Source: an optimization exercise on an open RTL-to-GDS flow (aim: small area and a short achievable clock period). Production flows keep margins and buffers that such runs may drop. Where RTL was checked, it was by simulation tests only, not by an equivalence proof against the original. Not every run is shown, and edits may drop behaviour that the tests do not exercise. No functional check of the RTL was part of runs 2 to 7. Power figures rest on the tool's default switching activity, not on a simulated workload.

==> design/flow/design.v <==
module PE #(
    parameter DATA_WIDTH = 16,
    parameter SPARSITY_THRESHOLD = 16'h0010   
)(
    input wire clk,
    input wire rst,
    input wire en,
    input wire mode_residual,  
    input wire signed [DATA_WIDTH-1:0] input_data,
    input wire signed [DATA_WIDTH-1:0] weight_data,
    input wire signed [DATA_WIDTH-1:0] residual_data,
    output reg signed [DATA_WIDTH-1:0] output_data,
    output wire input_sparse,
    output wire weight_sparse,
    output wire computation_skipped,
    output reg [15:0] sparse_count,
    output reg [15:0] total_count
);
    wire input_is_zero, weight_is_zero;
    wire input_is_sparse, weight_is_sparse;
    wire skip_computation;
    wire [DATA_WIDTH-1:0] abs_input_data, abs_weight_data;
    assign abs_input_data = (input_data[DATA_WIDTH-1]) ? -input_data : input_data;
    assign abs_weight_data = (weight_data[DATA_WIDTH-1]) ? -weight_data : weight_data;
    assign input_is_zero = (input_data == 0);
    assign weight_is_zero = (weight_data == 0);
    assign input_is_sparse = (abs_input_data < SPARSITY_THRESHOLD) || input_is_zero;
    assign weight_is_sparse = (abs_weight_data < SPARSITY_THRESHOLD) || weight_is_zero;
    assign skip_computation = input_is_sparse || weight_is_sparse;
    assign input_sparse = input_is_sparse;
    assign weight_sparse = weight_is_sparse;
    assign computation_skipped = skip_computation;
    reg signed [DATA_WIDTH-1:0] mac_result;
    wire signed [DATA_WIDTH-1:0] mult_result;
    assign mult_result = skip_computation ? 0 : input_data * weight_data;
    always @(posedge clk or posedge rst) begin
        if (rst) begin
            mac_result <= 0;
            output_data <= 0;
            sparse_count <= 0;
            total_count <= 0;
        end else if (en) begin
            total_count <= total_count + 1;
            if (skip_computation)
                sparse_count <= sparse_count + 1;
            if (!skip_computation) begin
                mac_result <= mac_result + mult_result;
            end
            if (mode_residual)
                output_data <= mac_result[DATA_WIDTH-1:0] + residual_data;
            else
                output_data <= mac_result[DATA_WIDTH-1:0];
        end
    end
endmodule
module sparse_detection_unit #(
    parameter DATA_WIDTH = 16,
    parameter THRESHOLD = 16'h0010
)(
    input wire signed [DATA_WIDTH-1:0] data_in,
    output wire is_sparse,
    output wire is_zero,
    output wire [DATA_WIDTH-1:0] abs_value
);
    assign abs_value = (data_in[DATA_WIDTH-1]) ? -data_in : data_in;
    assign is_zero = (data_in == 0);
    assign is_sparse = (abs_value < THRESHOLD) || is_zero;
endmodule
==> design/flow/run.sh <==
#!/bin/bash
# synth_recipe.tcl (not shown) runs the flow's synth.tcl, then flattens the netlist and writes it again
# the make line also repeats each setting of config.mk as NAME=value (left out here)
make -C /OpenROAD-flow-scripts/flow DESIGN_CONFIG=/design/flow/config.mk WORK_HOME=/design/flow/orfs CLKGATE_MAP_FILE= SYNTH_SCRIPT=/design/flow/synth_recipe.tcl finish
==> design/flow/config.mk <==
export PLATFORM = sky130hd
export DESIGN_NAME = PE
export DESIGN_NICKNAME = PE
export VERILOG_FILES = /design/flow/design.v
export SDC_FILE = /design/flow/constraint.sdc
export NUM_CORES = 4
export LEC_CHECK = 0
export CAP_MARGIN = 20
export CORE_MARGIN = 2
export CORE_UTILIZATION = 40
export PLACE_DENSITY = 0.6
export SLEW_MARGIN = 20
==> design/flow/constraint.sdc <==
create_clock -name core_clock -period 8.0 [get_ports {clk}]
set_input_delay 1.6000 -clock core_clock [delete_from_list [all_inputs] [get_ports {clk}]]
set_output_delay 1.6000 -clock core_clock [all_outputs]
set_load 0.01 [all_outputs]
Run 1, cell classes on the final placement:
Drawn at 3 px/µm. Fill, decap, tap and diode cells in gray.
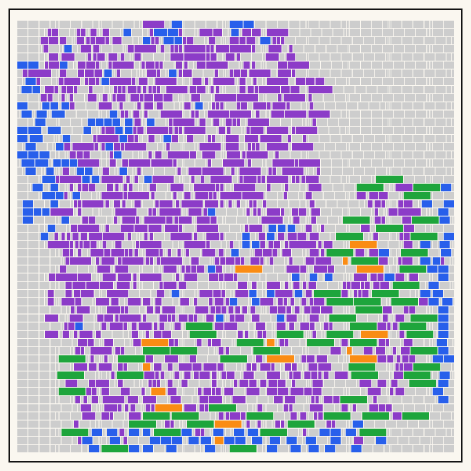
- clock drivers and dummy loads: orange (cells 15)
- flops: green (cells 64)
- combinational and other logic: purple (cells 877)
- other buffers and delay cells: blue (cells 175)
Layout Utilization: 50.7%
cell area after layout: 0.0107 mm²

Run 1, gate-type map:
Drawn at 4 px/µm.
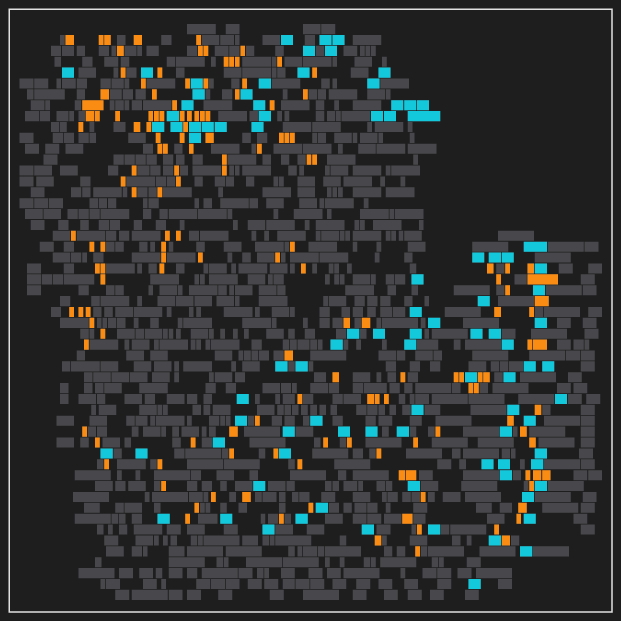
- NAND gates: orange (cells 150; most used nand2_1; where widely spread)
- XOR/XNOR gates: cyan (cells 92; most used xnor2_1)
number of standard cells in the final layout excluding fillers: 1406
multi-input logic portion of the cell area: 59.1%
most common cell after layout, fill and taps aside: inv_1

Run 1, pin placement:
Drawn at 3 px/µm. Pins as bars across the die edge, other pins in gray.
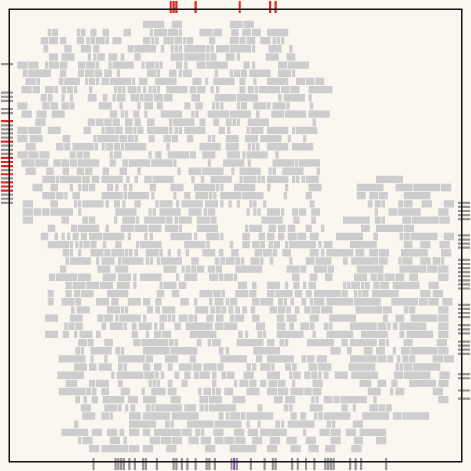
- `mode_residual`: purple (pins 1; direction input; edge bottom)
- `input_data`: red (pins 16; direction input; edge 9 left, 7 top)
height of the chip: 150 µm
count of port buffers added during placement: 102
die outline width: 150 µm

==> results.sh, run 1 <==
export IMPL_drt_first_pass_iters=7
export IMPL_seqAreaFraction_pct=15.0
export IMPL_most_common_layout_cells="inv_1 (144), nand2_1 (115), clkdlybuf4s50_1 (92)"
export IMPL_clock_buffer_count=10
export IMPL_timing_clock_skew_ns=0.00615
export IMPL_die_area_mm2=0.0226
export IMPL_status="timing/DRC/antenna clean"
export IMPL_post_synthesis_share_of_cell_area_spent_on_xor_and_xnor_gates_pct=9.66
export IMPL_comb_power_share_pct=81.9
export IMPL_placement_setup_worst_slack_ns=-0.229
export IMPL_area_growth_syn_to_layout_pct=24.5
export IMPL_power_density_cell_area_mw_per_mm2=466
export IMPL_antenna_cells_inserted=0
export IMPL_synth_async_sr_flop_share_pct=100
export IMPL_grt_use_met1_pct=27.2
export IMPL_clock_latency_ns=0.33
export IMPL_post_synth_cell_area_avg_um2=8.77
export IMPL_layout_sequential_cells=64
export IMPL_number_of_global_route_vias_before_repair=6770
export IMPL_finalHoldWorstSlack_ns=0.469
export IMPL_cp_required_ns=8.22
export IMPL_detailed_place_hpwl_mm=16.9
export IMPL_crit_buf_inv=5
export IMPL_tritoncts="done"
export IMPL_detail_route_vias_per_cell=4.92
export IMPL_maxCapViolCount=0
export IMPL_fillers=2018
export IMPL_part_of_the_total_power_dissipated_in_sequential_elements_pct=10.8
export IMPL_largestClassByArea="multi-input gates"
export IMPL_globalRouteMet3Util_pct=3.91
export IMPL_crit_fanout=14
export IMPL_grt_overflow=0
export IMPL_floorplan_core_area_mm2=0.0210
export IMPL_proportion_of_layout_cells_with_a_drive_suffix_above_1_pct=10.3
export IMPL_antenna_found_initial=0
export IMPL_switchingPower_mw=2.19
export IMPL_topRoutingLayerUsed="met4"
export IMPL_synth_cell_area_mm2=0.00856
export IMPL_drt_wirelength_per_cell_um=14.4
export IMPL_report_final_slew_viol_count=0
export IMPL_post_cts_setup_buffers=0
export IMPL_max_slew_worst_pin_slew_ns=0.955
export IMPL_ant_nets=0
export IMPL_timing_hold_worst_class="flop to flop"
export IMPL_grtUsageTotal_pct=18.7
export IMPL_global_route_peak_usage_layer="met2"
export IMPL_power_sequential_total_uw=536
export IMPL_synth_mux_area_fraction_pct=2.06
export IMPL_worst_path_max_delay_cell="fa_1"
export IMPL_post_synth_main_area_contributors="fa_1 (19%), dfrtp_1 (19%), ha_1 (14%), xnor2_1 (6.8%), inv_1 (6.4%)"
export IMPL_powerClk_uw=363
export IMPL_clk_transition_reported_paths_ns=0.06
export IMPL_netlist_top_cell_by_area="fa_1"
export IMPL_worst_setup_path_type="primary input to flop"
export IMPL_element_type_at_the_critical_path_start="primary input"
export IMPL_nNetsFinal=1353
export IMPL_clock_root_buffer="clkbuf_16"
export IMPL_clock_tree_htree_level_count=3
export IMPL_fmax_mhz=131
export IMPL_ys_ff_latch=64
export IMPL_post_synth_fa_ha_maj_area_fraction_pct=32.5
export IMPL_leakagePower_nw=5.27
-- run 1: worst register-to-register path, delay by kind of cell, from the launching register on --
kind                       cells  cell delay (ns)
and+or+nand+nor                3             0.55
DFF                            1             0.38
buffers and inverters          1             0.05
adders and majority gates      2             0.55
AOI/OAI and AO/OA              6             1.32
-- run 1: worst paths after layout --
path	end	depth (start not counted)	slack, ns
worst max-delay path	mac_result[15]	26	0.34
max in group asynchronous	output_data[10]	3	5.64
min in group asynchronous	sparse_count[0]	3	1.83
worst min register to register	total_count[15]	1	0.47
worst max register to register	output_data[14]	12	5.03
worst min-delay path	total_count[15]	1	0.47
-- run 1: stage by stage --
stage / instances / setup TNS (ns)
5_1_grt: 1406 / -0.0214
2_1_floorplan: 976 / 0
3_3_place_gp: 1391 / -0.235
4_1_cts: 1406 / 0
3_5_place_dp: 1391 / -0.455
6_report: 1406 / 0
-- run 1: cells by family (layout without fill, tap and decap cells) --
kind of cell             Yosys count  after routing
AND/OR/NAND/NOR                  328            328
buffers and inverters            180            335
adder cells (fa/ha/maj)          174            174
AO/OA/AOI/OAI                    121            121
XOR/XNOR                          92             92
flip-flops                        64             64
multiplexers                      17             17
--- run 2 (changed files replaced; the others as in run 1) ---
==> design/flow/design.v <==
module fa (input wire a, input wire b, input wire c, output wire s, output wire co);
    assign s = a ^ b ^ c;
    assign co = (a & b) | (a & c) | (b & c);
endmodule
module ha (input wire a, input wire b, output wire s, output wire co);
    assign s = a ^ b;
    assign co = a & b;
endmodule
module PE (
    input  wire               clk,
    input  wire               rst,
    input  wire               en,
    input  wire               mode_residual,
    input  wire signed [15:0] input_data,
    input  wire signed [15:0] weight_data,
    input  wire signed [15:0] residual_data,
    output reg  signed [15:0] output_data,
    output wire               input_sparse,
    output wire               weight_sparse,
    output wire               computation_skipped,
    output reg         [15:0] sparse_count,
    output reg         [15:0] total_count
);
    assign input_sparse  = (input_data[15:4] == 12'h000) |
                           ((input_data[15:4] == 12'hfff) & (input_data[3:0] != 4'h0));
    assign weight_sparse = (weight_data[15:4] == 12'h000) |
                           ((weight_data[15:4] == 12'hfff) & (weight_data[3:0] != 4'h0));
    assign computation_skipped = input_sparse | weight_sparse;
    wire mac = en & ~computation_skipped;
    reg  [15:0] acc;
    wire pp_0_0 = input_data[0] & weight_data[0];
    wire pp_0_1 = input_data[0] & weight_data[1];
    wire pp_0_2 = input_data[0] & weight_data[2];
    wire pp_0_3 = input_data[0] & weight_data[3];
    wire pp_0_4 = input_data[0] & weight_data[4];
    wire pp_0_5 = input_data[0] & weight_data[5];
    wire pp_0_6 = input_data[0] & weight_data[6];
    wire pp_0_7 = input_data[0] & weight_data[7];
    wire pp_0_8 = input_data[0] & weight_data[8];
    wire pp_0_9 = input_data[0] & weight_data[9];
    wire pp_0_10 = input_data[0] & weight_data[10];
    wire pp_0_11 = input_data[0] & weight_data[11];
    wire pp_0_12 = input_data[0] & weight_data[12];
    wire pp_0_13 = input_data[0] & weight_data[13];
    wire pp_0_14 = input_data[0] & weight_data[14];
    wire pp_0_15 = input_data[0] & weight_data[15];
    wire pp_1_0 = input_data[1] & weight_data[0];
    wire pp_1_1 = input_data[1] & weight_data[1];
    wire pp_1_2 = input_data[1] & weight_data[2];
    wire pp_1_3 = input_data[1] & weight_data[3];
    wire pp_1_4 = input_data[1] & weight_data[4];
    wire pp_1_5 = input_data[1] & weight_data[5];
    wire pp_1_6 = input_data[1] & weight_data[6];
    wire pp_1_7 = input_data[1] & weight_data[7];
    wire pp_1_8 = input_data[1] & weight_data[8];
    wire pp_1_9 = input_data[1] & weight_data[9];
    wire pp_1_10 = input_data[1] & weight_data[10];
    wire pp_1_11 = input_data[1] & weight_data[11];
    wire pp_1_12 = input_data[1] & weight_data[12];
    wire pp_1_13 = input_data[1] & weight_data[13];
    wire pp_1_14 = input_data[1] & weight_data[14];
    wire pp_2_0 = input_data[2] & weight_data[0];
    wire pp_2_1 = input_data[2] & weight_data[1];
    wire pp_2_2 = input_data[2] & weight_data[2];
    wire pp_2_3 = input_data[2] & weight_data[3];
    wire pp_2_4 = input_data[2] & weight_data[4];
    wire pp_2_5 = input_data[2] & weight_data[5];
    wire pp_2_6 = input_data[2] & weight_data[6];
    wire pp_2_7 = input_data[2] & weight_data[7];
    wire pp_2_8 = input_data[2] & weight_data[8];
    wire pp_2_9 = input_data[2] & weight_data[9];
    wire pp_2_10 = input_data[2] & weight_data[10];
    wire pp_2_11 = input_data[2] & weight_data[11];
    wire pp_2_12 = input_data[2] & weight_data[12];
    wire pp_2_13 = input_data[2] & weight_data[13];
    wire pp_3_0 = input_data[3] & weight_data[0];
    wire pp_3_1 = input_data[3] & weight_data[1];
    wire pp_3_2 = input_data[3] & weight_data[2];
    wire pp_3_3 = input_data[3] & weight_data[3];
    wire pp_3_4 = input_data[3] & weight_data[4];
    wire pp_3_5 = input_data[3] & weight_data[5];
    wire pp_3_6 = input_data[3] & weight_data[6];
    wire pp_3_7 = input_data[3] & weight_data[7];
    wire pp_3_8 = input_data[3] & weight_data[8];
    wire pp_3_9 = input_data[3] & weight_data[9];
    wire pp_3_10 = input_data[3] & weight_data[10];
    wire pp_3_11 = input_data[3] & weight_data[11];
    wire pp_3_12 = input_data[3] & weight_data[12];
    wire pp_4_0 = input_data[4] & weight_data[0];
    wire pp_4_1 = input_data[4] & weight_data[1];
    wire pp_4_2 = input_data[4] & weight_data[2];
    wire pp_4_3 = input_data[4] & weight_data[3];
    wire pp_4_4 = input_data[4] & weight_data[4];
    wire pp_4_5 = input_data[4] & weight_data[5];
    wire pp_4_6 = input_data[4] & weight_data[6];
    wire pp_4_7 = input_data[4] & weight_data[7];
    wire pp_4_8 = input_data[4] & weight_data[8];
    wire pp_4_9 = input_data[4] & weight_data[9];
    wire pp_4_10 = input_data[4] & weight_data[10];
    wire pp_4_11 = input_data[4] & weight_data[11];
    wire pp_5_0 = input_data[5] & weight_data[0];
    wire pp_5_1 = input_data[5] & weight_data[1];
    wire pp_5_2 = input_data[5] & weight_data[2];
    wire pp_5_3 = input_data[5] & weight_data[3];
    wire pp_5_4 = input_data[5] & weight_data[4];
    wire pp_5_5 = input_data[5] & weight_data[5];
    wire pp_5_6 = input_data[5] & weight_data[6];
    wire pp_5_7 = input_data[5] & weight_data[7];
    wire pp_5_8 = input_data[5] & weight_data[8];
    wire pp_5_9 = input_data[5] & weight_data[9];
    wire pp_5_10 = input_data[5] & weight_data[10];
    wire pp_6_0 = input_data[6] & weight_data[0];
    wire pp_6_1 = input_data[6] & weight_data[1];
    wire pp_6_2 = input_data[6] & weight_data[2];
    wire pp_6_3 = input_data[6] & weight_data[3];
    wire pp_6_4 = input_data[6] & weight_data[4];
    wire pp_6_5 = input_data[6] & weight_data[5];
    wire pp_6_6 = input_data[6] & weight_data[6];
    wire pp_6_7 = input_data[6] & weight_data[7];
    wire pp_6_8 = input_data[6] & weight_data[8];
    wire pp_6_9 = input_data[6] & weight_data[9];
    wire pp_7_0 = input_data[7] & weight_data[0];
    wire pp_7_1 = input_data[7] & weight_data[1];
    wire pp_7_2 = input_data[7] & weight_data[2];
    wire pp_7_3 = input_data[7] & weight_data[3];
    wire pp_7_4 = input_data[7] & weight_data[4];
    wire pp_7_5 = input_data[7] & weight_data[5];
    wire pp_7_6 = input_data[7] & weight_data[6];
    wire pp_7_7 = input_data[7] & weight_data[7];
    wire pp_7_8 = input_data[7] & weight_data[8];
    wire pp_8_0 = input_data[8] & weight_data[0];
    wire pp_8_1 = input_data[8] & weight_data[1];
    wire pp_8_2 = input_data[8] & weight_data[2];
    wire pp_8_3 = input_data[8] & weight_data[3];
    wire pp_8_4 = input_data[8] & weight_data[4];
    wire pp_8_5 = input_data[8] & weight_data[5];
    wire pp_8_6 = input_data[8] & weight_data[6];
    wire pp_8_7 = input_data[8] & weight_data[7];
    wire pp_9_0 = input_data[9] & weight_data[0];
    wire pp_9_1 = input_data[9] & weight_data[1];
    wire pp_9_2 = input_data[9] & weight_data[2];
    wire pp_9_3 = input_data[9] & weight_data[3];
    wire pp_9_4 = input_data[9] & weight_data[4];
    wire pp_9_5 = input_data[9] & weight_data[5];
    wire pp_9_6 = input_data[9] & weight_data[6];
    wire pp_10_0 = input_data[10] & weight_data[0];
    wire pp_10_1 = input_data[10] & weight_data[1];
    wire pp_10_2 = input_data[10] & weight_data[2];
    wire pp_10_3 = input_data[10] & weight_data[3];
    wire pp_10_4 = input_data[10] & weight_data[4];
    wire pp_10_5 = input_data[10] & weight_data[5];
    wire pp_11_0 = input_data[11] & weight_data[0];
    wire pp_11_1 = input_data[11] & weight_data[1];
    wire pp_11_2 = input_data[11] & weight_data[2];
    wire pp_11_3 = input_data[11] & weight_data[3];
    wire pp_11_4 = input_data[11] & weight_data[4];
    wire pp_12_0 = input_data[12] & weight_data[0];
    wire pp_12_1 = input_data[12] & weight_data[1];
    wire pp_12_2 = input_data[12] & weight_data[2];
    wire pp_12_3 = input_data[12] & weight_data[3];
    wire pp_13_0 = input_data[13] & weight_data[0];
    wire pp_13_1 = input_data[13] & weight_data[1];
    wire pp_13_2 = input_data[13] & weight_data[2];
    wire pp_14_0 = input_data[14] & weight_data[0];
    wire pp_14_1 = input_data[14] & weight_data[1];
    wire pp_15_0 = input_data[15] & weight_data[0];
    wire fs0, fc0;
    fa u_fa0 (.a(acc[1]), .b(pp_0_1), .c(pp_1_0), .s(fs0), .co(fc0));
    wire fs1, fc1;
    fa u_fa1 (.a(acc[2]), .b(pp_0_2), .c(pp_1_1), .s(fs1), .co(fc1));
    wire fs2, fc2;
    fa u_fa2 (.a(pp_2_0), .b(fc0), .c(fs1), .s(fs2), .co(fc2));
    wire fs3, fc3;
    fa u_fa3 (.a(acc[3]), .b(pp_0_3), .c(pp_1_2), .s(fs3), .co(fc3));
    wire fs4, fc4;
    fa u_fa4 (.a(pp_2_1), .b(pp_3_0), .c(fc1), .s(fs4), .co(fc4));
    wire fs5, fc5;
    fa u_fa5 (.a(fs3), .b(fc2), .c(fs4), .s(fs5), .co(fc5));
    wire fs6, fc6;
    fa u_fa6 (.a(acc[4]), .b(pp_0_4), .c(pp_1_3), .s(fs6), .co(fc6));
    wire fs7, fc7;
    fa u_fa7 (.a(pp_2_2), .b(pp_3_1), .c(pp_4_0), .s(fs7), .co(fc7));
    wire fs8, fc8;
    fa u_fa8 (.a(fc3), .b(fs6), .c(fs7), .s(fs8), .co(fc8));
    wire fs9, fc9;
    fa u_fa9 (.a(fc4), .b(fs8), .c(fc5), .s(fs9), .co(fc9));
    wire fs10, fc10;
    fa u_fa10 (.a(acc[5]), .b(pp_0_5), .c(pp_1_4), .s(fs10), .co(fc10));
    wire fs11, fc11;
    fa u_fa11 (.a(pp_2_3), .b(pp_3_2), .c(pp_4_1), .s(fs11), .co(fc11));
    wire fs12, fc12;
    fa u_fa12 (.a(pp_5_0), .b(fc6), .c(fc7), .s(fs12), .co(fc12));
    wire fs13, fc13;
    fa u_fa13 (.a(fs10), .b(fs11), .c(fc8), .s(fs13), .co(fc13));
    wire fs14, fc14;
    fa u_fa14 (.a(fs12), .b(fs13), .c(fc9), .s(fs14), .co(fc14));
    wire fs15, fc15;
    fa u_fa15 (.a(acc[6]), .b(pp_0_6), .c(pp_1_5), .s(fs15), .co(fc15));
    wire fs16, fc16;
    fa u_fa16 (.a(pp_2_4), .b(pp_3_3), .c(pp_4_2), .s(fs16), .co(fc16));
    wire fs17, fc17;
    fa u_fa17 (.a(pp_5_1), .b(pp_6_0), .c(fc10), .s(fs17), .co(fc17));
    wire fs18, fc18;
    fa u_fa18 (.a(fc11), .b(fs15), .c(fs16), .s(fs18), .co(fc18));
    wire fs19, fc19;
    fa u_fa19 (.a(fc12), .b(fs17), .c(fs18), .s(fs19), .co(fc19));
    wire fs20, fc20;
    fa u_fa20 (.a(fc13), .b(fs19), .c(fc14), .s(fs20), .co(fc20));
    wire fs21, fc21;
    fa u_fa21 (.a(acc[7]), .b(pp_0_7), .c(pp_1_6), .s(fs21), .co(fc21));
    wire fs22, fc22;
    fa u_fa22 (.a(pp_2_5), .b(pp_3_4), .c(pp_4_3), .s(fs22), .co(fc22));
    wire fs23, fc23;
    fa u_fa23 (.a(pp_5_2), .b(pp_6_1), .c(pp_7_0), .s(fs23), .co(fc23));
    wire fs24, fc24;
    fa u_fa24 (.a(fc15), .b(fc16), .c(fs21), .s(fs24), .co(fc24));
    wire fs25, fc25;
    fa u_fa25 (.a(fs22), .b(fs23), .c(fc17), .s(fs25), .co(fc25));
    wire fs26, fc26;
    fa u_fa26 (.a(fc18), .b(fs24), .c(fs25), .s(fs26), .co(fc26));
    wire fs27, fc27;
    fa u_fa27 (.a(fc19), .b(fs26), .c(fc20), .s(fs27), .co(fc27));
    wire fs28, fc28;
    fa u_fa28 (.a(acc[8]), .b(pp_0_8), .c(pp_1_7), .s(fs28), .co(fc28));
    wire fs29, fc29;
    fa u_fa29 (.a(pp_2_6), .b(pp_3_5), .c(pp_4_4), .s(fs29), .co(fc29));
    wire fs30, fc30;
    fa u_fa30 (.a(pp_5_3), .b(pp_6_2), .c(pp_7_1), .s(fs30), .co(fc30));
    wire fs31, fc31;
    fa u_fa31 (.a(pp_8_0), .b(fc21), .c(fc22), .s(fs31), .co(fc31));
    wire fs32, fc32;
    fa u_fa32 (.a(fc23), .b(fs28), .c(fs29), .s(fs32), .co(fc32));
    wire fs33, fc33;
    fa u_fa33 (.a(fs30), .b(fc24), .c(fs31), .s(fs33), .co(fc33));
    wire fs34, fc34;
    fa u_fa34 (.a(fs32), .b(fc25), .c(fs33), .s(fs34), .co(fc34));
    wire fs35, fc35;
    fa u_fa35 (.a(fc26), .b(fs34), .c(fc27), .s(fs35), .co(fc35));
    wire fs36, fc36;
    fa u_fa36 (.a(acc[9]), .b(pp_0_9), .c(pp_1_8), .s(fs36), .co(fc36));
    wire fs37, fc37;
    fa u_fa37 (.a(pp_2_7), .b(pp_3_6), .c(pp_4_5), .s(fs37), .co(fc37));
    wire fs38, fc38;
    fa u_fa38 (.a(pp_5_4), .b(pp_6_3), .c(pp_7_2), .s(fs38), .co(fc38));
    wire fs39, fc39;
    fa u_fa39 (.a(pp_8_1), .b(pp_9_0), .c(fc28), .s(fs39), .co(fc39));
    wire fs40, fc40;
    fa u_fa40 (.a(fc29), .b(fc30), .c(fs36), .s(fs40), .co(fc40));
    wire fs41, fc41;
    fa u_fa41 (.a(fs37), .b(fs38), .c(fc31), .s(fs41), .co(fc41));
    wire fs42, fc42;
    fa u_fa42 (.a(fc32), .b(fs39), .c(fs40), .s(fs42), .co(fc42));
    wire fs43, fc43;
    fa u_fa43 (.a(fc33), .b(fs41), .c(fs42), .s(fs43), .co(fc43));
    wire fs44, fc44;
    fa u_fa44 (.a(fc34), .b(fs43), .c(fc35), .s(fs44), .co(fc44));
    wire fs45, fc45;
    fa u_fa45 (.a(acc[10]), .b(pp_0_10), .c(pp_10_0), .s(fs45), .co(fc45));
    wire fs46, fc46;
    fa u_fa46 (.a(pp_1_9), .b(pp_2_8), .c(pp_3_7), .s(fs46), .co(fc46));
    wire fs47, fc47;
    fa u_fa47 (.a(pp_4_6), .b(pp_5_5), .c(pp_6_4), .s(fs47), .co(fc47));
    wire fs48, fc48;
    fa u_fa48 (.a(pp_7_3), .b(pp_8_2), .c(pp_9_1), .s(fs48), .co(fc48));
    wire fs49, fc49;
    fa u_fa49 (.a(fc36), .b(fc37), .c(fc38), .s(fs49), .co(fc49));
    wire fs50, fc50;
    fa u_fa50 (.a(fs45), .b(fs46), .c(fs47), .s(fs50), .co(fc50));
    wire fs51, fc51;
    fa u_fa51 (.a(fs48), .b(fc39), .c(fc40), .s(fs51), .co(fc51));
    wire fs52, fc52;
    fa u_fa52 (.a(fs49), .b(fs50), .c(fc41), .s(fs52), .co(fc52));
    wire fs53, fc53;
    fa u_fa53 (.a(fc42), .b(fs51), .c(fs52), .s(fs53), .co(fc53));
    wire fs54, fc54;
    fa u_fa54 (.a(fc43), .b(fs53), .c(fc44), .s(fs54), .co(fc54));
    wire fs55, fc55;
    fa u_fa55 (.a(acc[11]), .b(pp_0_11), .c(pp_10_1), .s(fs55), .co(fc55));
    wire fs56, fc56;
    fa u_fa56 (.a(pp_11_0), .b(pp_1_10), .c(pp_2_9), .s(fs56), .co(fc56));
    wire fs57, fc57;
    fa u_fa57 (.a(pp_3_8), .b(pp_4_7), .c(pp_5_6), .s(fs57), .co(fc57));
    wire fs58, fc58;
    fa u_fa58 (.a(pp_6_5), .b(pp_7_4), .c(pp_8_3), .s(fs58), .co(fc58));
    wire fs59, fc59;
    fa u_fa59 (.a(pp_9_2), .b(fc45), .c(fc46), .s(fs59), .co(fc59));
    wire fs60, fc60;
    fa u_fa60 (.a(fc47), .b(fc48), .c(fs55), .s(fs60), .co(fc60));
    wire fs61, fc61;
    fa u_fa61 (.a(fs56), .b(fs57), .c(fs58), .s(fs61), .co(fc61));
    wire fs62, fc62;
    fa u_fa62 (.a(fc49), .b(fc50), .c(fs59), .s(fs62), .co(fc62));
    wire fs63, fc63;
    fa u_fa63 (.a(fs60), .b(fs61), .c(fc51), .s(fs63), .co(fc63));
    wire fs64, fc64;
    fa u_fa64 (.a(fs62), .b(fc52), .c(fs63), .s(fs64), .co(fc64));
    wire fs65, fc65;
    fa u_fa65 (.a(fc53), .b(fs64), .c(fc54), .s(fs65), .co(fc65));
    wire fs66, fc66;
    fa u_fa66 (.a(acc[12]), .b(pp_0_12), .c(pp_10_2), .s(fs66), .co(fc66));
    wire fs67, fc67;
    fa u_fa67 (.a(pp_11_1), .b(pp_12_0), .c(pp_1_11), .s(fs67), .co(fc67));
    wire fs68, fc68;
    fa u_fa68 (.a(pp_2_10), .b(pp_3_9), .c(pp_4_8), .s(fs68), .co(fc68));
    wire fs69, fc69;
    fa u_fa69 (.a(pp_5_7), .b(pp_6_6), .c(pp_7_5), .s(fs69), .co(fc69));
    wire fs70, fc70;
    fa u_fa70 (.a(pp_8_4), .b(pp_9_3), .c(fc55), .s(fs70), .co(fc70));
    wire fs71, fc71;
    fa u_fa71 (.a(fc56), .b(fc57), .c(fc58), .s(fs71), .co(fc71));
    wire fs72, fc72;
    fa u_fa72 (.a(fs66), .b(fs67), .c(fs68), .s(fs72), .co(fc72));
    wire fs73, fc73;
    fa u_fa73 (.a(fs69), .b(fc59), .c(fc60), .s(fs73), .co(fc73));
    wire fs74, fc74;
    fa u_fa74 (.a(fc61), .b(fs70), .c(fs71), .s(fs74), .co(fc74));
    wire fs75, fc75;
    fa u_fa75 (.a(fs72), .b(fc62), .c(fs73), .s(fs75), .co(fc75));
    wire fs76, fc76;
    fa u_fa76 (.a(fs74), .b(fc63), .c(fs75), .s(fs76), .co(fc76));
    wire fs77, fc77;
    fa u_fa77 (.a(fc64), .b(fs76), .c(fc65), .s(fs77), .co(fc77));
    wire fs78, fc78;
    fa u_fa78 (.a(acc[13]), .b(pp_0_13), .c(pp_10_3), .s(fs78), .co(fc78));
    wire fs79, fc79;
    fa u_fa79 (.a(pp_11_2), .b(pp_12_1), .c(pp_13_0), .s(fs79), .co(fc79));
    wire fs80, fc80;
    fa u_fa80 (.a(pp_1_12), .b(pp_2_11), .c(pp_3_10), .s(fs80), .co(fc80));
    wire fs81, fc81;
    fa u_fa81 (.a(pp_4_9), .b(pp_5_8), .c(pp_6_7), .s(fs81), .co(fc81));
    wire fs82, fc82;
    fa u_fa82 (.a(pp_7_6), .b(pp_8_5), .c(pp_9_4), .s(fs82), .co(fc82));
    wire fs83, fc83;
    fa u_fa83 (.a(fc66), .b(fc67), .c(fc68), .s(fs83), .co(fc83));
    wire fs84, fc84;
    fa u_fa84 (.a(fc69), .b(fs78), .c(fs79), .s(fs84), .co(fc84));
    wire fs85, fc85;
    fa u_fa85 (.a(fs80), .b(fs81), .c(fs82), .s(fs85), .co(fc85));
    wire fs86, fc86;
    fa u_fa86 (.a(fc70), .b(fc71), .c(fc72), .s(fs86), .co(fc86));
    wire fs87, fc87;
    fa u_fa87 (.a(fs83), .b(fs84), .c(fs85), .s(fs87), .co(fc87));
    wire fs88, fc88;
    fa u_fa88 (.a(fc73), .b(fc74), .c(fs86), .s(fs88), .co(fc88));
    wire fs89, fc89;
    fa u_fa89 (.a(fs87), .b(fc75), .c(fs88), .s(fs89), .co(fc89));
    wire fs90, fc90;
    fa u_fa90 (.a(fc76), .b(fs89), .c(fc77), .s(fs90), .co(fc90));
    wire fs91, fc91;
    fa u_fa91 (.a(acc[14]), .b(pp_0_14), .c(pp_10_4), .s(fs91), .co(fc91));
    wire fs92, fc92;
    fa u_fa92 (.a(pp_11_3), .b(pp_12_2), .c(pp_13_1), .s(fs92), .co(fc92));
    wire fs93, fc93;
    fa u_fa93 (.a(pp_14_0), .b(pp_1_13), .c(pp_2_12), .s(fs93), .co(fc93));
    wire fs94, fc94;
    fa u_fa94 (.a(pp_3_11), .b(pp_4_10), .c(pp_5_9), .s(fs94), .co(fc94));
    wire fs95, fc95;
    fa u_fa95 (.a(pp_6_8), .b(pp_7_7), .c(pp_8_6), .s(fs95), .co(fc95));
    wire fs96, fc96;
    fa u_fa96 (.a(pp_9_5), .b(fc78), .c(fc79), .s(fs96), .co(fc96));
    wire fs97, fc97;
    fa u_fa97 (.a(fc80), .b(fc81), .c(fc82), .s(fs97), .co(fc97));
    wire fs98, fc98;
    fa u_fa98 (.a(fs91), .b(fs92), .c(fs93), .s(fs98), .co(fc98));
    wire fs99, fc99;
    fa u_fa99 (.a(fs94), .b(fs95), .c(fc83), .s(fs99), .co(fc99));
    wire fs100, fc100;
    fa u_fa100 (.a(fc84), .b(fc85), .c(fs96), .s(fs100), .co(fc100));
    wire fs101, fc101;
    fa u_fa101 (.a(fs97), .b(fs98), .c(fc86), .s(fs101), .co(fc101));
    wire fs102, fc102;
    fa u_fa102 (.a(fs99), .b(fc87), .c(fs100), .s(fs102), .co(fc102));
    wire fs103, fc103;
    fa u_fa103 (.a(fc88), .b(fs101), .c(fs102), .s(fs103), .co(fc103));
    wire fs104, fc104;
    fa u_fa104 (.a(fc89), .b(fs103), .c(fc90), .s(fs104), .co(fc104));
    wire fs105 = acc[15] ^ pp_0_15 ^ pp_10_5;
    wire fs106 = pp_11_4 ^ pp_12_3 ^ pp_13_2;
    wire fs107 = pp_14_1 ^ pp_15_0 ^ pp_1_14;
    wire fs108 = pp_2_13 ^ pp_3_12 ^ pp_4_11;
    wire fs109 = pp_5_10 ^ pp_6_9 ^ pp_7_8;
    wire fs110 = pp_8_7 ^ pp_9_6 ^ fc91;
    wire fs111 = fc92 ^ fc93 ^ fc94;
    wire fs112 = fc95 ^ fs105 ^ fs106;
    wire fs113 = fs107 ^ fs108 ^ fs109;
    wire fs114 = fc96 ^ fc97 ^ fc98;
    wire fs115 = fs110 ^ fs111 ^ fs112;
    wire fs116 = fs113 ^ fc99 ^ fc100;
    wire fs117 = fs114 ^ fs115 ^ fc101;
    wire fs118 = fc102 ^ fs116 ^ fs117;
    wire fs119 = fc103 ^ fs118 ^ fc104;
    wire [15:0] row0 = {fs119, fs104, fs90, fs77, fs65, fs54, fs44, fs35, fs27, fs20, fs14, fs9, fs5, fs2, fs0, acc[0]};
    wire [15:0] row1 = {1'b0, 1'b0, 1'b0, 1'b0, 1'b0, 1'b0, 1'b0, 1'b0, 1'b0, 1'b0, 1'b0, 1'b0, 1'b0, 1'b0, 1'b0, pp_0_0};
    wire [15:0] acc_nx = row0 + row1;
    always @(posedge clk or posedge rst) begin
        if (rst) begin
            acc <= 16'd0;
            output_data <= 16'd0;
            sparse_count <= 16'd0;
            total_count <= 16'd0;
        end else begin
            total_count  <= total_count + {15'd0, en};
            sparse_count <= sparse_count + {15'd0, en & computation_skipped};
            if (mac) acc <= acc_nx;
            if (en) output_data <= acc + (mode_residual ? residual_data : 16'd0);
        end
    end
endmodule
==> design/flow/config.mk <==
export PLATFORM = sky130hd
export DESIGN_NAME = PE
export DESIGN_NICKNAME = PE
export VERILOG_FILES = /design/flow/design.v
export SDC_FILE = /design/flow/constraint.sdc
export NUM_CORES = 4
export LEC_CHECK = 0
export CAP_MARGIN = 20
export CORE_MARGIN = 2
export CORE_UTILIZATION = 40
export PLACE_DENSITY = 0.6
export SLEW_MARGIN = 20
export SYNTH_HIERARCHICAL = 1
export SYNTH_MINIMUM_KEEP_SIZE = 0
Run 2, M2 wires:
Drawn at 4 px/µm.
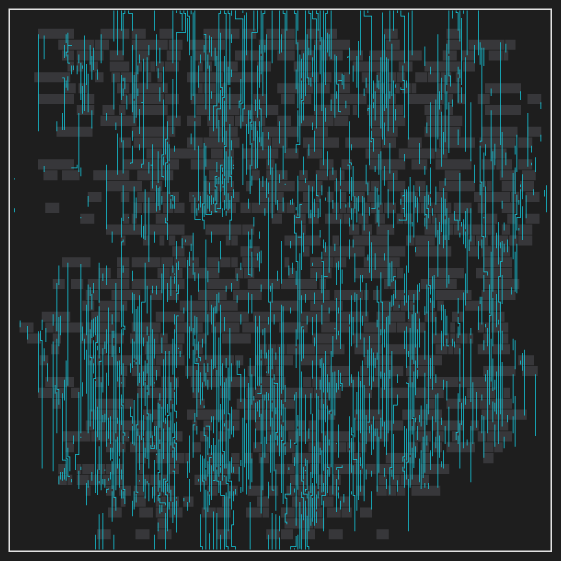
- main direction: vertical
- nets with wire on the layer: 837
- wire length on this layer: 9410 µm

Run 2, gate-type map:
Drawn at 6 px/µm.
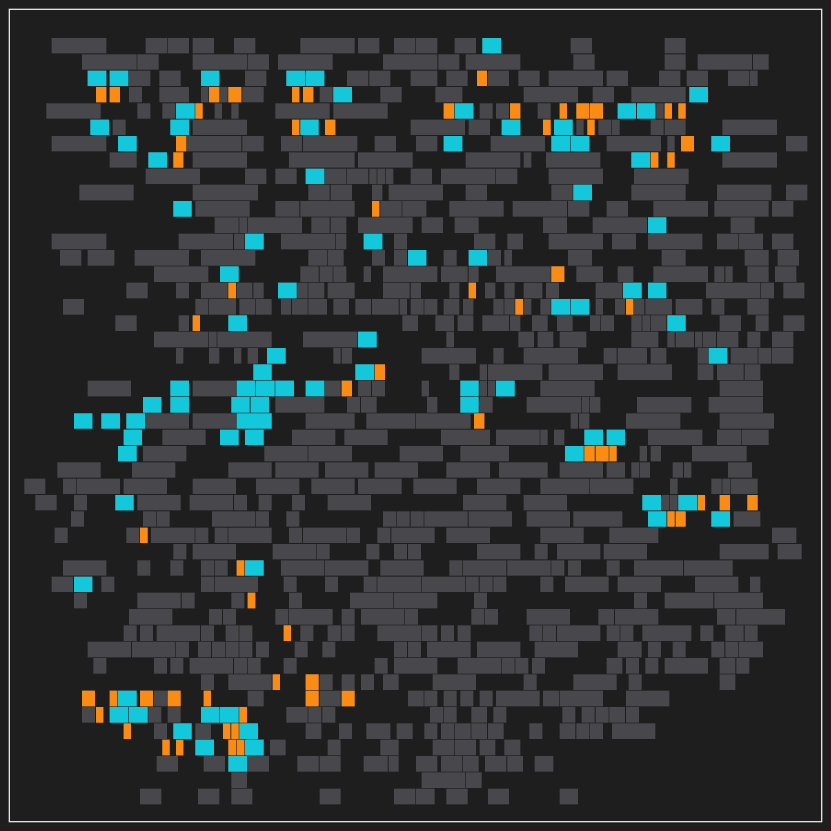
- XOR/XNOR gates: cyan (cells 85; most used xnor2_1; where widely spread)
- NAND gates: orange (cells 64; most used nand2_1; where widely spread)

==> run 2 against run 1 <==
Count of clock-buffer cells in the layout increased by 2. Critical endpoint is now acc[15]. Still clean. Core utilization increased by 1.3 points. Clock skew decreased by 0.00051 ns. Clock power increased by 18%. Critical path depth decreased by 4. Final area decreased by 19%. Largest cell class unchanged.
==> results.sh, run 2 <==
export IMPL_element_type_at_the_critical_path_start="primary input"
export IMPL_detail_route_vias_per_cell=5.14
export IMPL_timing_clock_skew_ns=0.00563
export IMPL_post_synthesis_share_of_cell_area_spent_on_xor_and_xnor_gates_pct=10.8
export IMPL_grtUsageTotal_pct=21.4
export IMPL_die_area_mm2=0.0183
export IMPL_clock_latency_ns=0.33
export IMPL_portBuffers=102
export IMPL_clk_transition_reported_paths_ns=0.05
export IMPL_post_synth_main_area_contributors="fa_1 (31%), dfrtp_1 (23%), and2_1 (12%), xnor2_1 (7.6%), ha_1 (3.8%)"
export IMPL_clock_buffer_count=12
export IMPL_largestClassByArea="multi-input gates"
export IMPL_worst_path_max_delay_cell="fa_1"
export IMPL_synth_mux_area_fraction_pct=2.13
export IMPL_seqAreaFraction_pct=18.5
export IMPL_reg2reg_setup_slack_ns=1.31
export IMPL_area_growth_syn_to_layout_pct=26.1
export IMPL_crit_buf_inv=1
export IMPL_global_route_peak_usage_layer="met2"
export IMPL_fmax_mhz=128
export IMPL_proportion_of_layout_cells_with_a_drive_suffix_above_1_pct=11.8
export IMPL_timing_hold_worst_class="flop to flop"
export IMPL_post_cts_setup_buffers=0
export IMPL_maxCapViolCount=0
export IMPL_layout_sequential_cells=64
export IMPL_worst_setup_path_type="primary input to flop"
export IMPL_fin_tns_setup_ns=0
export IMPL_crit_fanout=4
export IMPL_final_core_utilization_pct=52.0
export IMPL_finalHoldWorstSlack_ns=0.467
export IMPL_die_w_um=135
export IMPL_antenna_found_initial=0
export IMPL_grt_overflow=0
export IMPL_netlist_top_cell_by_area="fa_1"
export IMPL_grt_use_met1_pct=27.3
export IMPL_report_final_slew_viol_count=0
export IMPL_synth_async_sr_flop_share_pct=100
export IMPL_power_density_cell_area_mw_per_mm2=448
export IMPL_placement_setup_worst_slack_ns=-0.644
export IMPL_clock_root_buffer="clkbuf_16"
export IMPL_ys_ff_latch=64
export IMPL_clock_tree_htree_level_count=3
export IMPL_status="timing/DRC/antenna clean"
export IMPL_floorplan_core_area_mm2=0.0167
export IMPL_number_of_standard_cells_in_the_final_layout_excluding_fillers=993
export IMPL_tritoncts="done"
export IMPL_globalRouteMet3Util_pct=3.74
export IMPL_layout_commonest_cell="and2_1"
export IMPL_post_synth_fa_ha_maj_area_fraction_pct=34.7
export IMPL_fillers=1543
Run 2, pin placement:
Drawn at 3 px/µm. Pins as bars across the die edge, other pins in gray.
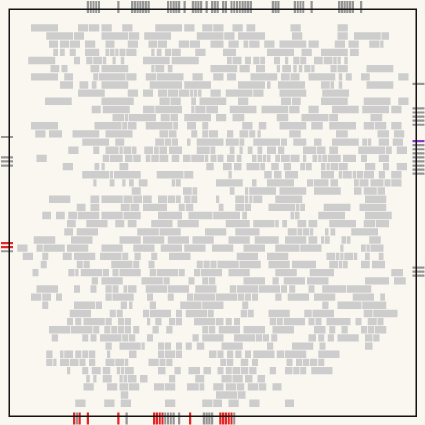
- `input_data`: red (pins 16; direction input; edge 14 bottom, 2 left)
- `mode_residual`: purple (pins 1; direction input; edge right)

==> run 2: changes by cell type in the layout (fill, tap and decap cells not counted), moves of 13 or more <==
cell     change
inv_1      -135
nand2_1     -80
ha_1        -70
and2_1      +63
buf_4       -44
fa_2        +16
o21ai_0     -16
nor2_1      -14
nor4_1      +13
==> run 2: repair_timing <==
| action | in CTS | in global routing |
|---|---|---|
| setup endpoints to repair | 1 | 1 |
| pin swaps | 24 | 21 |
| gates resized for setup | 38 | 3 |
==> run 2: power by group <==
part | switching [mW] | internal [mW] | total, mW | leakage [nW]
clock network | 0.138 | 0.290 | 0.428 | 0.159
logic | 1.35 | 1.57 | 2.92 | 2.74
registers | 0.101 | 0.440 | 0.542 | 0.800
total | 1.59 | 2.30 | 3.89 | 3.70
==> run 2: final timing paths <==
kind / start / end / cells after the start
worst max-delay path: weight_data[4] / acc[15] / 22
worst max register to register: acc[2] / acc[15] / 21
min in group asynchronous: rst / total_count[11] / 3
worst min-delay path: total_count[15] / total_count[15] / 1
max in group asynchronous: rst / acc[12] / 3
worst min register to register: total_count[15] / total_count[15] / 1
==> run 2 -> run 3 <==
--- a/design/flow/design.v
+++ b/design/flow/design.v
@@ -391,7 +391,65 @@
     wire fs119 = fc103 ^ fs118 ^ fc104;
     wire [15:0] row0 = {fs119, fs104, fs90, fs77, fs65, fs54, fs44, fs35, fs27, fs20, fs14, fs9, fs5, fs2, fs0, acc[0]};
     wire [15:0] row1 = {1'b0, 1'b0, 1'b0, 1'b0, 1'b0, 1'b0, 1'b0, 1'b0, 1'b0, 1'b0, 1'b0, 1'b0, 1'b0, 1'b0, 1'b0, pp_0_0};
-    wire [15:0] acc_nx = row0 + row1;
+    wire [15:0] g0 = row0 & row1;
+    wire [15:0] p0 = row0 ^ row1;
+    wire G0_1 = g0[1] | (p0[1] & g0[0]);
+    wire P0_1 = p0[1] & p0[0];
+    wire G0_3 = g0[3] | (p0[3] & g0[2]);
+    wire P0_3 = p0[3] & p0[2];
+    wire G0_5 = g0[5] | (p0[5] & g0[4]);
+    wire P0_5 = p0[5] & p0[4];
+    wire G0_7 = g0[7] | (p0[7] & g0[6]);
+    wire P0_7 = p0[7] & p0[6];
+    wire G0_9 = g0[9] | (p0[9] & g0[8]);
+    wire P0_9 = p0[9] & p0[8];
+    wire G0_11 = g0[11] | (p0[11] & g0[10]);
+    wire P0_11 = p0[11] & p0[10];
+    wire G0_13 = g0[13] | (p0[13] & g0[12]);
+    wire P0_13 = p0[13] & p0[12];
+    wire G1_2 = g0[2] | (p0[2] & G0_1);
+    wire P1_2 = p0[2] & P0_1;
+    wire G1_3 = G0_3 | (P0_3 & G0_1);
+    wire P1_3 = P0_3 & P0_1;
+    wire G1_6 = g0[6] | (p0[6] & G0_5);
+    wire P1_6 = p0[6] & P0_5;
+    wire G1_7 = G0_7 | (P0_7 & G0_5);
+    wire P1_7 = P0_7 & P0_5;
+    wire G1_10 = g0[10] | (p0[10] & G0_9);
+    wire P1_10 = p0[10] & P0_9;
+    wire G1_11 = G0_11 | (P0_11 & G0_9);
+    wire P1_11 = P0_11 & P0_9;
+    wire G1_14 = g0[14] | (p0[14] & G0_13);
+    wire P1_14 = p0[14] & P0_13;
+    wire G2_4 = g0[4] | (p0[4] & G1_3);
+    wire P2_4 = p0[4] & P1_3;
+    wire G2_5 = G0_5 | (P0_5 & G1_3);
+    wire P2_5 = P0_5 & P1_3;
+    wire G2_6 = G1_6 | (P1_6 & G1_3);
+    wire P2_6 = P1_6 & P1_3;
+    wire G2_7 = G1_7 | (P1_7 & G1_3);
+    wire P2_7 = P1_7 & P1_3;
+    wire G2_12 = g0[12] | (p0[12] & G1_11);
+    wire P2_12 = p0[12] & P1_11;
+    wire G2_13 = G0_13 | (P0_13 & G1_11);
+    wire P2_13 = P0_13 & P1_11;
+    wire G2_14 = G1_14 | (P1_14 & G1_11);
+    wire P2_14 = P1_14 & P1_11;
+    wire G3_8 = g0[8] | (p0[8] & G2_7);
+    wire P3_8 = p0[8] & P2_7;
+    wire G3_9 = G0_9 | (P0_9 & G2_7);
+    wire P3_9 = P0_9 & P2_7;
+    wire G3_10 = G1_10 | (P1_10 & G2_7);
+    wire P3_10 = P1_10 & P2_7;
+    wire G3_11 = G1_11 | (P1_11 & G2_7);
+    wire P3_11 = P1_11 & P2_7;
+    wire G3_12 = G2_12 | (P2_12 & G2_7);
+    wire P3_12 = P2_12 & P2_7;
+    wire G3_13 = G2_13 | (P2_13 & G2_7);
+    wire P3_13 = P2_13 & P2_7;
+    wire G3_14 = G2_14 | (P2_14 & G2_7);
+    wire P3_14 = P2_14 & P2_7;
+    wire [15:0] acc_nx = {p0[15] ^ G3_14, p0[14] ^ G3_13, p0[13] ^ G3_12, p0[12] ^ G3_11, p0[11] ^ G3_10, p0[10] ^ G3_9, p0[9] ^ G3_8, p0[8] ^ G2_7, p0[7] ^ G2_6, p0[6] ^ G2_5, p0[5] ^ G2_4, p0[4] ^ G1_3, p0[3] ^ G1_2, p0[2] ^ G0_1, p0[1] ^ g0[0], p0[0]};
     always @(posedge clk or posedge rst) begin
         if (rst) begin
             acc <= 16'd0;
Run 3, gate-type map:
Drawn at 6 px/µm.
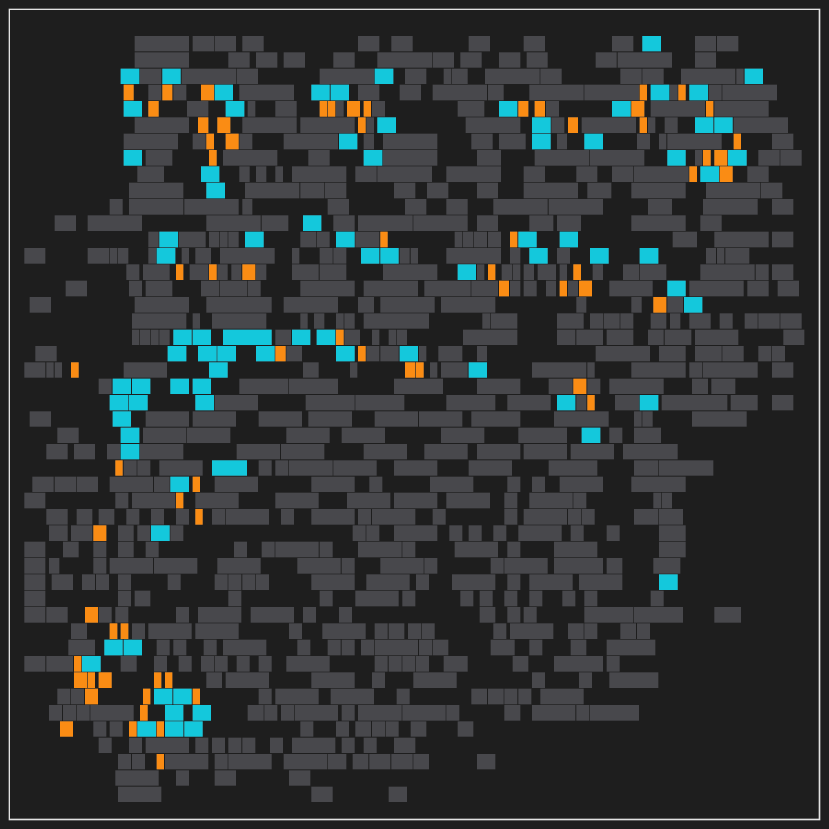
- NAND gates: orange (cells 68; most used nand2_1; where widely spread)
- XOR/XNOR gates: cyan (cells 83; most used xnor2_1; where widely spread)

Run 3, finished layout with every layer on:
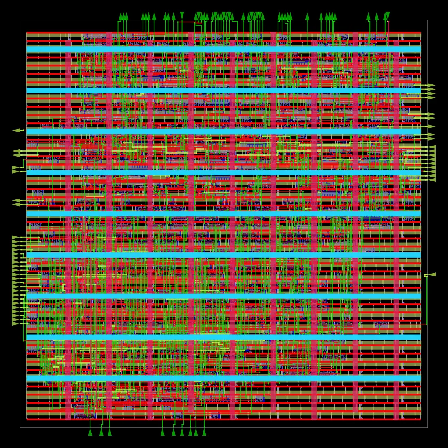
die outline width: 135 µm
height of the chip: 135 µm
Layout Utilization: 52.3%

==> run 3 against run 2 <==
Still clean on timing, DRC and antenna. Critical path depth stayed put. Sequential cell count stayed put. Global-route usage hardly changed. First-iteration DRC count is 24% lower. Wire length is 1.1% higher. Worst setup slack worse by 0.0097 ns. Final area is 0.37% higher. Core utilization is 0.38 points higher. Register-to-register slack better by 0.12 ns. Critical path type unchanged.
==> results.sh, run 3 <==
export IMPL_status="timing/DRC/antenna clean"
export IMPL_comb_power_mw=2.95
export IMPL_crit_buf_inv=2
export IMPL_area_growth_syn_to_layout_pct=27.3
export IMPL_grtUsageTotal_pct=21.4
export IMPL_routed_via_count=5113
export IMPL_grt_use_met1_pct=27.9
export IMPL_grt_overflow=0
export IMPL_vdd_ir_drop_max_mv=0.450
export IMPL_detailedRoute_firstIterationViolations=233
export IMPL_synth_simple_area_share_pct=21.0
export IMPL_ys_ff_latch=64
export IMPL_finalHoldWorstSlack_ns=0.471
export IMPL_clock_root_buffer="clkbuf_16"
export IMPL_ios=103
export IMPL_power_total_mw=3.94
export IMPL_routed_wirelength_mm=18.3
export IMPL_synth_top_family_by_area="adder cells"
export IMPL_comb_power_share_pct=74.9
export IMPL_clk_transition_reported_paths_ns=0.05
export IMPL_pin_count_of_the_biggest_net_entering_global_routing=65
export IMPL_post_synth_main_area_contributors="fa_1 (31%), dfrtp_1 (23%), and2_1 (13%), xnor2_1 (7.9%), ha_1 (4.4%)"
export IMPL_fp_rows=47
export IMPL_fillers=1483
export IMPL_worst_path_max_delay_cell="fa_1"
export IMPL_net_sw_share_pct=40.3
export IMPL_whs_path_depth=1
export IMPL_proportion_of_layout_cells_with_a_drive_suffix_above_1_pct=12.2
export IMPL_globalRouteMet3Util_pct=3.23
export IMPL_layout_commonest_cell="and2_1"
export IMPL_synth_mux_area_fraction_pct=2.63
export IMPL_report_final_slew_viol_count=0
export IMPL_post_cts_setup_buffers=0
export IMPL_reg2reg_to="acc[15]"
export IMPL_synth_compound_area_share_pct=4.75
export IMPL_number_of_standard_cells_in_the_final_layout_excluding_fillers=986
export IMPL_drt_first_pass_iters=5
export IMPL_floorplan_core_area_mm2=0.0166
export IMPL_synthTopCellsByCount="and2_1 (140), fa_1 (106), dfrtp_1 (64)"
export IMPL_leakagePower_nw=3.74
export IMPL_number_of_global_route_vias_before_repair=5556
export IMPL_detail_route_vias_per_cell=5.19
export IMPL_cts_path_max_buffers=2
export IMPL_global_route_peak_usage_layer="met2"
export IMPL_crit_fanout=14
export IMPL_globalplace_congestion=0.964
export IMPL_power_density_cell_area_mw_per_mm2=452
export IMPL_drc=0
export IMPL_power_top_consumer="combinational cells"
export IMPL_worst_slack_ns=0.196
export IMPL_powerClk_uw=445
export IMPL_fmax_mhz=128
export IMPL_switchingPower_mw=1.59
export IMPL_worst_endpoint_arrival_ns=8.06
export IMPL_synth_lib_cells_used_distinct=36
export IMPL_finalInstanceArea_mm2=0.00871
export IMPL_clockPowerShare_pct=11.3
export IMPL_post_synth_cell_area_avg_um2=10.8
export IMPL_portBuffers=102
export IMPL_period_needed_ns=7.80
export IMPL_critical_path_launch_point="weight_data[2]"
export IMPL_part_of_the_total_power_dissipated_in_sequential_elements_pct=13.8
export IMPL_grt_setup_unrepaired="yes"
export IMPL_timing_max_slew_rel_slack_pct=37.3
export IMPL_tritoncts="done"
export IMPL_post_synthesis_share_of_cell_area_spent_on_xor_and_xnor_gates_pct=10.8
export IMPL_postSynth_topFlopCell="dfrtp_1"
export IMPL_cell_internal_pwr_mw=2.35
export IMPL_fin_tns_setup_ns=0
export IMPL_cp_endpoint="acc[15]"
export IMPL_timing_clock_skew_ns=0.00525
export IMPL_floorplan_initialDensity_pct=41.1
export IMPL_cp_required_ns=8.26
export IMPL_rr_worst_depth=20
export IMPL_hold_path_startpoint="sparse_count[15]"
export IMPL_topRoutingLayerUsed="met4"
export IMPL_synth_nets=817
export IMPL_antenna_found_initial=0
export IMPL_cp_top_family="adder cells"
export IMPL_element_type_at_the_critical_path_start="primary input"
export IMPL_reg2reg_setup_slack_ns=1.43
export IMPL_clock_latency_ns=0.33
export IMPL_max_slew_worst_pin_slew_ns=0.940
export IMPL_synth_async_sr_flop_share_pct=100
export IMPL_power_sequential_total_uw=545
export IMPL_worst_setup_path_type="primary input to flop"
export IMPL_netlist_top_cell_by_area="fa_1"
export IMPL_die_area_mm2=0.0182
export IMPL_worst_r2r_startpoint="acc[2]"
export IMPL_maxCapViolCount=0
export IMPL_placed_cells=969
export IMPL_grtUsageMet2_pct=36.2
export IMPL_placement_setup_worst_slack_ns=-0.747
export IMPL_detailed_place_area_mm2=0.00834
export IMPL_worst_hold_path_endpoint="sparse_count[15]"
export IMPL_worst_path_depth=22
export IMPL_drt_wirelength_per_cell_um=18.6
export IMPL_clock_tree_htree_level_count=3
export IMPL_timing_hold_worst_class="flop to flop"
export IMPL_ys_warnings_count=7
export IMPL_post_synth_fa_ha_maj_area_fraction_pct=35.4
Run 3, pin placement:
Drawn at 4 px/µm. Pins as bars across the die edge, other pins in gray.
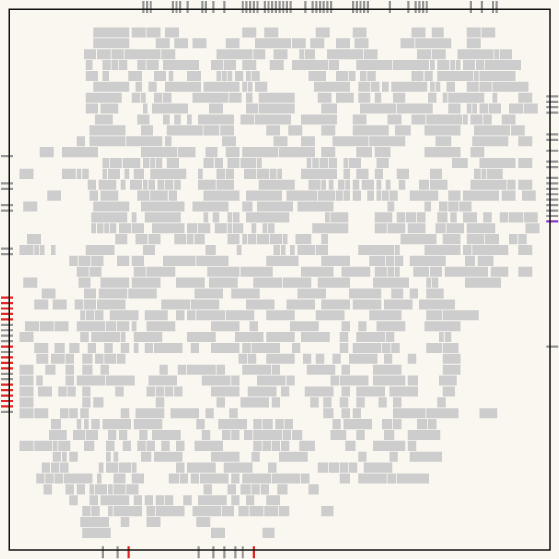
- `mode_residual`: purple (pins 1; direction input; edge right)
- `input_data`: red (pins 16; direction input; edge 14 left, 2 bottom)

==> run 3: changes by cell type after synthesis, sizes merged, moves of 4 or more <==
cell | before | now
a21o | 9 | 5
xor2 | 25 | 20
and2 | 136 | 140
nor2 | 32 | 26
nand3 | 17 | 10
o21a | 4 | 0
nand2 | 35 | 41
nand4 | 11 | 15
==> run 3: area by class of cell <==
type                       instances  area [µm²]  area share [%]
antenna                            1        2.50          0.0287
clock buffer                      10         229            2.63
clock inverter                     6         108            1.24
inverter                          10        37.5           0.431
multi-input combinational        537        5160            59.2
sequential                        64        1600            18.4
tap                              220         275            3.16
timing repair buffer             138        1300            14.9
==> run 3: cell families (layout without fill, tap and decap cells) <==
family	Yosys count	after routing
AOI/OAI and AO/OA	49	49
xor gates and xnor gates	83	83
other	0	1
muxes	16	16
DFF	64	64
adders and majority gates	130	130
buffers and inverters	34	164
and+or+nand+nor	259	259
==> run 3: per-module statistics from Yosys, one instance, submodules excluded <==
module  cells  flip-flops and latches  area, µm²  copies in the design
PE        530                      64       4740                     1
fa          1                       0       20.0                   105
==> run 3: what timing repair did <==
item | 4_1_cts | 5_1_grt
pin swaps | 3 | 4
resized for setup | 14 | 10
hold buffers | 0 | 0
endpoints found under the setup margin | 2 | 1
==> run 4: a larger rewrite; changed files in full <==
==> design/flow/design.v <==
module fa (input wire a, input wire b, input wire c, output wire s, output wire co);
    assign s = a ^ b ^ c;
    assign co = (a & b) | (a & c) | (b & c);
endmodule
module ha (input wire a, input wire b, output wire s, output wire co);
    assign s = a ^ b;
    assign co = a & b;
endmodule
module PE (
    input  wire               clk,
    input  wire               rst,
    input  wire               en,
    input  wire               mode_residual,
    input  wire signed [15:0] input_data,
    input  wire signed [15:0] weight_data,
    input  wire signed [15:0] residual_data,
    output reg  signed [15:0] output_data,
    output wire               input_sparse,
    output wire               weight_sparse,
    output wire               computation_skipped,
    output reg         [15:0] sparse_count,
    output reg         [15:0] total_count
);
    assign input_sparse  = (input_data[15:4] == 12'h000) |
                           ((input_data[15:4] == 12'hfff) & (input_data[3:0] != 4'h0));
    assign weight_sparse = (weight_data[15:4] == 12'h000) |
                           ((weight_data[15:4] == 12'hfff) & (weight_data[3:0] != 4'h0));
    assign computation_skipped = input_sparse | weight_sparse;
    wire mac = en & ~computation_skipped;
    reg  [15:0] acc;
    wire pp_0_0 = input_data[0] & weight_data[0];
    wire pp_0_1 = input_data[0] & weight_data[1];
    wire pp_0_2 = input_data[0] & weight_data[2];
    wire pp_0_3 = input_data[0] & weight_data[3];
    wire pp_0_4 = input_data[0] & weight_data[4];
    wire pp_0_5 = input_data[0] & weight_data[5];
    wire pp_0_6 = input_data[0] & weight_data[6];
    wire pp_0_7 = input_data[0] & weight_data[7];
    wire pp_0_8 = input_data[0] & weight_data[8];
    wire pp_0_9 = input_data[0] & weight_data[9];
    wire pp_0_10 = input_data[0] & weight_data[10];
    wire pp_0_11 = input_data[0] & weight_data[11];
    wire pp_0_12 = input_data[0] & weight_data[12];
    wire pp_0_13 = input_data[0] & weight_data[13];
    wire pp_0_14 = input_data[0] & weight_data[14];
    wire pp_0_15 = input_data[0] & weight_data[15];
    wire pp_1_0 = input_data[1] & weight_data[0];
    wire pp_1_1 = input_data[1] & weight_data[1];
    wire pp_1_2 = input_data[1] & weight_data[2];
    wire pp_1_3 = input_data[1] & weight_data[3];
    wire pp_1_4 = input_data[1] & weight_data[4];
    wire pp_1_5 = input_data[1] & weight_data[5];
    wire pp_1_6 = input_data[1] & weight_data[6];
    wire pp_1_7 = input_data[1] & weight_data[7];
    wire pp_1_8 = input_data[1] & weight_data[8];
    wire pp_1_9 = input_data[1] & weight_data[9];
    wire pp_1_10 = input_data[1] & weight_data[10];
    wire pp_1_11 = input_data[1] & weight_data[11];
    wire pp_1_12 = input_data[1] & weight_data[12];
    wire pp_1_13 = input_data[1] & weight_data[13];
    wire pp_1_14 = input_data[1] & weight_data[14];
    wire pp_2_0 = input_data[2] & weight_data[0];
    wire pp_2_1 = input_data[2] & weight_data[1];
    wire pp_2_2 = input_data[2] & weight_data[2];
    wire pp_2_3 = input_data[2] & weight_data[3];
    wire pp_2_4 = input_data[2] & weight_data[4];
    wire pp_2_5 = input_data[2] & weight_data[5];
    wire pp_2_6 = input_data[2] & weight_data[6];
    wire pp_2_7 = input_data[2] & weight_data[7];
    wire pp_2_8 = input_data[2] & weight_data[8];
    wire pp_2_9 = input_data[2] & weight_data[9];
    wire pp_2_10 = input_data[2] & weight_data[10];
    wire pp_2_11 = input_data[2] & weight_data[11];
    wire pp_2_12 = input_data[2] & weight_data[12];
    wire pp_2_13 = input_data[2] & weight_data[13];
    wire pp_3_0 = input_data[3] & weight_data[0];
    wire pp_3_1 = input_data[3] & weight_data[1];
    wire pp_3_2 = input_data[3] & weight_data[2];
    wire pp_3_3 = input_data[3] & weight_data[3];
    wire pp_3_4 = input_data[3] & weight_data[4];
    wire pp_3_5 = input_data[3] & weight_data[5];
    wire pp_3_6 = input_data[3] & weight_data[6];
    wire pp_3_7 = input_data[3] & weight_data[7];
    wire pp_3_8 = input_data[3] & weight_data[8];
    wire pp_3_9 = input_data[3] & weight_data[9];
    wire pp_3_10 = input_data[3] & weight_data[10];
    wire pp_3_11 = input_data[3] & weight_data[11];
    wire pp_3_12 = input_data[3] & weight_data[12];
    wire pp_4_0 = input_data[4] & weight_data[0];
    wire pp_4_1 = input_data[4] & weight_data[1];
    wire pp_4_2 = input_data[4] & weight_data[2];
    wire pp_4_3 = input_data[4] & weight_data[3];
    wire pp_4_4 = input_data[4] & weight_data[4];
    wire pp_4_5 = input_data[4] & weight_data[5];
    wire pp_4_6 = input_data[4] & weight_data[6];
    wire pp_4_7 = input_data[4] & weight_data[7];
    wire pp_4_8 = input_data[4] & weight_data[8];
    wire pp_4_9 = input_data[4] & weight_data[9];
    wire pp_4_10 = input_data[4] & weight_data[10];
    wire pp_4_11 = input_data[4] & weight_data[11];
    wire pp_5_0 = input_data[5] & weight_data[0];
    wire pp_5_1 = input_data[5] & weight_data[1];
    wire pp_5_2 = input_data[5] & weight_data[2];
    wire pp_5_3 = input_data[5] & weight_data[3];
    wire pp_5_4 = input_data[5] & weight_data[4];
    wire pp_5_5 = input_data[5] & weight_data[5];
    wire pp_5_6 = input_data[5] & weight_data[6];
    wire pp_5_7 = input_data[5] & weight_data[7];
    wire pp_5_8 = input_data[5] & weight_data[8];
    wire pp_5_9 = input_data[5] & weight_data[9];
    wire pp_5_10 = input_data[5] & weight_data[10];
    wire pp_6_0 = input_data[6] & weight_data[0];
    wire pp_6_1 = input_data[6] & weight_data[1];
    wire pp_6_2 = input_data[6] & weight_data[2];
    wire pp_6_3 = input_data[6] & weight_data[3];
    wire pp_6_4 = input_data[6] & weight_data[4];
    wire pp_6_5 = input_data[6] & weight_data[5];
    wire pp_6_6 = input_data[6] & weight_data[6];
    wire pp_6_7 = input_data[6] & weight_data[7];
    wire pp_6_8 = input_data[6] & weight_data[8];
    wire pp_6_9 = input_data[6] & weight_data[9];
    wire pp_7_0 = input_data[7] & weight_data[0];
    wire pp_7_1 = input_data[7] & weight_data[1];
    wire pp_7_2 = input_data[7] & weight_data[2];
    wire pp_7_3 = input_data[7] & weight_data[3];
    wire pp_7_4 = input_data[7] & weight_data[4];
    wire pp_7_5 = input_data[7] & weight_data[5];
    wire pp_7_6 = input_data[7] & weight_data[6];
    wire pp_7_7 = input_data[7] & weight_data[7];
    wire pp_7_8 = input_data[7] & weight_data[8];
    wire pp_8_0 = input_data[8] & weight_data[0];
    wire pp_8_1 = input_data[8] & weight_data[1];
    wire pp_8_2 = input_data[8] & weight_data[2];
    wire pp_8_3 = input_data[8] & weight_data[3];
    wire pp_8_4 = input_data[8] & weight_data[4];
    wire pp_8_5 = input_data[8] & weight_data[5];
    wire pp_8_6 = input_data[8] & weight_data[6];
    wire pp_8_7 = input_data[8] & weight_data[7];
    wire pp_9_0 = input_data[9] & weight_data[0];
    wire pp_9_1 = input_data[9] & weight_data[1];
    wire pp_9_2 = input_data[9] & weight_data[2];
    wire pp_9_3 = input_data[9] & weight_data[3];
    wire pp_9_4 = input_data[9] & weight_data[4];
    wire pp_9_5 = input_data[9] & weight_data[5];
    wire pp_9_6 = input_data[9] & weight_data[6];
    wire pp_10_0 = input_data[10] & weight_data[0];
    wire pp_10_1 = input_data[10] & weight_data[1];
    wire pp_10_2 = input_data[10] & weight_data[2];
    wire pp_10_3 = input_data[10] & weight_data[3];
    wire pp_10_4 = input_data[10] & weight_data[4];
    wire pp_10_5 = input_data[10] & weight_data[5];
    wire pp_11_0 = input_data[11] & weight_data[0];
    wire pp_11_1 = input_data[11] & weight_data[1];
    wire pp_11_2 = input_data[11] & weight_data[2];
    wire pp_11_3 = input_data[11] & weight_data[3];
    wire pp_11_4 = input_data[11] & weight_data[4];
    wire pp_12_0 = input_data[12] & weight_data[0];
    wire pp_12_1 = input_data[12] & weight_data[1];
    wire pp_12_2 = input_data[12] & weight_data[2];
    wire pp_12_3 = input_data[12] & weight_data[3];
    wire pp_13_0 = input_data[13] & weight_data[0];
    wire pp_13_1 = input_data[13] & weight_data[1];
    wire pp_13_2 = input_data[13] & weight_data[2];
    wire pp_14_0 = input_data[14] & weight_data[0];
    wire pp_14_1 = input_data[14] & weight_data[1];
    wire pp_15_0 = input_data[15] & weight_data[0];
    wire hs0, hc0;
    ha u_ha0 (.a(pp_0_12), .b(pp_1_11), .s(hs0), .co(hc0));
    wire fs0, fc0;
    fa u_fa0 (.a(pp_0_13), .b(pp_1_12), .c(pp_2_11), .s(fs0), .co(fc0));
    wire hs1, hc1;
    ha u_ha1 (.a(pp_3_10), .b(pp_4_9), .s(hs1), .co(hc1));
    wire fs1, fc1;
    fa u_fa1 (.a(pp_0_14), .b(pp_1_13), .c(pp_2_12), .s(fs1), .co(fc1));
    wire fs2, fc2;
    fa u_fa2 (.a(pp_3_11), .b(pp_4_10), .c(pp_5_9), .s(fs2), .co(fc2));
    wire hs2, hc2;
    ha u_ha2 (.a(pp_6_8), .b(pp_7_7), .s(hs2), .co(hc2));
    wire fs3 = pp_0_15 ^ pp_1_14 ^ pp_2_13;
    wire fs4 = pp_3_12 ^ pp_4_11 ^ pp_5_10;
    wire fs5 = pp_6_9 ^ pp_7_8 ^ pp_8_7;
    wire hs3 = pp_9_6 ^ pp_10_5;
    wire hs4, hc4;
    ha u_ha4 (.a(pp_0_8), .b(pp_1_7), .s(hs4), .co(hc4));
    wire fs6, fc6;
    fa u_fa6 (.a(pp_0_9), .b(pp_1_8), .c(pp_2_7), .s(fs6), .co(fc6));
    wire hs5, hc5;
    ha u_ha5 (.a(pp_3_6), .b(pp_4_5), .s(hs5), .co(hc5));
    wire fs7, fc7;
    fa u_fa7 (.a(pp_0_10), .b(pp_1_9), .c(pp_2_8), .s(fs7), .co(fc7));
    wire fs8, fc8;
    fa u_fa8 (.a(pp_3_7), .b(pp_4_6), .c(pp_5_5), .s(fs8), .co(fc8));
    wire hs6, hc6;
    ha u_ha6 (.a(pp_6_4), .b(pp_7_3), .s(hs6), .co(hc6));
    wire fs9, fc9;
    fa u_fa9 (.a(pp_0_11), .b(pp_1_10), .c(pp_2_9), .s(fs9), .co(fc9));
    wire fs10, fc10;
    fa u_fa10 (.a(pp_3_8), .b(pp_4_7), .c(pp_5_6), .s(fs10), .co(fc10));
    wire fs11, fc11;
    fa u_fa11 (.a(pp_6_5), .b(pp_7_4), .c(pp_8_3), .s(fs11), .co(fc11));
    wire hs7, hc7;
    ha u_ha7 (.a(pp_9_2), .b(pp_10_1), .s(hs7), .co(hc7));
    wire fs12, fc12;
    fa u_fa12 (.a(hs0), .b(pp_2_10), .c(pp_3_9), .s(fs12), .co(fc12));
    wire fs13, fc13;
    fa u_fa13 (.a(pp_4_8), .b(pp_5_7), .c(pp_6_6), .s(fs13), .co(fc13));
    wire fs14, fc14;
    fa u_fa14 (.a(pp_7_5), .b(pp_8_4), .c(pp_9_3), .s(fs14), .co(fc14));
    wire fs15, fc15;
    fa u_fa15 (.a(pp_10_2), .b(pp_11_1), .c(pp_12_0), .s(fs15), .co(fc15));
    wire fs16, fc16;
    fa u_fa16 (.a(hc0), .b(fs0), .c(hs1), .s(fs16), .co(fc16));
    wire fs17, fc17;
    fa u_fa17 (.a(pp_5_8), .b(pp_6_7), .c(pp_7_6), .s(fs17), .co(fc17));
    wire fs18, fc18;
    fa u_fa18 (.a(pp_8_5), .b(pp_9_4), .c(pp_10_3), .s(fs18), .co(fc18));
    wire fs19, fc19;
    fa u_fa19 (.a(pp_11_2), .b(pp_12_1), .c(pp_13_0), .s(fs19), .co(fc19));
    wire fs20, fc20;
    fa u_fa20 (.a(fc0), .b(hc1), .c(fs1), .s(fs20), .co(fc20));
    wire fs21, fc21;
    fa u_fa21 (.a(fs2), .b(hs2), .c(pp_8_6), .s(fs21), .co(fc21));
    wire fs22, fc22;
    fa u_fa22 (.a(pp_9_5), .b(pp_10_4), .c(pp_11_3), .s(fs22), .co(fc22));
    wire fs23, fc23;
    fa u_fa23 (.a(pp_12_2), .b(pp_13_1), .c(pp_14_0), .s(fs23), .co(fc23));
    wire fs24 = fc1 ^ fc2 ^ hc2;
    wire fs25 = fs3 ^ fs4 ^ fs5;
    wire fs26 = hs3 ^ pp_11_4 ^ pp_12_3;
    wire fs27 = pp_13_2 ^ pp_14_1 ^ pp_15_0;
    wire hs8, hc8;
    ha u_ha8 (.a(pp_0_5), .b(pp_1_4), .s(hs8), .co(hc8));
    wire fs28, fc28;
    fa u_fa28 (.a(pp_0_6), .b(pp_1_5), .c(pp_2_4), .s(fs28), .co(fc28));
    wire hs9, hc9;
    ha u_ha9 (.a(pp_3_3), .b(pp_4_2), .s(hs9), .co(hc9));
    wire fs29, fc29;
    fa u_fa29 (.a(pp_0_7), .b(pp_1_6), .c(pp_2_5), .s(fs29), .co(fc29));
    wire fs30, fc30;
    fa u_fa30 (.a(pp_3_4), .b(pp_4_3), .c(pp_5_2), .s(fs30), .co(fc30));
    wire hs10, hc10;
    ha u_ha10 (.a(pp_6_1), .b(pp_7_0), .s(hs10), .co(hc10));
    wire fs31, fc31;
    fa u_fa31 (.a(hs4), .b(pp_2_6), .c(pp_3_5), .s(fs31), .co(fc31));
    wire fs32, fc32;
    fa u_fa32 (.a(pp_4_4), .b(pp_5_3), .c(pp_6_2), .s(fs32), .co(fc32));
    wire fs33, fc33;
    fa u_fa33 (.a(pp_7_1), .b(pp_8_0), .c(acc[8]), .s(fs33), .co(fc33));
    wire fs34, fc34;
    fa u_fa34 (.a(hc4), .b(fs6), .c(hs5), .s(fs34), .co(fc34));
    wire fs35, fc35;
    fa u_fa35 (.a(pp_5_4), .b(pp_6_3), .c(pp_7_2), .s(fs35), .co(fc35));
    wire fs36, fc36;
    fa u_fa36 (.a(pp_8_1), .b(pp_9_0), .c(acc[9]), .s(fs36), .co(fc36));
    wire fs37, fc37;
    fa u_fa37 (.a(fc6), .b(hc5), .c(fs7), .s(fs37), .co(fc37));
    wire fs38, fc38;
    fa u_fa38 (.a(fs8), .b(hs6), .c(pp_8_2), .s(fs38), .co(fc38));
    wire fs39, fc39;
    fa u_fa39 (.a(pp_9_1), .b(pp_10_0), .c(acc[10]), .s(fs39), .co(fc39));
    wire fs40, fc40;
    fa u_fa40 (.a(fc7), .b(fc8), .c(hc6), .s(fs40), .co(fc40));
    wire fs41, fc41;
    fa u_fa41 (.a(fs9), .b(fs10), .c(fs11), .s(fs41), .co(fc41));
    wire fs42, fc42;
    fa u_fa42 (.a(hs7), .b(pp_11_0), .c(acc[11]), .s(fs42), .co(fc42));
    wire fs43, fc43;
    fa u_fa43 (.a(fc9), .b(fc10), .c(fc11), .s(fs43), .co(fc43));
    wire fs44, fc44;
    fa u_fa44 (.a(hc7), .b(fs12), .c(fs13), .s(fs44), .co(fc44));
    wire fs45, fc45;
    fa u_fa45 (.a(fs14), .b(fs15), .c(acc[12]), .s(fs45), .co(fc45));
    wire fs46, fc46;
    fa u_fa46 (.a(fc12), .b(fc13), .c(fc14), .s(fs46), .co(fc46));
    wire fs47, fc47;
    fa u_fa47 (.a(fc15), .b(fs16), .c(fs17), .s(fs47), .co(fc47));
    wire fs48, fc48;
    fa u_fa48 (.a(fs18), .b(fs19), .c(acc[13]), .s(fs48), .co(fc48));
    wire fs49, fc49;
    fa u_fa49 (.a(fc16), .b(fc17), .c(fc18), .s(fs49), .co(fc49));
    wire fs50, fc50;
    fa u_fa50 (.a(fc19), .b(fs20), .c(fs21), .s(fs50), .co(fc50));
    wire fs51, fc51;
    fa u_fa51 (.a(fs22), .b(fs23), .c(acc[14]), .s(fs51), .co(fc51));
    wire fs52 = fc20 ^ fc21 ^ fc22;
    wire fs53 = fc23 ^ fs24 ^ fs25;
    wire fs54 = fs26 ^ fs27 ^ acc[15];
    wire hs11, hc11;
    ha u_ha11 (.a(pp_0_3), .b(pp_1_2), .s(hs11), .co(hc11));
    wire fs55, fc55;
    fa u_fa55 (.a(pp_0_4), .b(pp_1_3), .c(pp_2_2), .s(fs55), .co(fc55));
    wire hs12, hc12;
    ha u_ha12 (.a(pp_3_1), .b(pp_4_0), .s(hs12), .co(hc12));
    wire fs56, fc56;
    fa u_fa56 (.a(hs8), .b(pp_2_3), .c(pp_3_2), .s(fs56), .co(fc56));
    wire fs57, fc57;
    fa u_fa57 (.a(pp_4_1), .b(pp_5_0), .c(acc[5]), .s(fs57), .co(fc57));
    wire fs58, fc58;
    fa u_fa58 (.a(hc8), .b(fs28), .c(hs9), .s(fs58), .co(fc58));
    wire fs59, fc59;
    fa u_fa59 (.a(pp_5_1), .b(pp_6_0), .c(acc[6]), .s(fs59), .co(fc59));
    wire fs60, fc60;
    fa u_fa60 (.a(fc28), .b(hc9), .c(fs29), .s(fs60), .co(fc60));
    wire fs61, fc61;
    fa u_fa61 (.a(fs30), .b(hs10), .c(acc[7]), .s(fs61), .co(fc61));
    wire fs62, fc62;
    fa u_fa62 (.a(fc29), .b(fc30), .c(hc10), .s(fs62), .co(fc62));
    wire fs63, fc63;
    fa u_fa63 (.a(fs31), .b(fs32), .c(fs33), .s(fs63), .co(fc63));
    wire fs64, fc64;
    fa u_fa64 (.a(fc31), .b(fc32), .c(fc33), .s(fs64), .co(fc64));
    wire fs65, fc65;
    fa u_fa65 (.a(fs34), .b(fs35), .c(fs36), .s(fs65), .co(fc65));
    wire fs66, fc66;
    fa u_fa66 (.a(fc34), .b(fc35), .c(fc36), .s(fs66), .co(fc66));
    wire fs67, fc67;
    fa u_fa67 (.a(fs37), .b(fs38), .c(fs39), .s(fs67), .co(fc67));
    wire fs68, fc68;
    fa u_fa68 (.a(fc37), .b(fc38), .c(fc39), .s(fs68), .co(fc68));
    wire fs69, fc69;
    fa u_fa69 (.a(fs40), .b(fs41), .c(fs42), .s(fs69), .co(fc69));
    wire fs70, fc70;
    fa u_fa70 (.a(fc40), .b(fc41), .c(fc42), .s(fs70), .co(fc70));
    wire fs71, fc71;
    fa u_fa71 (.a(fs43), .b(fs44), .c(fs45), .s(fs71), .co(fc71));
    wire fs72, fc72;
    fa u_fa72 (.a(fc43), .b(fc44), .c(fc45), .s(fs72), .co(fc72));
    wire fs73, fc73;
    fa u_fa73 (.a(fs46), .b(fs47), .c(fs48), .s(fs73), .co(fc73));
    wire fs74, fc74;
    fa u_fa74 (.a(fc46), .b(fc47), .c(fc48), .s(fs74), .co(fc74));
    wire fs75, fc75;
    fa u_fa75 (.a(fs49), .b(fs50), .c(fs51), .s(fs75), .co(fc75));
    wire fs76 = fc49 ^ fc50 ^ fc51;
    wire fs77 = fs52 ^ fs53 ^ fs54;
    wire hs13, hc13;
    ha u_ha13 (.a(pp_0_2), .b(pp_1_1), .s(hs13), .co(hc13));
    wire fs78, fc78;
    fa u_fa78 (.a(hs11), .b(pp_2_1), .c(pp_3_0), .s(fs78), .co(fc78));
    wire fs79, fc79;
    fa u_fa79 (.a(hc11), .b(fs55), .c(hs12), .s(fs79), .co(fc79));
    wire fs80, fc80;
    fa u_fa80 (.a(fc55), .b(hc12), .c(fs56), .s(fs80), .co(fc80));
    wire fs81, fc81;
    fa u_fa81 (.a(fc56), .b(fc57), .c(fs58), .s(fs81), .co(fc81));
    wire fs82, fc82;
    fa u_fa82 (.a(fc58), .b(fc59), .c(fs60), .s(fs82), .co(fc82));
    wire fs83, fc83;
    fa u_fa83 (.a(fc60), .b(fc61), .c(fs62), .s(fs83), .co(fc83));
    wire fs84, fc84;
    fa u_fa84 (.a(fc62), .b(fc63), .c(fs64), .s(fs84), .co(fc84));
    wire fs85, fc85;
    fa u_fa85 (.a(fc64), .b(fc65), .c(fs66), .s(fs85), .co(fc85));
    wire fs86, fc86;
    fa u_fa86 (.a(fc66), .b(fc67), .c(fs68), .s(fs86), .co(fc86));
    wire fs87, fc87;
    fa u_fa87 (.a(fc68), .b(fc69), .c(fs70), .s(fs87), .co(fc87));
    wire fs88, fc88;
    fa u_fa88 (.a(fc70), .b(fc71), .c(fs72), .s(fs88), .co(fc88));
    wire fs89, fc89;
    fa u_fa89 (.a(fc72), .b(fc73), .c(fs74), .s(fs89), .co(fc89));
    wire fs90 = fc74 ^ fc75 ^ fs76;
    wire hs14, hc14;
    ha u_ha14 (.a(pp_0_1), .b(pp_1_0), .s(hs14), .co(hc14));
    wire fs91, fc91;
    fa u_fa91 (.a(hs13), .b(pp_2_0), .c(acc[2]), .s(fs91), .co(fc91));
    wire fs92, fc92;
    fa u_fa92 (.a(hc13), .b(fs78), .c(acc[3]), .s(fs92), .co(fc92));
    wire fs93, fc93;
    fa u_fa93 (.a(fc78), .b(fs79), .c(acc[4]), .s(fs93), .co(fc93));
    wire fs94, fc94;
    fa u_fa94 (.a(fc79), .b(fs80), .c(fs57), .s(fs94), .co(fc94));
    wire fs95, fc95;
    fa u_fa95 (.a(fc80), .b(fs81), .c(fs59), .s(fs95), .co(fc95));
    wire fs96, fc96;
    fa u_fa96 (.a(fc81), .b(fs82), .c(fs61), .s(fs96), .co(fc96));
    wire fs97, fc97;
    fa u_fa97 (.a(fc82), .b(fs83), .c(fs63), .s(fs97), .co(fc97));
    wire fs98, fc98;
    fa u_fa98 (.a(fc83), .b(fs84), .c(fs65), .s(fs98), .co(fc98));
    wire fs99, fc99;
    fa u_fa99 (.a(fc84), .b(fs85), .c(fs67), .s(fs99), .co(fc99));
    wire fs100, fc100;
    fa u_fa100 (.a(fc85), .b(fs86), .c(fs69), .s(fs100), .co(fc100));
    wire fs101, fc101;
    fa u_fa101 (.a(fc86), .b(fs87), .c(fs71), .s(fs101), .co(fc101));
    wire fs102, fc102;
    fa u_fa102 (.a(fc87), .b(fs88), .c(fs73), .s(fs102), .co(fc102));
    wire fs103, fc103;
    fa u_fa103 (.a(fc88), .b(fs89), .c(fs75), .s(fs103), .co(fc103));
    wire fs104 = fc89 ^ fs90 ^ fs77;
    wire [15:0] row0 = {fc103, fc102, fc101, fc100, fc99, fc98, fc97, fs97, fc95, fc94, fc93, fc92, fc91, hc14, acc[1], acc[0]};
    wire [15:0] row1 = {fs104, fs103, fs102, fs101, fs100, fs99, fs98, fc96, fs96, fs95, fs94, fs93, fs92, fs91, hs14, pp_0_0};
    wire [15:0] g0 = row0 & row1;
    wire [15:0] p0 = row0 ^ row1;
    wire G0_1 = g0[1] | (p0[1] & g0[0]);
    wire P0_1 = p0[1] & p0[0];
    wire G0_3 = g0[3] | (p0[3] & g0[2]);
    wire P0_3 = p0[3] & p0[2];
    wire G0_5 = g0[5] | (p0[5] & g0[4]);
    wire P0_5 = p0[5] & p0[4];
    wire G0_7 = g0[7] | (p0[7] & g0[6]);
    wire P0_7 = p0[7] & p0[6];
    wire G0_9 = g0[9] | (p0[9] & g0[8]);
    wire P0_9 = p0[9] & p0[8];
    wire G0_11 = g0[11] | (p0[11] & g0[10]);
    wire P0_11 = p0[11] & p0[10];
    wire G0_13 = g0[13] | (p0[13] & g0[12]);
    wire P0_13 = p0[13] & p0[12];
    wire G1_2 = g0[2] | (p0[2] & G0_1);
    wire P1_2 = p0[2] & P0_1;
    wire G1_3 = G0_3 | (P0_3 & G0_1);
    wire P1_3 = P0_3 & P0_1;
    wire G1_6 = g0[6] | (p0[6] & G0_5);
    wire P1_6 = p0[6] & P0_5;
    wire G1_7 = G0_7 | (P0_7 & G0_5);
    wire P1_7 = P0_7 & P0_5;
    wire G1_10 = g0[10] | (p0[10] & G0_9);
    wire P1_10 = p0[10] & P0_9;
    wire G1_11 = G0_11 | (P0_11 & G0_9);
    wire P1_11 = P0_11 & P0_9;
    wire G1_14 = g0[14] | (p0[14] & G0_13);
    wire P1_14 = p0[14] & P0_13;
    wire G2_4 = g0[4] | (p0[4] & G1_3);
    wire P2_4 = p0[4] & P1_3;
    wire G2_5 = G0_5 | (P0_5 & G1_3);
    wire P2_5 = P0_5 & P1_3;
    wire G2_6 = G1_6 | (P1_6 & G1_3);
    wire P2_6 = P1_6 & P1_3;
    wire G2_7 = G1_7 | (P1_7 & G1_3);
    wire P2_7 = P1_7 & P1_3;
    wire G2_12 = g0[12] | (p0[12] & G1_11);
    wire P2_12 = p0[12] & P1_11;
    wire G2_13 = G0_13 | (P0_13 & G1_11);
    wire P2_13 = P0_13 & P1_11;
    wire G2_14 = G1_14 | (P1_14 & G1_11);
    wire P2_14 = P1_14 & P1_11;
    wire G3_8 = g0[8] | (p0[8] & G2_7);
    wire P3_8 = p0[8] & P2_7;
    wire G3_9 = G0_9 | (P0_9 & G2_7);
    wire P3_9 = P0_9 & P2_7;
    wire G3_10 = G1_10 | (P1_10 & G2_7);
    wire P3_10 = P1_10 & P2_7;
    wire G3_11 = G1_11 | (P1_11 & G2_7);
    wire P3_11 = P1_11 & P2_7;
    wire G3_12 = G2_12 | (P2_12 & G2_7);
    wire P3_12 = P2_12 & P2_7;
    wire G3_13 = G2_13 | (P2_13 & G2_7);
    wire P3_13 = P2_13 & P2_7;
    wire G3_14 = G2_14 | (P2_14 & G2_7);
    wire P3_14 = P2_14 & P2_7;
    wire [15:0] acc_nx = {p0[15] ^ G3_14, p0[14] ^ G3_13, p0[13] ^ G3_12, p0[12] ^ G3_11, p0[11] ^ G3_10, p0[10] ^ G3_9, p0[9] ^ G3_8, p0[8] ^ G2_7, p0[7] ^ G2_6, p0[6] ^ G2_5, p0[5] ^ G2_4, p0[4] ^ G1_3, p0[3] ^ G1_2, p0[2] ^ G0_1, p0[1] ^ g0[0], p0[0]};
    always @(posedge clk or posedge rst) begin
        if (rst) begin
            acc <= 16'd0;
            output_data <= 16'd0;
            sparse_count <= 16'd0;
            total_count <= 16'd0;
        end else begin
            total_count  <= total_count + {15'd0, en};
            sparse_count <= sparse_count + {15'd0, en & computation_skipped};
            if (mac) acc <= acc_nx;
            if (en) output_data <= acc + (mode_residual ? residual_data : 16'd0);
        end
    end
endmodule
Run 4, M2 wires:
Drawn at 4 px/µm.
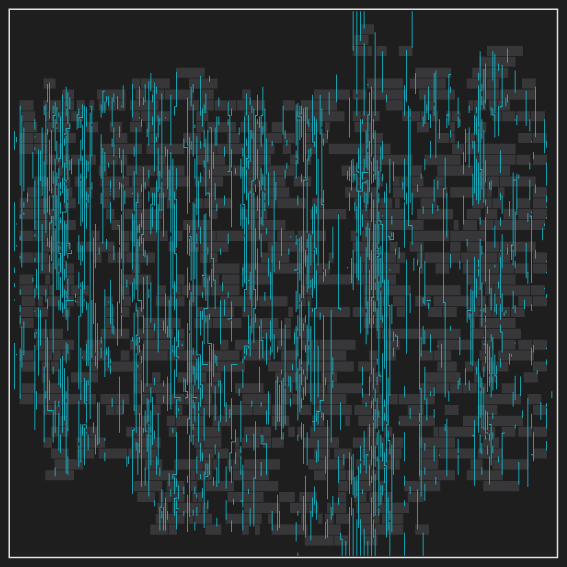
- nets with wire on the layer: 824
- wire length on this layer: 8010 µm
- share of all routed wire: 47%
- main direction: vertical
global routing met2 resource utilization: 33.1%
Routed WL: 16.9 mm
total number of vias: 5147

Run 4, gate-type map:
Drawn at 6 px/µm.
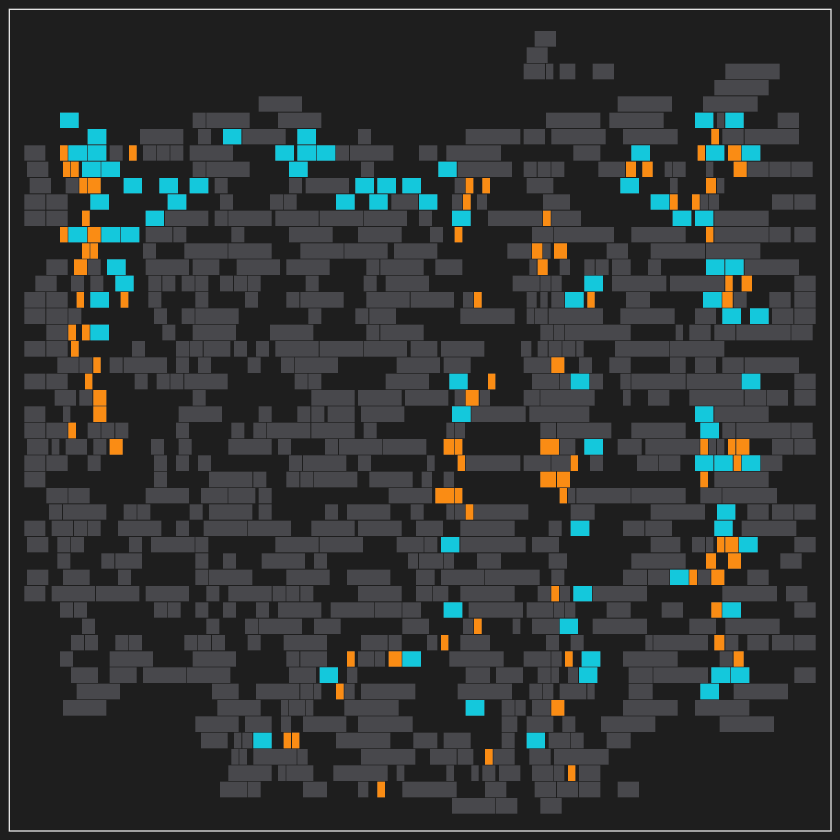
- XOR/XNOR gates: cyan (cells 79; most used xnor2_1; where widely spread)
- NAND gates: orange (cells 87; most used nand2_1)
number of standard cells in the final layout excluding fillers: 997
most common cell after layout, fill and taps aside: and2_1
multi-input logic portion of the cell area: 61.3%

==> run 4 against run 3 <==
Combinational power decreased by 26%. Cell count increased by 1.1%. Worst setup slack better by 1.4 ns. Synthesized area rose by 2.9%. Register-to-register slack better by 2.5 ns. Sequential cell count unchanged. Wire length is 7.6% lower. Clock skew up 0.0027 ns. Worst hold slack lost 0.0047 ns. Largest cell class unchanged. Largest power group unchanged.
==> results.sh, run 4 <==
export IMPL_cp_required_ns=8.17
export IMPL_floorplan_initialDensity_pct=40.9
export IMPL_antenna_found_initial=0
export IMPL_drc=0
export IMPL_die_area_mm2=0.0187
export IMPL_hold_path_startpoint="sparse_count[15]"
export IMPL_crit_fanout=17
export IMPL_tritoncts="done"
export IMPL_synthTopCellsByCount="and2_1 (137), fa_1 (96), dfrtp_1 (64)"
export IMPL_pin_count_of_the_biggest_net_entering_global_routing=65
export IMPL_post_synth_inst_count=675
export IMPL_post_cts_setup_buffers=0
export IMPL_yosysSeqAreaShare_pct=22.7
export IMPL_clock_tree_htree_level_count=3
export IMPL_timing_final_hold_violations=0
export IMPL_report_final_slew_viol_count=0
export IMPL_most_common_layout_cells="and2_1 (137), clkdlybuf4s50_1 (102), fa_1 (96)"
export IMPL_antenna_cells_inserted=0
export IMPL_portBuffers=102
export IMPL_cts_num_sinks=64
export IMPL_netlist_top_cell_by_area="fa_1"
export IMPL_fillers=1555
export IMPL_worst_slack_ns=1.58
export IMPL_vdd_ir_drop_max_mv=0.264
export IMPL_grtUsageTotal_pct=19.7
export IMPL_part_of_the_total_power_dissipated_in_sequential_elements_pct=17.1
export IMPL_final_core_utilization_pct=49.9
export IMPL_area_growth_syn_to_layout_pct=22.2
export IMPL_period_needed_ns=6.42
export IMPL_power_total_mw=3.15
export IMPL_globalplace_congestion=0.845
export IMPL_critical_path_launch_point="input_data[0]"
export IMPL_timing_clock_skew_ns=0.00793
export IMPL_fin_crit_share_pct=80.2
export IMPL_post_synth_main_area_contributors="fa_1 (27%), dfrtp_1 (23%), and2_1 (12%), ha_1 (8.3%), xnor2_1 (7.0%)"
export IMPL_cts_path_max_buffers=2
export IMPL_fmax_mhz=156
export IMPL_die_h_um=137
export IMPL_cp_top_family="adder cells"
export IMPL_grt_setup_unrepaired="no"
export IMPL_fp_rows=48
export IMPL_leakagePower_nw=3.78
export IMPL_net_sw_share_pct=41.9
export IMPL_end_kind="flop"
export IMPL_maxCapViolCount=0
export IMPL_worst_endpoint_arrival_ns=6.59
export IMPL_numCtsBuffers=9
export IMPL_synth_enable_flop_cells=0
export IMPL_seq_area_mm2=0.00160
export IMPL_drt_first_pass_iters=4
export IMPL_detailed_place_hpwl_mm=13.6
export IMPL_post_synth_cell_area_avg_um2=10.4
export IMPL_worst_r2r_startpoint="acc[8]"
export IMPL_timing_max_slew_rel_slack_pct=46.7
export IMPL_worst_hold_path_endpoint="sparse_count[15]"
export IMPL_reg2reg_setup_slack_ns=3.93
export IMPL_die_w_um=137
export IMPL_detailedRoute_firstIterationViolations=174
export IMPL_synth_async_sr_flop_share_pct=100
export IMPL_cpMostUsedCell="fa_1"
export IMPL_floorplan_core_area_mm2=0.0172
export IMPL_clk_transition_reported_paths_ns=0.05
export IMPL_ios=103
export IMPL_fin_tns_setup_ns=0
export IMPL_most_frequent_cell_after_synthesis="and2_1"
export IMPL_reg2reg_to="acc[15]"
export IMPL_grt_pass1_wl_mm=28.5
export IMPL_finalHoldWorstSlack_ns=0.466
export IMPL_status="timing/DRC/antenna clean"
export IMPL_ys_warnings_count=7
export IMPL_cp_cell_sequence="clkdlybuf4s50_1 -> and2_1 -> fa_1 -> fa_1 -> fa_1 -> fa_1 -> fa_1 -> fa_1 -> ha_1 -> and3_1 -> a221oi_1 -> xnor2_1 -> o21ai_0"
export IMPL_clockPowerShare_pct=13.7
export IMPL_cts_hold_repair_buffers=0
export IMPL_grt_overflow=0
export IMPL_clock_root_buffer="clkbuf_16"
export IMPL_postSynth_topFlopCell="dfrtp_1"
export IMPL_detailed_place_area_mm2=0.00827
export IMPL_number_of_global_route_vias_before_repair=5602
export IMPL_max_slew_worst_pin_slew_ns=0.800
export IMPL_comb_power_share_pct=69.1
export IMPL_cp_endpoint="acc[15]"
export IMPL_timing_hold_worst_class="flop to flop"
export IMPL_power_density_cell_area_mw_per_mm2=366
export IMPL_rr_worst_depth=12
export IMPL_worst_path_max_delay_cell="clkdlybuf4s50_1"
export IMPL_post_cts_resized_instances=0
export IMPL_ant_nets=0
export IMPL_placement_setup_worst_slack_ns=1.27
export IMPL_finalSetupViolCount=0
export IMPL_ys_ff_latch=64
export IMPL_synth_nets=870
export IMPL_cell_internal_pwr_mw=1.83
export IMPL_synth_lib_cells_used_distinct=41
export IMPL_finalInstanceArea_mm2=0.00861
export IMPL_detail_route_vias_per_cell=5.16
export IMPL_crit_buf_inv=1
export IMPL_element_type_at_the_critical_path_start="primary input"
export IMPL_worst_path_depth=13
export IMPL_synth_cell_area_mm2=0.00705
export IMPL_max_stage_delay_ns=0.67
export IMPL_area_share_of_the_largest_cell_type_after_synthesis_pct=27.3
export IMPL_whs_path_depth=1
export IMPL_drt_wirelength_per_cell_um=17.0
export IMPL_clock_latency_ns=0.33
export IMPL_proportion_of_layout_cells_with_a_drive_suffix_above_1_pct=4.27
export IMPL_placed_cells=981
export IMPL_worst_setup_path_type="primary input to flop"
export IMPL_nNetsFinal=962
export IMPL_multiInputGateArea_mm2=0.00528
export IMPL_switchingPower_mw=1.32
Run 4, cell classes on the final placement:
Drawn at 3 px/µm. Fill, decap, tap and diode cells in gray.
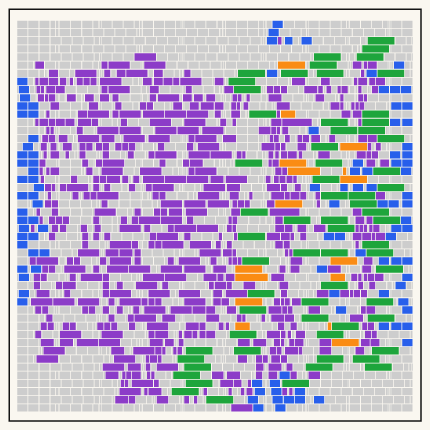
- flops: green (cells 64)
- combinational and other logic: purple (cells 588)
- other buffers and delay cells: blue (cells 104)
- clock drivers and dummy loads: orange (cells 16)

run 4: power by group through the flow:
stage                     sequential, mW  combinational [mW]  clock [mW]
final                              0.539                2.18       0.432
after CTS                          0.543                2.19       0.441
after global routing               0.557                2.45       0.458
after global placement             0.543                2.09           0
after floorplan                    0.538                1.61           0
after detailed placement           0.548                2.17           0
run 4: cells by family (layout without fill, tap and decap cells):
family                     after synthesis  in the layout  share of synthesized area [%]
DFF                                     64             64                           22.7
adders and majority gates              143            143                           35.6
and+or+nand+nor                        268            268                           21.2
buffers and inverters                   43            140                           2.33
xor gates and xnor gates                79             79                           9.82
AOI/OAI and AO/OA                       66             66                           6.38
muxes                                   12             12                           1.92
run 4: modules after synthesis, one instance, submodules excluded:
module  area, µm²  cells  times used
PE           5050    570           1
ha           12.5      1          14
fa           20.0      1          91
run 4: area by class of cell:
class	count	share of cell area, %
multi-input cells	568	61.3
flip-flops and latches	64	18.6
repair buffers	104	12.0
well taps	225	3.27
clock buffers	14	3.18
inverters	20	0.872
clock inverters	2	0.698
run 4: metal layers:
metal | global-route usage (%) | wire, µm
met1 | 26.4 | 7770
met5 | 0 | 0
met2 | 33.1 | 8010
met4 | 7.41 | 357
met3 | 1.81 | 766
==> run 4 -> run 5 <==
--- a/design/flow/design.v
+++ b/design/flow/design.v
@@ -391,65 +391,7 @@
     wire fs104 = fc89 ^ fs90 ^ fs77;
     wire [15:0] row0 = {fc103, fc102, fc101, fc100, fc99, fc98, fc97, fs97, fc95, fc94, fc93, fc92, fc91, hc14, acc[1], acc[0]};
     wire [15:0] row1 = {fs104, fs103, fs102, fs101, fs100, fs99, fs98, fc96, fs96, fs95, fs94, fs93, fs92, fs91, hs14, pp_0_0};
-    wire [15:0] g0 = row0 & row1;
-    wire [15:0] p0 = row0 ^ row1;
-    wire G0_1 = g0[1] | (p0[1] & g0[0]);
-    wire P0_1 = p0[1] & p0[0];
-    wire G0_3 = g0[3] | (p0[3] & g0[2]);
-    wire P0_3 = p0[3] & p0[2];
-    wire G0_5 = g0[5] | (p0[5] & g0[4]);
-    wire P0_5 = p0[5] & p0[4];
-    wire G0_7 = g0[7] | (p0[7] & g0[6]);
-    wire P0_7 = p0[7] & p0[6];
-    wire G0_9 = g0[9] | (p0[9] & g0[8]);
-    wire P0_9 = p0[9] & p0[8];
-    wire G0_11 = g0[11] | (p0[11] & g0[10]);
-    wire P0_11 = p0[11] & p0[10];
-    wire G0_13 = g0[13] | (p0[13] & g0[12]);
-    wire P0_13 = p0[13] & p0[12];
-    wire G1_2 = g0[2] | (p0[2] & G0_1);
-    wire P1_2 = p0[2] & P0_1;
-    wire G1_3 = G0_3 | (P0_3 & G0_1);
-    wire P1_3 = P0_3 & P0_1;
-    wire G1_6 = g0[6] | (p0[6] & G0_5);
-    wire P1_6 = p0[6] & P0_5;
-    wire G1_7 = G0_7 | (P0_7 & G0_5);
-    wire P1_7 = P0_7 & P0_5;
-    wire G1_10 = g0[10] | (p0[10] & G0_9);
-    wire P1_10 = p0[10] & P0_9;
-    wire G1_11 = G0_11 | (P0_11 & G0_9);
-    wire P1_11 = P0_11 & P0_9;
-    wire G1_14 = g0[14] | (p0[14] & G0_13);
-    wire P1_14 = p0[14] & P0_13;
-    wire G2_4 = g0[4] | (p0[4] & G1_3);
-    wire P2_4 = p0[4] & P1_3;
-    wire G2_5 = G0_5 | (P0_5 & G1_3);
-    wire P2_5 = P0_5 & P1_3;
-    wire G2_6 = G1_6 | (P1_6 & G1_3);
-    wire P2_6 = P1_6 & P1_3;
-    wire G2_7 = G1_7 | (P1_7 & G1_3);
-    wire P2_7 = P1_7 & P1_3;
-    wire G2_12 = g0[12] | (p0[12] & G1_11);
-    wire P2_12 = p0[12] & P1_11;
-    wire G2_13 = G0_13 | (P0_13 & G1_11);
-    wire P2_13 = P0_13 & P1_11;
-    wire G2_14 = G1_14 | (P1_14 & G1_11);
-    wire P2_14 = P1_14 & P1_11;
-    wire G3_8 = g0[8] | (p0[8] & G2_7);
-    wire P3_8 = p0[8] & P2_7;
-    wire G3_9 = G0_9 | (P0_9 & G2_7);
-    wire P3_9 = P0_9 & P2_7;
-    wire G3_10 = G1_10 | (P1_10 & G2_7);
-    wire P3_10 = P1_10 & P2_7;
-    wire G3_11 = G1_11 | (P1_11 & G2_7);
-    wire P3_11 = P1_11 & P2_7;
-    wire G3_12 = G2_12 | (P2_12 & G2_7);
-    wire P3_12 = P2_12 & P2_7;
-    wire G3_13 = G2_13 | (P2_13 & G2_7);
-    wire P3_13 = P2_13 & P2_7;
-    wire G3_14 = G2_14 | (P2_14 & G2_7);
-    wire P3_14 = P2_14 & P2_7;
-    wire [15:0] acc_nx = {p0[15] ^ G3_14, p0[14] ^ G3_13, p0[13] ^ G3_12, p0[12] ^ G3_11, p0[11] ^ G3_10, p0[10] ^ G3_9, p0[9] ^ G3_8, p0[8] ^ G2_7, p0[7] ^ G2_6, p0[6] ^ G2_5, p0[5] ^ G2_4, p0[4] ^ G1_3, p0[3] ^ G1_2, p0[2] ^ G0_1, p0[1] ^ g0[0], p0[0]};
+    wire [15:0] acc_nx = row0 + row1;
     always @(posedge clk or posedge rst) begin
         if (rst) begin
             acc <= 16'd0;
Run 5, pin placement:
Drawn at 3 px/µm. Pins as bars across the die edge, other pins in gray.
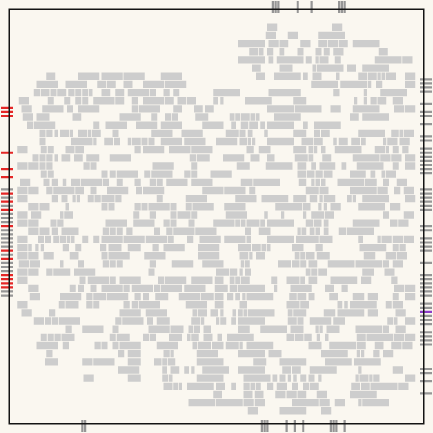
- `input_data`: red (pins 16; direction input; edge left)
- `mode_residual`: purple (pins 1; direction input; edge right)
- all pins by edge: 50 right, 33 left, 12 bottom, 8 top

Run 5, cell classes on the final placement:
Drawn at 3 px/µm. Fill, decap, tap and diode cells in gray.
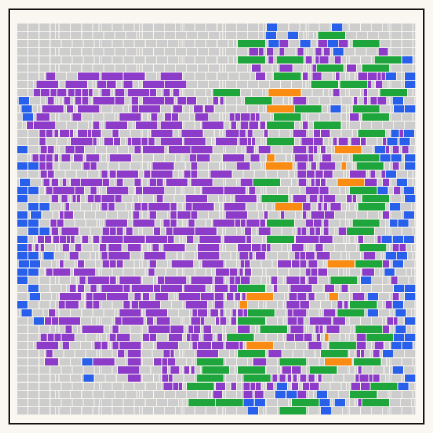
- flops: green (cells 64)
- other buffers and delay cells: blue (cells 104)
- clock drivers and dummy loads: orange (cells 15)
- combinational and other logic: purple (cells 598)
Layout Utilization: 49.9%
core area: 0.0174 mm²
cell area after layout: 0.00866 mm²
FP Rows: 48

==> run 5 against run 4 <==
Global-route usage down 0.31 points. Combinational power up 9%. Critical path depth up 2. Clock power down 13%. Sequential share of layout area down 0.10 points. First-iteration DRC count up 44%. Sequential power up 0.9%. Wire length up 2.3%. Worst hold slack better by 0.0012 ns. Fmax up 2.5%. Worst setup slack better by 0.16 ns. Via count up 1.3%. Critical endpoint unchanged. Largest cell class unchanged.
==> results.sh, run 5 <==
export IMPL_status="timing/DRC/antenna clean"
export IMPL_worst_path_max_delay_cell="clkdlybuf4s50_1"
export IMPL_max_stage_delay_ns=0.67
export IMPL_rr_worst_depth=12
export IMPL_timing_final_hold_violations=0
export IMPL_synth_lib_cells_used_distinct=51
export IMPL_nNetsFinal=970
export IMPL_cts_num_sinks=64
export IMPL_layout_comb_gates_multi_input=587
export IMPL_reg2reg_setup_slack_ns=4.20
export IMPL_worst_slack_ns=1.74
export IMPL_grt_setup_unrepaired="no"
export IMPL_postSynth_topFlopCell="dfrtp_1"
export IMPL_placement_setup_worst_slack_ns=1.35
export IMPL_detailed_place_area_mm2=0.00837
export IMPL_final_clk_cell_share_pct=3.32
export IMPL_die_h_um=138
export IMPL_power_density_cell_area_mw_per_mm2=380
export IMPL_num_nonclk_buffers=104
export IMPL_largestClassByArea="multi-input gates"
export IMPL_die_w_um=138
export IMPL_ys_ff_latch=64
export IMPL_drt_first_pass_iters=5
export IMPL_area_share_of_the_largest_cell_type_after_synthesis_pct=26.0
export IMPL_element_type_at_the_critical_path_start="primary input"
export IMPL_reg2reg_to="acc[14]"
export IMPL_synth_enable_flop_cells=0
export IMPL_hold_path_startpoint="total_count[15]"
export IMPL_post_synthesis_share_of_cell_area_spent_on_xor_and_xnor_gates_pct=10.3
export IMPL_placed_cells=991
export IMPL_cp_cell_sequence="clkdlybuf4s50_1 -> and2_1 -> fa_1 -> fa_1 -> fa_1 -> fa_1 -> fa_1 -> fa_1 -> xnor2_1 -> xnor2_1 -> xnor2_1 -> xnor2_1 -> xnor2_1 -> xnor2_1 -> o21ai_1"
export IMPL_vdd_ir_drop_max_mv=0.259
export IMPL_seq_area_mm2=0.00160
export IMPL_tritoncts="done"
export IMPL_clk_transition_reported_paths_ns=0.06
export IMPL_layout_nonclk_buf_share_pct=12.0
export IMPL_synth_async_sr_flop_share_pct=100
export IMPL_drt_wirelength_per_cell_um=17.2
export IMPL_taps=225
export IMPL_timing_clock_skew_ns=0.00833
export IMPL_routed_via_count=5215
export IMPL_number_of_ordinary_inverters_in_the_final_layout=11
export IMPL_synth_mux_area_fraction_pct=2.26
export IMPL_synth_simple_area_share_pct=20.9
export IMPL_antenna_cells_inserted=0
export IMPL_grt_pass1_wl_mm=28.3
export IMPL_multiInputGateArea_mm2=0.00541
export IMPL_ios=103
export IMPL_finalSetupViolCount=0
export IMPL_most_frequent_cell_after_synthesis="and2_1"
export IMPL_fin_tns_setup_ns=0
export IMPL_detailedRoute_firstIterationViolations=251
export IMPL_report_final_slew_viol_count=0
export IMPL_fillers=1564
export IMPL_detail_route_vias_per_cell=5.18
export IMPL_timing_hold_worst_class="flop to flop"
export IMPL_antenna_found_initial=0
export IMPL_detailed_place_hpwl_mm=13.7
export IMPL_post_synth_inst_count=684
export IMPL_end_kind="flop"
export IMPL_post_synth_cell_area_avg_um2=10.5
export IMPL_period_needed_ns=6.26
export IMPL_ant_nets=0
export IMPL_netlist_top_cell_by_area="fa_1"
export IMPL_leakagePower_nw=3.80
export IMPL_crit_fanout=17
export IMPL_worst_endpoint_arrival_ns=6.45
export IMPL_numCtsBuffers=9
export IMPL_fmax_mhz=160
export IMPL_grt_overflow=0
export IMPL_post_synth_fa_ha_maj_area_fraction_pct=34.4
export IMPL_yosysSeqAreaShare_pct=22.4
export IMPL_grtUsageTotal_pct=19.4
export IMPL_synth_compound_area_share_pct=7.79
export IMPL_synthTopCellsByCount="and2_1 (136), fa_1 (93), dfrtp_1 (64)"
export IMPL_cp_top_family="adder cells"
export IMPL_timing_max_slew_rel_slack_pct=47.7
export IMPL_layout_commonest_cell="and2_1"
export IMPL_proportion_of_layout_cells_with_a_drive_suffix_above_1_pct=6.53
export IMPL_worst_setup_path_type="primary input to flop"
export IMPL_post_synth_main_area_contributors="fa_1 (26%), dfrtp_1 (22%), and2_1 (12%), ha_1 (8.4%), xnor2_1 (6.7%)"
export IMPL_max_slew_worst_pin_slew_ns=0.784
export IMPL_drc=0
export IMPL_whs_path_depth=1
export IMPL_finalHoldWorstSlack_ns=0.468
export IMPL_synth_nets=877
export IMPL_seqAreaFraction_pct=18.5
export IMPL_crit_buf_inv=1
export IMPL_clock_latency_ns=0.33
export IMPL_post_cts_setup_buffers=0
export IMPL_fin_crit_share_pct=78.3
export IMPL_ys_warnings_count=7
export IMPL_clock_tree_htree_level_count=3
export IMPL_globalplace_congestion=0.844
export IMPL_synth_cell_area_mm2=0.00715
Run 5, gate-type map:
Drawn at 6 px/µm.
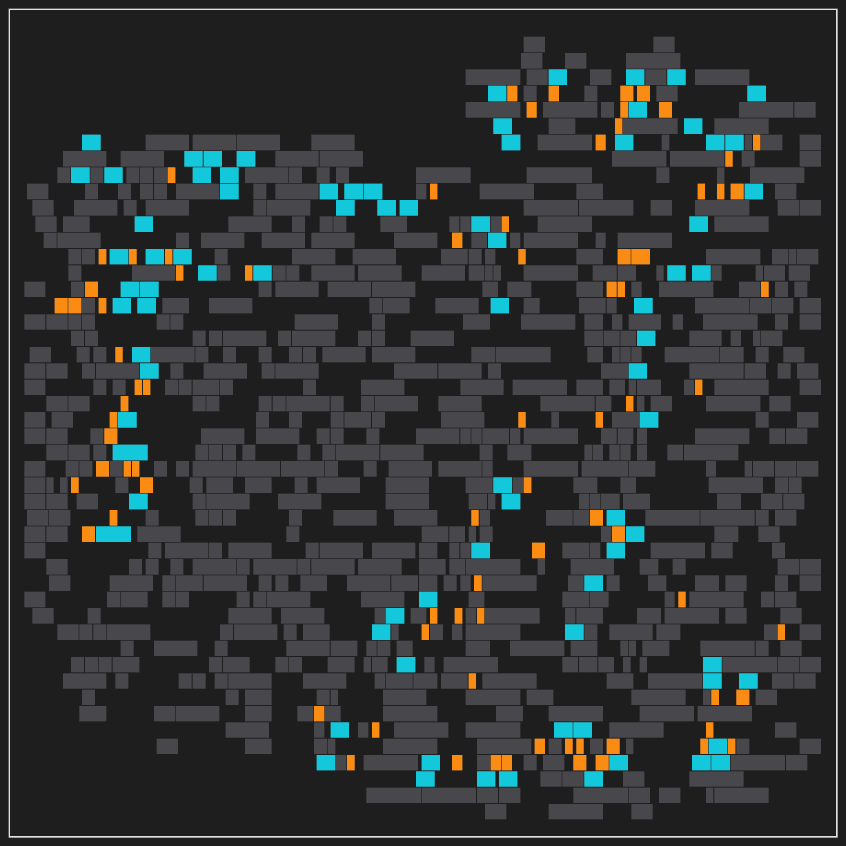
- NAND gates: orange (cells 80; most used nand2_1; where widely spread)
- XOR/XNOR gates: cyan (cells 82; most used xnor2_1; where widely spread)
number of standard cells in the final layout excluding fillers: 1006
multi-input logic portion of the cell area: 62.5%

## run 5: power by group
group          switching [mW]  leakage (nW)  internal, mW  total, mW
sequential              0.105         0.817         0.440      0.544
clock                   0.136         0.135         0.239      0.375
combinational            1.19          2.84          1.19       2.37
total                    1.43          3.80          1.86       3.29
## run 5: worst max path at each step
stage,startpoint,endpoint,depth (start not counted)
finish,input_data[0],acc[15],15
detailed placement,input_data[1],acc[15],15
floorplan,weight_data[13],acc[15],14
global placement,input_data[0],acc[15],15
CTS,input_data[0],acc[15],15
global route,input_data[0],acc[15],15
## run 5: Yosys stat by module (local to each module, per instance)
module  cells  cell area (µm²)  copies in the design
fa          1             20.0                    91
ha          1             12.5                    14
PE        579             5150                     1
## run 5: metal layers
layer | share of wire (%) | vias up | global-route usage [%]
met2 | 44 | 157 | 30.3
li1 | - | 2471 | -
met1 | 49 | 2563 | 27.9
met5 | 0 | - | 0
met4 | 1.9 | 0 | 6.07
met3 | 5.2 | 24 | 2.76
## run 5: worst register-to-register path: cells and delay by family (launching register included)
kind	cells	cell delay, ns
and+or+nand+nor	2	0.20
xor gates and xnor gates	1	0.16
DFF	1	0.43
AOI/OAI and AO/OA	4	0.65
adders and majority gates	5	2.21
## Run 6: large edit since run 5, in outline
design/flow/design.v: 408 -> 411 lines; modules unchanged: 2
  PE: edited, 400 -> 400 lines
  bsel: new, 3 lines
==> module bsel as of run 6 <==
module bsel (input wire one, input wire two, input wire neg, input wire a1, input wire a0, output wire p);
    assign p = ((one & a1) | (two & a0)) ^ neg;
endmodule
==> design/flow/flow/run.sh (new file) <==
#!/bin/bash
# Standard ORFS layout, with port buffers of the smallest buffer cell
# (instead of buffer_ports' default pick, clkdlybuf4s50_1).
set -euo pipefail
export BUFFER_PORTS_ARGS="-buffer_cell sky130_fd_sc_hd__buf_1"
bash standard.sh finish > standard_flow.log 2>&1
==> design/flow/standard.sh (new file) <==
#!/bin/bash
# synth_recipe.tcl (not shown) runs the flow's synth.tcl, then flattens the netlist and writes it again
# the make line also repeats each setting of config.mk as NAME=value (left out here)
make -C /OpenROAD-flow-scripts/flow DESIGN_CONFIG=/design/flow/config.mk WORK_HOME=/design/flow/orfs CLKGATE_MAP_FILE= SYNTH_SCRIPT=/design/flow/synth_recipe.tcl "${@:-finish}"
--- a/design/flow/config.mk
+++ b/design/flow/config.mk
@@ -10,4 +10,5 @@
 export CORE_UTILIZATION = 40
 export PLACE_DENSITY = 0.6
+export SETUP_SLACK_MARGIN = 2
 export SLEW_MARGIN = 20
 export SYNTH_HIERARCHICAL = 1
removed: design/flow/run.sh
Run 6, M2 wires:
Drawn at 4 px/µm.
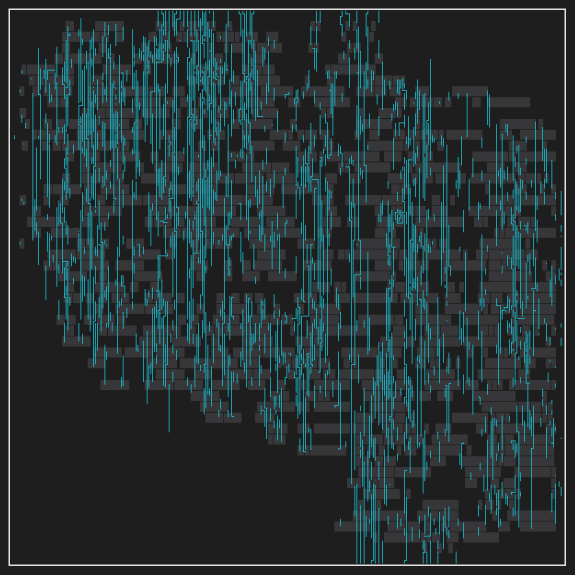
- nets with wire on the layer: 827
- wire length on this layer: 7880 µm
- share of all routed wire: 45%

Run 6, finished layout with every layer on:
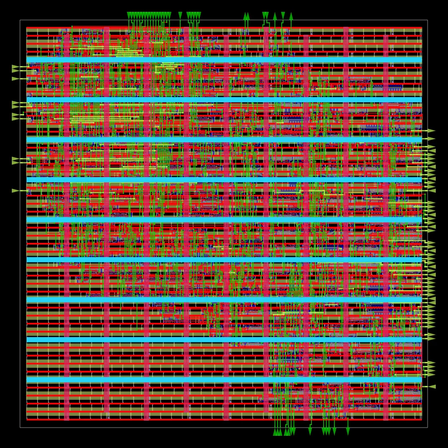
number of standard cells in the final layout excluding fillers: 1045
cell area after layout: 0.00820 mm²
Layout Utilization: 45.8%
FP Rows: 49

==> run 6 against run 5 <==
Still clean. Register-to-register slack worse by 0.55 ns. Total power up 6.4%. Via count up 2.9%. Worst hold slack better by 0.0028 ns. Count of clock-buffer cells in the layout down 1. Final area down 5.3%. Critical path type unchanged. Highest routed layer unchanged.
==> results.sh, run 6 <==
export IMPL_post_synth_inst_count=720
export IMPL_clock_tree_htree_level_count=3
export IMPL_finalHoldWorstSlack_ns=0.470
export IMPL_ys_ff_latch=64
export IMPL_placement_setup_worst_slack_ns=1.76
export IMPL_detail_route_vias_per_cell=5.14
export IMPL_end_kind="flop"
export IMPL_globalplace_congestion=0.876
export IMPL_detailed_place_hpwl_mm=13.5
export IMPL_met1Wirelength_mm=8.42
export IMPL_drc=0
export IMPL_numCtsBuffers=9
export IMPL_antenna_cells_inserted=0
export IMPL_timing_clock_skew_ns=0.00396
export IMPL_floorplan_core_area_mm2=0.0179
export IMPL_cp_endpoint="acc[15]"
export IMPL_synth_lib_cells_used_distinct=51
export IMPL_worst_endpoint_arrival_ns=5.93
export IMPL_cts_num_sinks=64
export IMPL_grt_overflow=0
export IMPL_grtUsageMet2_pct=28.3
export IMPL_fin_tns_setup_ns=0
export IMPL_detailedRoute_firstIterationViolations=292
export IMPL_max_slew_worst_pin_slew_ns=0.995
export IMPL_area_share_of_the_largest_cell_type_after_synthesis_pct=25.7
export IMPL_critical_path_launch_point="input_data[5]"
export IMPL_post_cts_setup_buffers=0
export IMPL_post_synth_cell_area_avg_um2=10.1
export IMPL_proportion_of_layout_cells_with_a_drive_suffix_above_1_pct=6.13
export IMPL_antenna_found_initial=0
export IMPL_drt_first_pass_iters=5
export IMPL_reg2reg_setup_slack_ns=3.65
export IMPL_detailed_place_area_mm2=0.00784
export IMPL_nNetsFinal=1004
export IMPL_report_final_slew_viol_count=0
export IMPL_met3RoutedLength_um=953
export IMPL_die_h_um=139
export IMPL_ios=103
export IMPL_detailroute_wirelength_met2_mm=7.88
export IMPL_rr_worst_depth=13
export IMPL_placed_cells=1029
export IMPL_status="timing/DRC/antenna clean"
export IMPL_netlist_top_cell_by_area="fa_1"
export IMPL_yosysSeqAreaShare_pct=22.1
export IMPL_leakagePower_nw=3.64
export IMPL_crit_fanout=13
export IMPL_synth_enable_flop_cells=0
export IMPL_grt_setup_unrepaired="no"
export IMPL_synth_cell_area_mm2=0.00725
export IMPL_reg2reg_to="acc[15]"
export IMPL_fin_crit_share_pct=71.9
export IMPL_globalRouteMet3Util_pct=3.31
export IMPL_grt_pass1_wl_mm=28.8
export IMPL_global_route_peak_usage_layer="met2"
export IMPL_routed_via_count=5367
export IMPL_hold_path_startpoint="total_count[15]"
export IMPL_timing_final_hold_violations=0
export IMPL_grtUsageTotal_pct=18.6
export IMPL_die_w_um=139
export IMPL_synth_compound_area_share_pct=7.47
export IMPL_fillers=1729
export IMPL_ys_warnings_count=7
export IMPL_element_type_at_the_critical_path_start="primary input"
export IMPL_synth_async_sr_flop_share_pct=100
export IMPL_drt_wirelength_per_cell_um=16.8
export IMPL_topRoutingLayerUsed="met4"
export IMPL_power_density_cell_area_mw_per_mm2=427
export IMPL_tritoncts="done"
export IMPL_layout_commonest_cell="and2_1"
export IMPL_timing_hold_worst_class="flop to flop"
export IMPL_synth_nets=913
export IMPL_postSynth_topFlopCell="dfrtp_1"
export IMPL_post_synth_fa_ha_maj_area_fraction_pct=34.0
export IMPL_grt_use_met1_pct=27.5
export IMPL_whs_path_depth=1
Run 6, cell classes on the final placement:
Drawn at 3 px/µm. Fill, decap, tap and diode cells in gray.
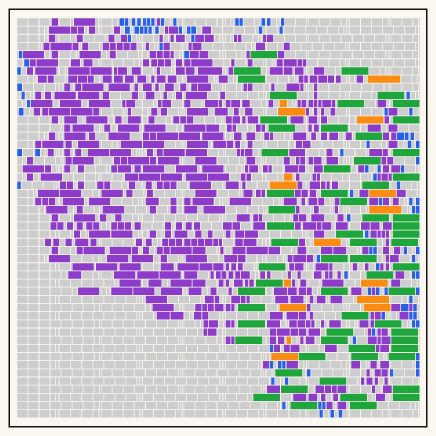
- combinational and other logic: purple (cells 632)
- flops: green (cells 64)
- clock drivers and dummy loads: orange (cells 16)
- other buffers and delay cells: blue (cells 104)

## run 6: critical path: stages
cell and delay (ns):
buf_1 0.48, and2_1 0.24, fa_1 0.43, fa_1 0.42
fa_1 0.46, fa_1 0.53, fa_1 0.41, ha_1 0.34
and3_1 0.23, a21o_1 0.17, a31oi_1 0.21, o21ai_0 0.15
xnor2_1 0.17, o21ai_1 0.07
## run 6: per-module statistics from Yosys, one instance, submodules excluded
module  cell area (µm²)  flops+latches
PE                 5260             64
ha                 12.5              0
fa                 20.0              0
## run 6: repair_timing
item,in CTS,in global routing
resized for setup,0,10
hold buffers,0,0
setup endpoints to repair,0,1
## run 6: final cells by class
type / instances / area [µm²] / share of cell area, %
clock inverter: 7 / 119 / 1.45
tap: 229 / 287 / 3.49
clock buffer: 9 / 225 / 2.75
multi-input combinational: 618 / 5500 / 67.1
inverter: 14 / 52.6 / 0.641
sequential: 64 / 1600 / 19.5
timing repair buffer: 104 / 410 / 5.01
## run 6: power by group
group	internal, mW	leakage [nW]	switching, mW
logic	1.21	2.66	1.31
registers	0.440	0.818	0.0974
clock network	0.305	0.162	0.147
==> run 6 -> run 7 <==
--- a/design/flow/config.mk
+++ b/design/flow/config.mk
@@ -9,7 +9,7 @@
 export CORE_MARGIN = 2
 export CORE_UTILIZATION = 40
 export PLACE_DENSITY = 0.6
-export SETUP_SLACK_MARGIN = 2
+export SETUP_SLACK_MARGIN = 3
 export SLEW_MARGIN = 20
 export SYNTH_HIERARCHICAL = 1
 export SYNTH_MINIMUM_KEEP_SIZE = 0
Run 7, cell classes on the final placement:
Drawn at 3 px/µm. Fill, decap, tap and diode cells in gray.
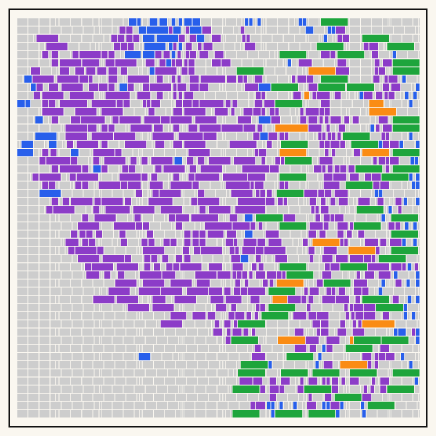
- clock drivers and dummy loads: orange (cells 15)
- combinational and other logic: purple (cells 632)
- other buffers and delay cells: blue (cells 116)
- flops: green (cells 64)
Layout Utilization: 48.5%
cell area after layout: 0.00868 mm²

Run 7, M2 wires:
Drawn at 4 px/µm.
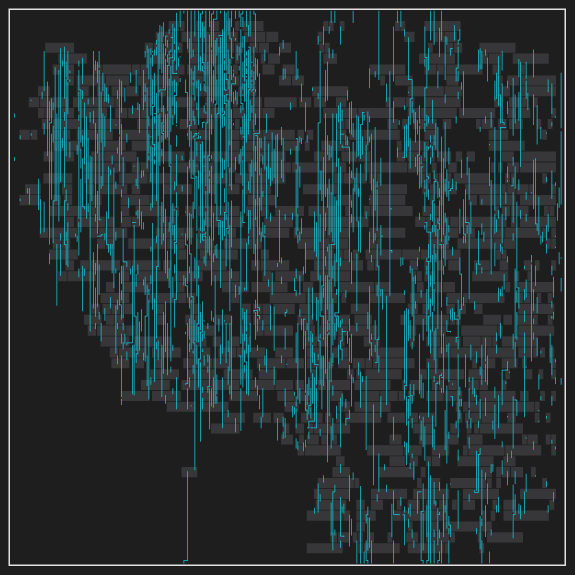
- nets with wire on the layer: 840
- wire length on this layer: 8260 µm

==> run 7 against run 6 <==
Clock skew rose by 0.0035 ns. Synthesized cell count did not move. Final area rose by 5.9%. Core utilization is 2.7 points higher. Still clean. Global-route usage rose by 0.75 points. Wire length up 2.8%. Critical endpoint unchanged.
==> results.sh, run 7 <==
export IMPL_ys_ff_latch=64
export IMPL_power_top_consumer="combinational cells"
export IMPL_synth_async_sr_flop_share_pct=100
export IMPL_crit_buf_inv=1
export IMPL_fillers=1696
export IMPL_die_h_um=139
export IMPL_ios=103
export IMPL_met1Wirelength_mm=8.46
export IMPL_grt_pass1_wl_mm=29.9
export IMPL_postSynth_topFlopCell="dfrtp_1"
export IMPL_post_cts_setup_buffers=12
export IMPL_crit_fanout=2
export IMPL_max_slew_worst_pin_slew_ns=0.809
export IMPL_synth_lib_cells_used_distinct=51
export IMPL_powerClk_uw=422
export IMPL_cp_cell_sequence="buf_8 -> and2_4 -> ha_4 -> fa_1 -> fa_1 -> fa_2 -> fa_1 -> fa_2 -> xnor2_2 -> xnor2_1 -> xnor2_1 -> xnor2_1 -> xnor3_1 -> xnor2_1 -> o21ai_1"
export IMPL_post_cts_resized_instances=91
export IMPL_cpMostUsedCell="xnor2_1"
export IMPL_synth_cell_area_mm2=0.00725
export IMPL_drt_first_pass_iters=5
export IMPL_grt_use_met1_pct=27.7
export IMPL_global_route_peak_usage_layer="met2"
export IMPL_status="timing/DRC/antenna clean"
export IMPL_drc=0
export IMPL_number_of_global_route_vias_before_repair=5657
export IMPL_comb_power_mw=3.21
export IMPL_netlist_top_cell_by_area="fa_1"
export IMPL_area_share_of_the_largest_cell_type_after_synthesis_pct=25.7
export IMPL_detailed_place_area_mm2=0.00793
export IMPL_worst_path_max_delay_cell="fa_1"
export IMPL_element_type_at_the_critical_path_start="primary input"
export IMPL_detailedRoute_firstIterationViolations=237
export IMPL_worst_endpoint_arrival_ns=5.46
export IMPL_tritoncts="done"
export IMPL_timing_hold_worst_class="flop to flop"
export IMPL_reg2reg_to="acc[15]"
export IMPL_reg2reg_setup_slack_ns=3.84
export IMPL_post_synth_inst_count=720
export IMPL_timing_final_hold_violations=0
export IMPL_grtUsageTotal_pct=19.3
export IMPL_grt_overflow=0
export IMPL_placement_setup_worst_slack_ns=1.97
export IMPL_synth_nets=913
export IMPL_cts_num_sinks=64
export IMPL_proportion_of_layout_cells_with_a_drive_suffix_above_1_pct=14.5
export IMPL_numCtsBuffers=9
export IMPL_ys_warnings_count=7
export IMPL_synth_enable_flop_cells=0
export IMPL_leakagePower_nw=3.81
export IMPL_power_density_cell_area_mw_per_mm2=481
export IMPL_fp_rows=49
export IMPL_critical_path_launch_point="input_data[12]"
export IMPL_clockPowerShare_pct=10.1
export IMPL_cp_endpoint="acc[15]"
export IMPL_power_sequential_total_uw=543
export IMPL_detail_route_vias_per_cell=5.20
export IMPL_cts_hold_repair_buffers=0
export IMPL_grtUsageMet2_pct=31.3
export IMPL_end_kind="flop"
export IMPL_placed_cells=1029
export IMPL_post_synth_cell_area_avg_um2=10.1
export IMPL_floorplan_core_area_mm2=0.0179
export IMPL_clock_tree_htree_level_count=3
export IMPL_ant_nets=0
export IMPL_cp_top_family="adder cells"
export IMPL_cell_internal_pwr_mw=2.36
export IMPL_comb_power_share_pct=76.9
export IMPL_routed_via_count=5488
export IMPL_layout_commonest_cell="and2_1"
export IMPL_grt_setup_unrepaired="yes"
export IMPL_detailroute_wirelength_met2_mm=8.26
export IMPL_detailed_place_hpwl_mm=13.7
export IMPL_globalplace_congestion=0.831
export IMPL_max_stage_delay_ns=0.54
export IMPL_worst_path_depth=15
export IMPL_nNetsFinal=1016
export IMPL_globalRouteMet3Util_pct=2.69
export IMPL_timing_clock_skew_ns=0.00744
export IMPL_whs_path_depth=1
export IMPL_antenna_found_initial=0
export IMPL_die_w_um=139
export IMPL_clk_transition_reported_paths_ns=0.05
Run 7, gate-type map:
Drawn at 6 px/µm.
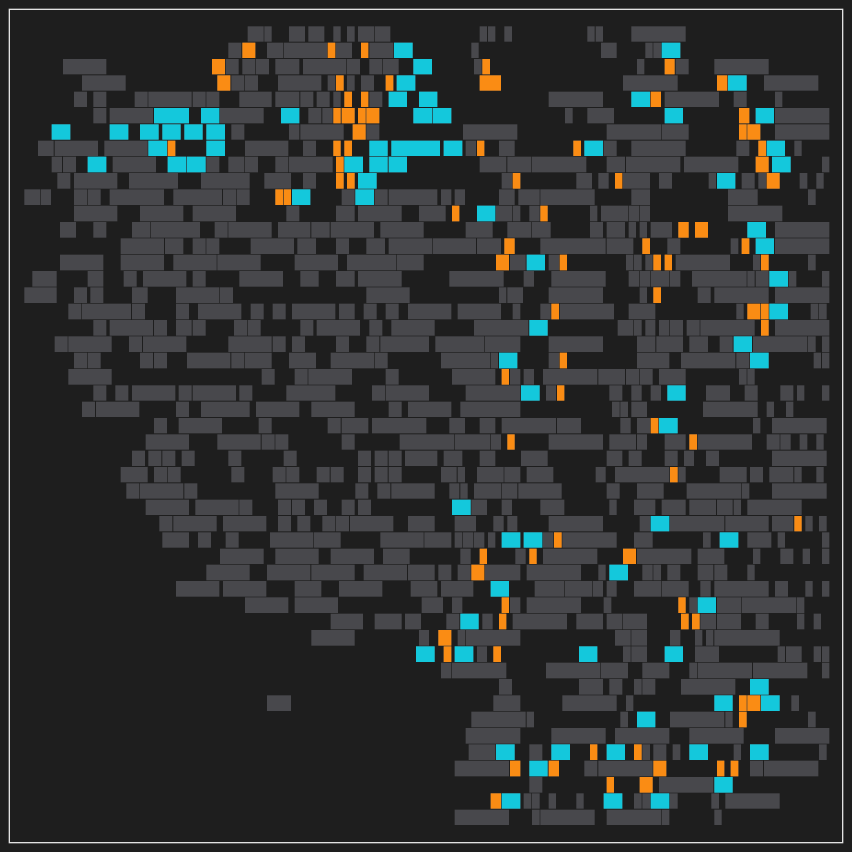
- NAND gates: orange (cells 88; most used nand2_1)
- XOR/XNOR gates: cyan (cells 79; most used xnor2_1; where widely spread)
multi-input logic portion of the cell area: 66.1%
number of standard cells in the final layout excluding fillers: 1056

-- run 7: cell types whose count changed in the layout (fill, tap and decap cells not counted), moves of 4 or more --
cell,delta
buf_4,+17
buf_1,-16
fa_1,-12
fa_2,+12
clkbuf_2,-10
ha_1,-9
and2_1,-8
and2_4,+8
buf_6,+7
ha_4,+6
buf_12,+5
buf_2,+4
-- run 7: kinds of logic (layout without fill, tap and decap cells) --
kind of cell,Yosys count,in the layout,synth area share [%]
AND/OR/NAND/NOR,299,299,22.6
multiplexers,14,14,2.10
XOR/XNOR,79,79,9.73
adder cells (fa/ha/maj),141,141,34.0
buffers and inverters,38,145,2.02
flip-flops,64,64,22.1
AO/OA/AOI/OAI,85,85,7.47
-- run 7: area by class of cell --
| cell class | instances | area, µm² | share of cell area, % |
|---|---|---|---|
| inverters | 14 | 52.6 | 0.605 |
| multi-input cells | 618 | 5740 | 66.1 |
| repair buffers | 116 | 679 | 7.82 |
| clock buffers | 12 | 256 | 2.95 |
| clock inverters | 3 | 65.1 | 0.749 |
| well taps | 229 | 287 | 3.30 |
| flip-flops and latches | 64 | 1600 | 18.4 |

what the ideal ports hide:
How much do the figures lean on ideal ports? The routed layouts below were timed once more, with nothing changed but the port constraints.
Step 1, drivers: a clkbuf_16 drives clk and a buf_2 each remaining input, both assumed.
Step 2 moves the port delays by t, midway between the first and last clock arrival at a register: inputs arrive t later, outputs are due t later. That takes back most of the time a late clock gives input paths.
a / b / c = ideal / step 1 / step 2; a / b = the first two.
run	t, ns	slack for setup (ns)	hold slack, ns	worst data-port slew with drivers (ns)
run 1	0.369	0.344 / 0.357 / -0.013	0.469 / 0.469 / 0.469	0.04
run 2	0.363	0.206 / 0.224 / -0.139	0.467 / 0.467 / 0.467	0.05
run 3	0.368	0.196 / 0.214 / -0.155	0.471 / 0.471 / 0.471	0.05
run 4	0.364	1.580 / 1.591 / 1.227	0.466 / 0.466 / 0.466	0.06
run 5	0.366	1.738 / 1.755 / 1.389	0.468 / 0.468 / 0.468	0.04
run 6	0.363	2.247 / 2.259 / 1.896	0.470 / 0.470 / 0.470	0.05
run 7	0.363	2.735 / 2.725 / 2.361	0.467 / 0.467 / 0.467	0.06
Met with ideal ports but missed after step 2: setup timing in run 1, run 2 and run 3. The setup slack of run 7, which loses most, moves by -0.010 ns with the drivers and by -0.374 ns with both steps.
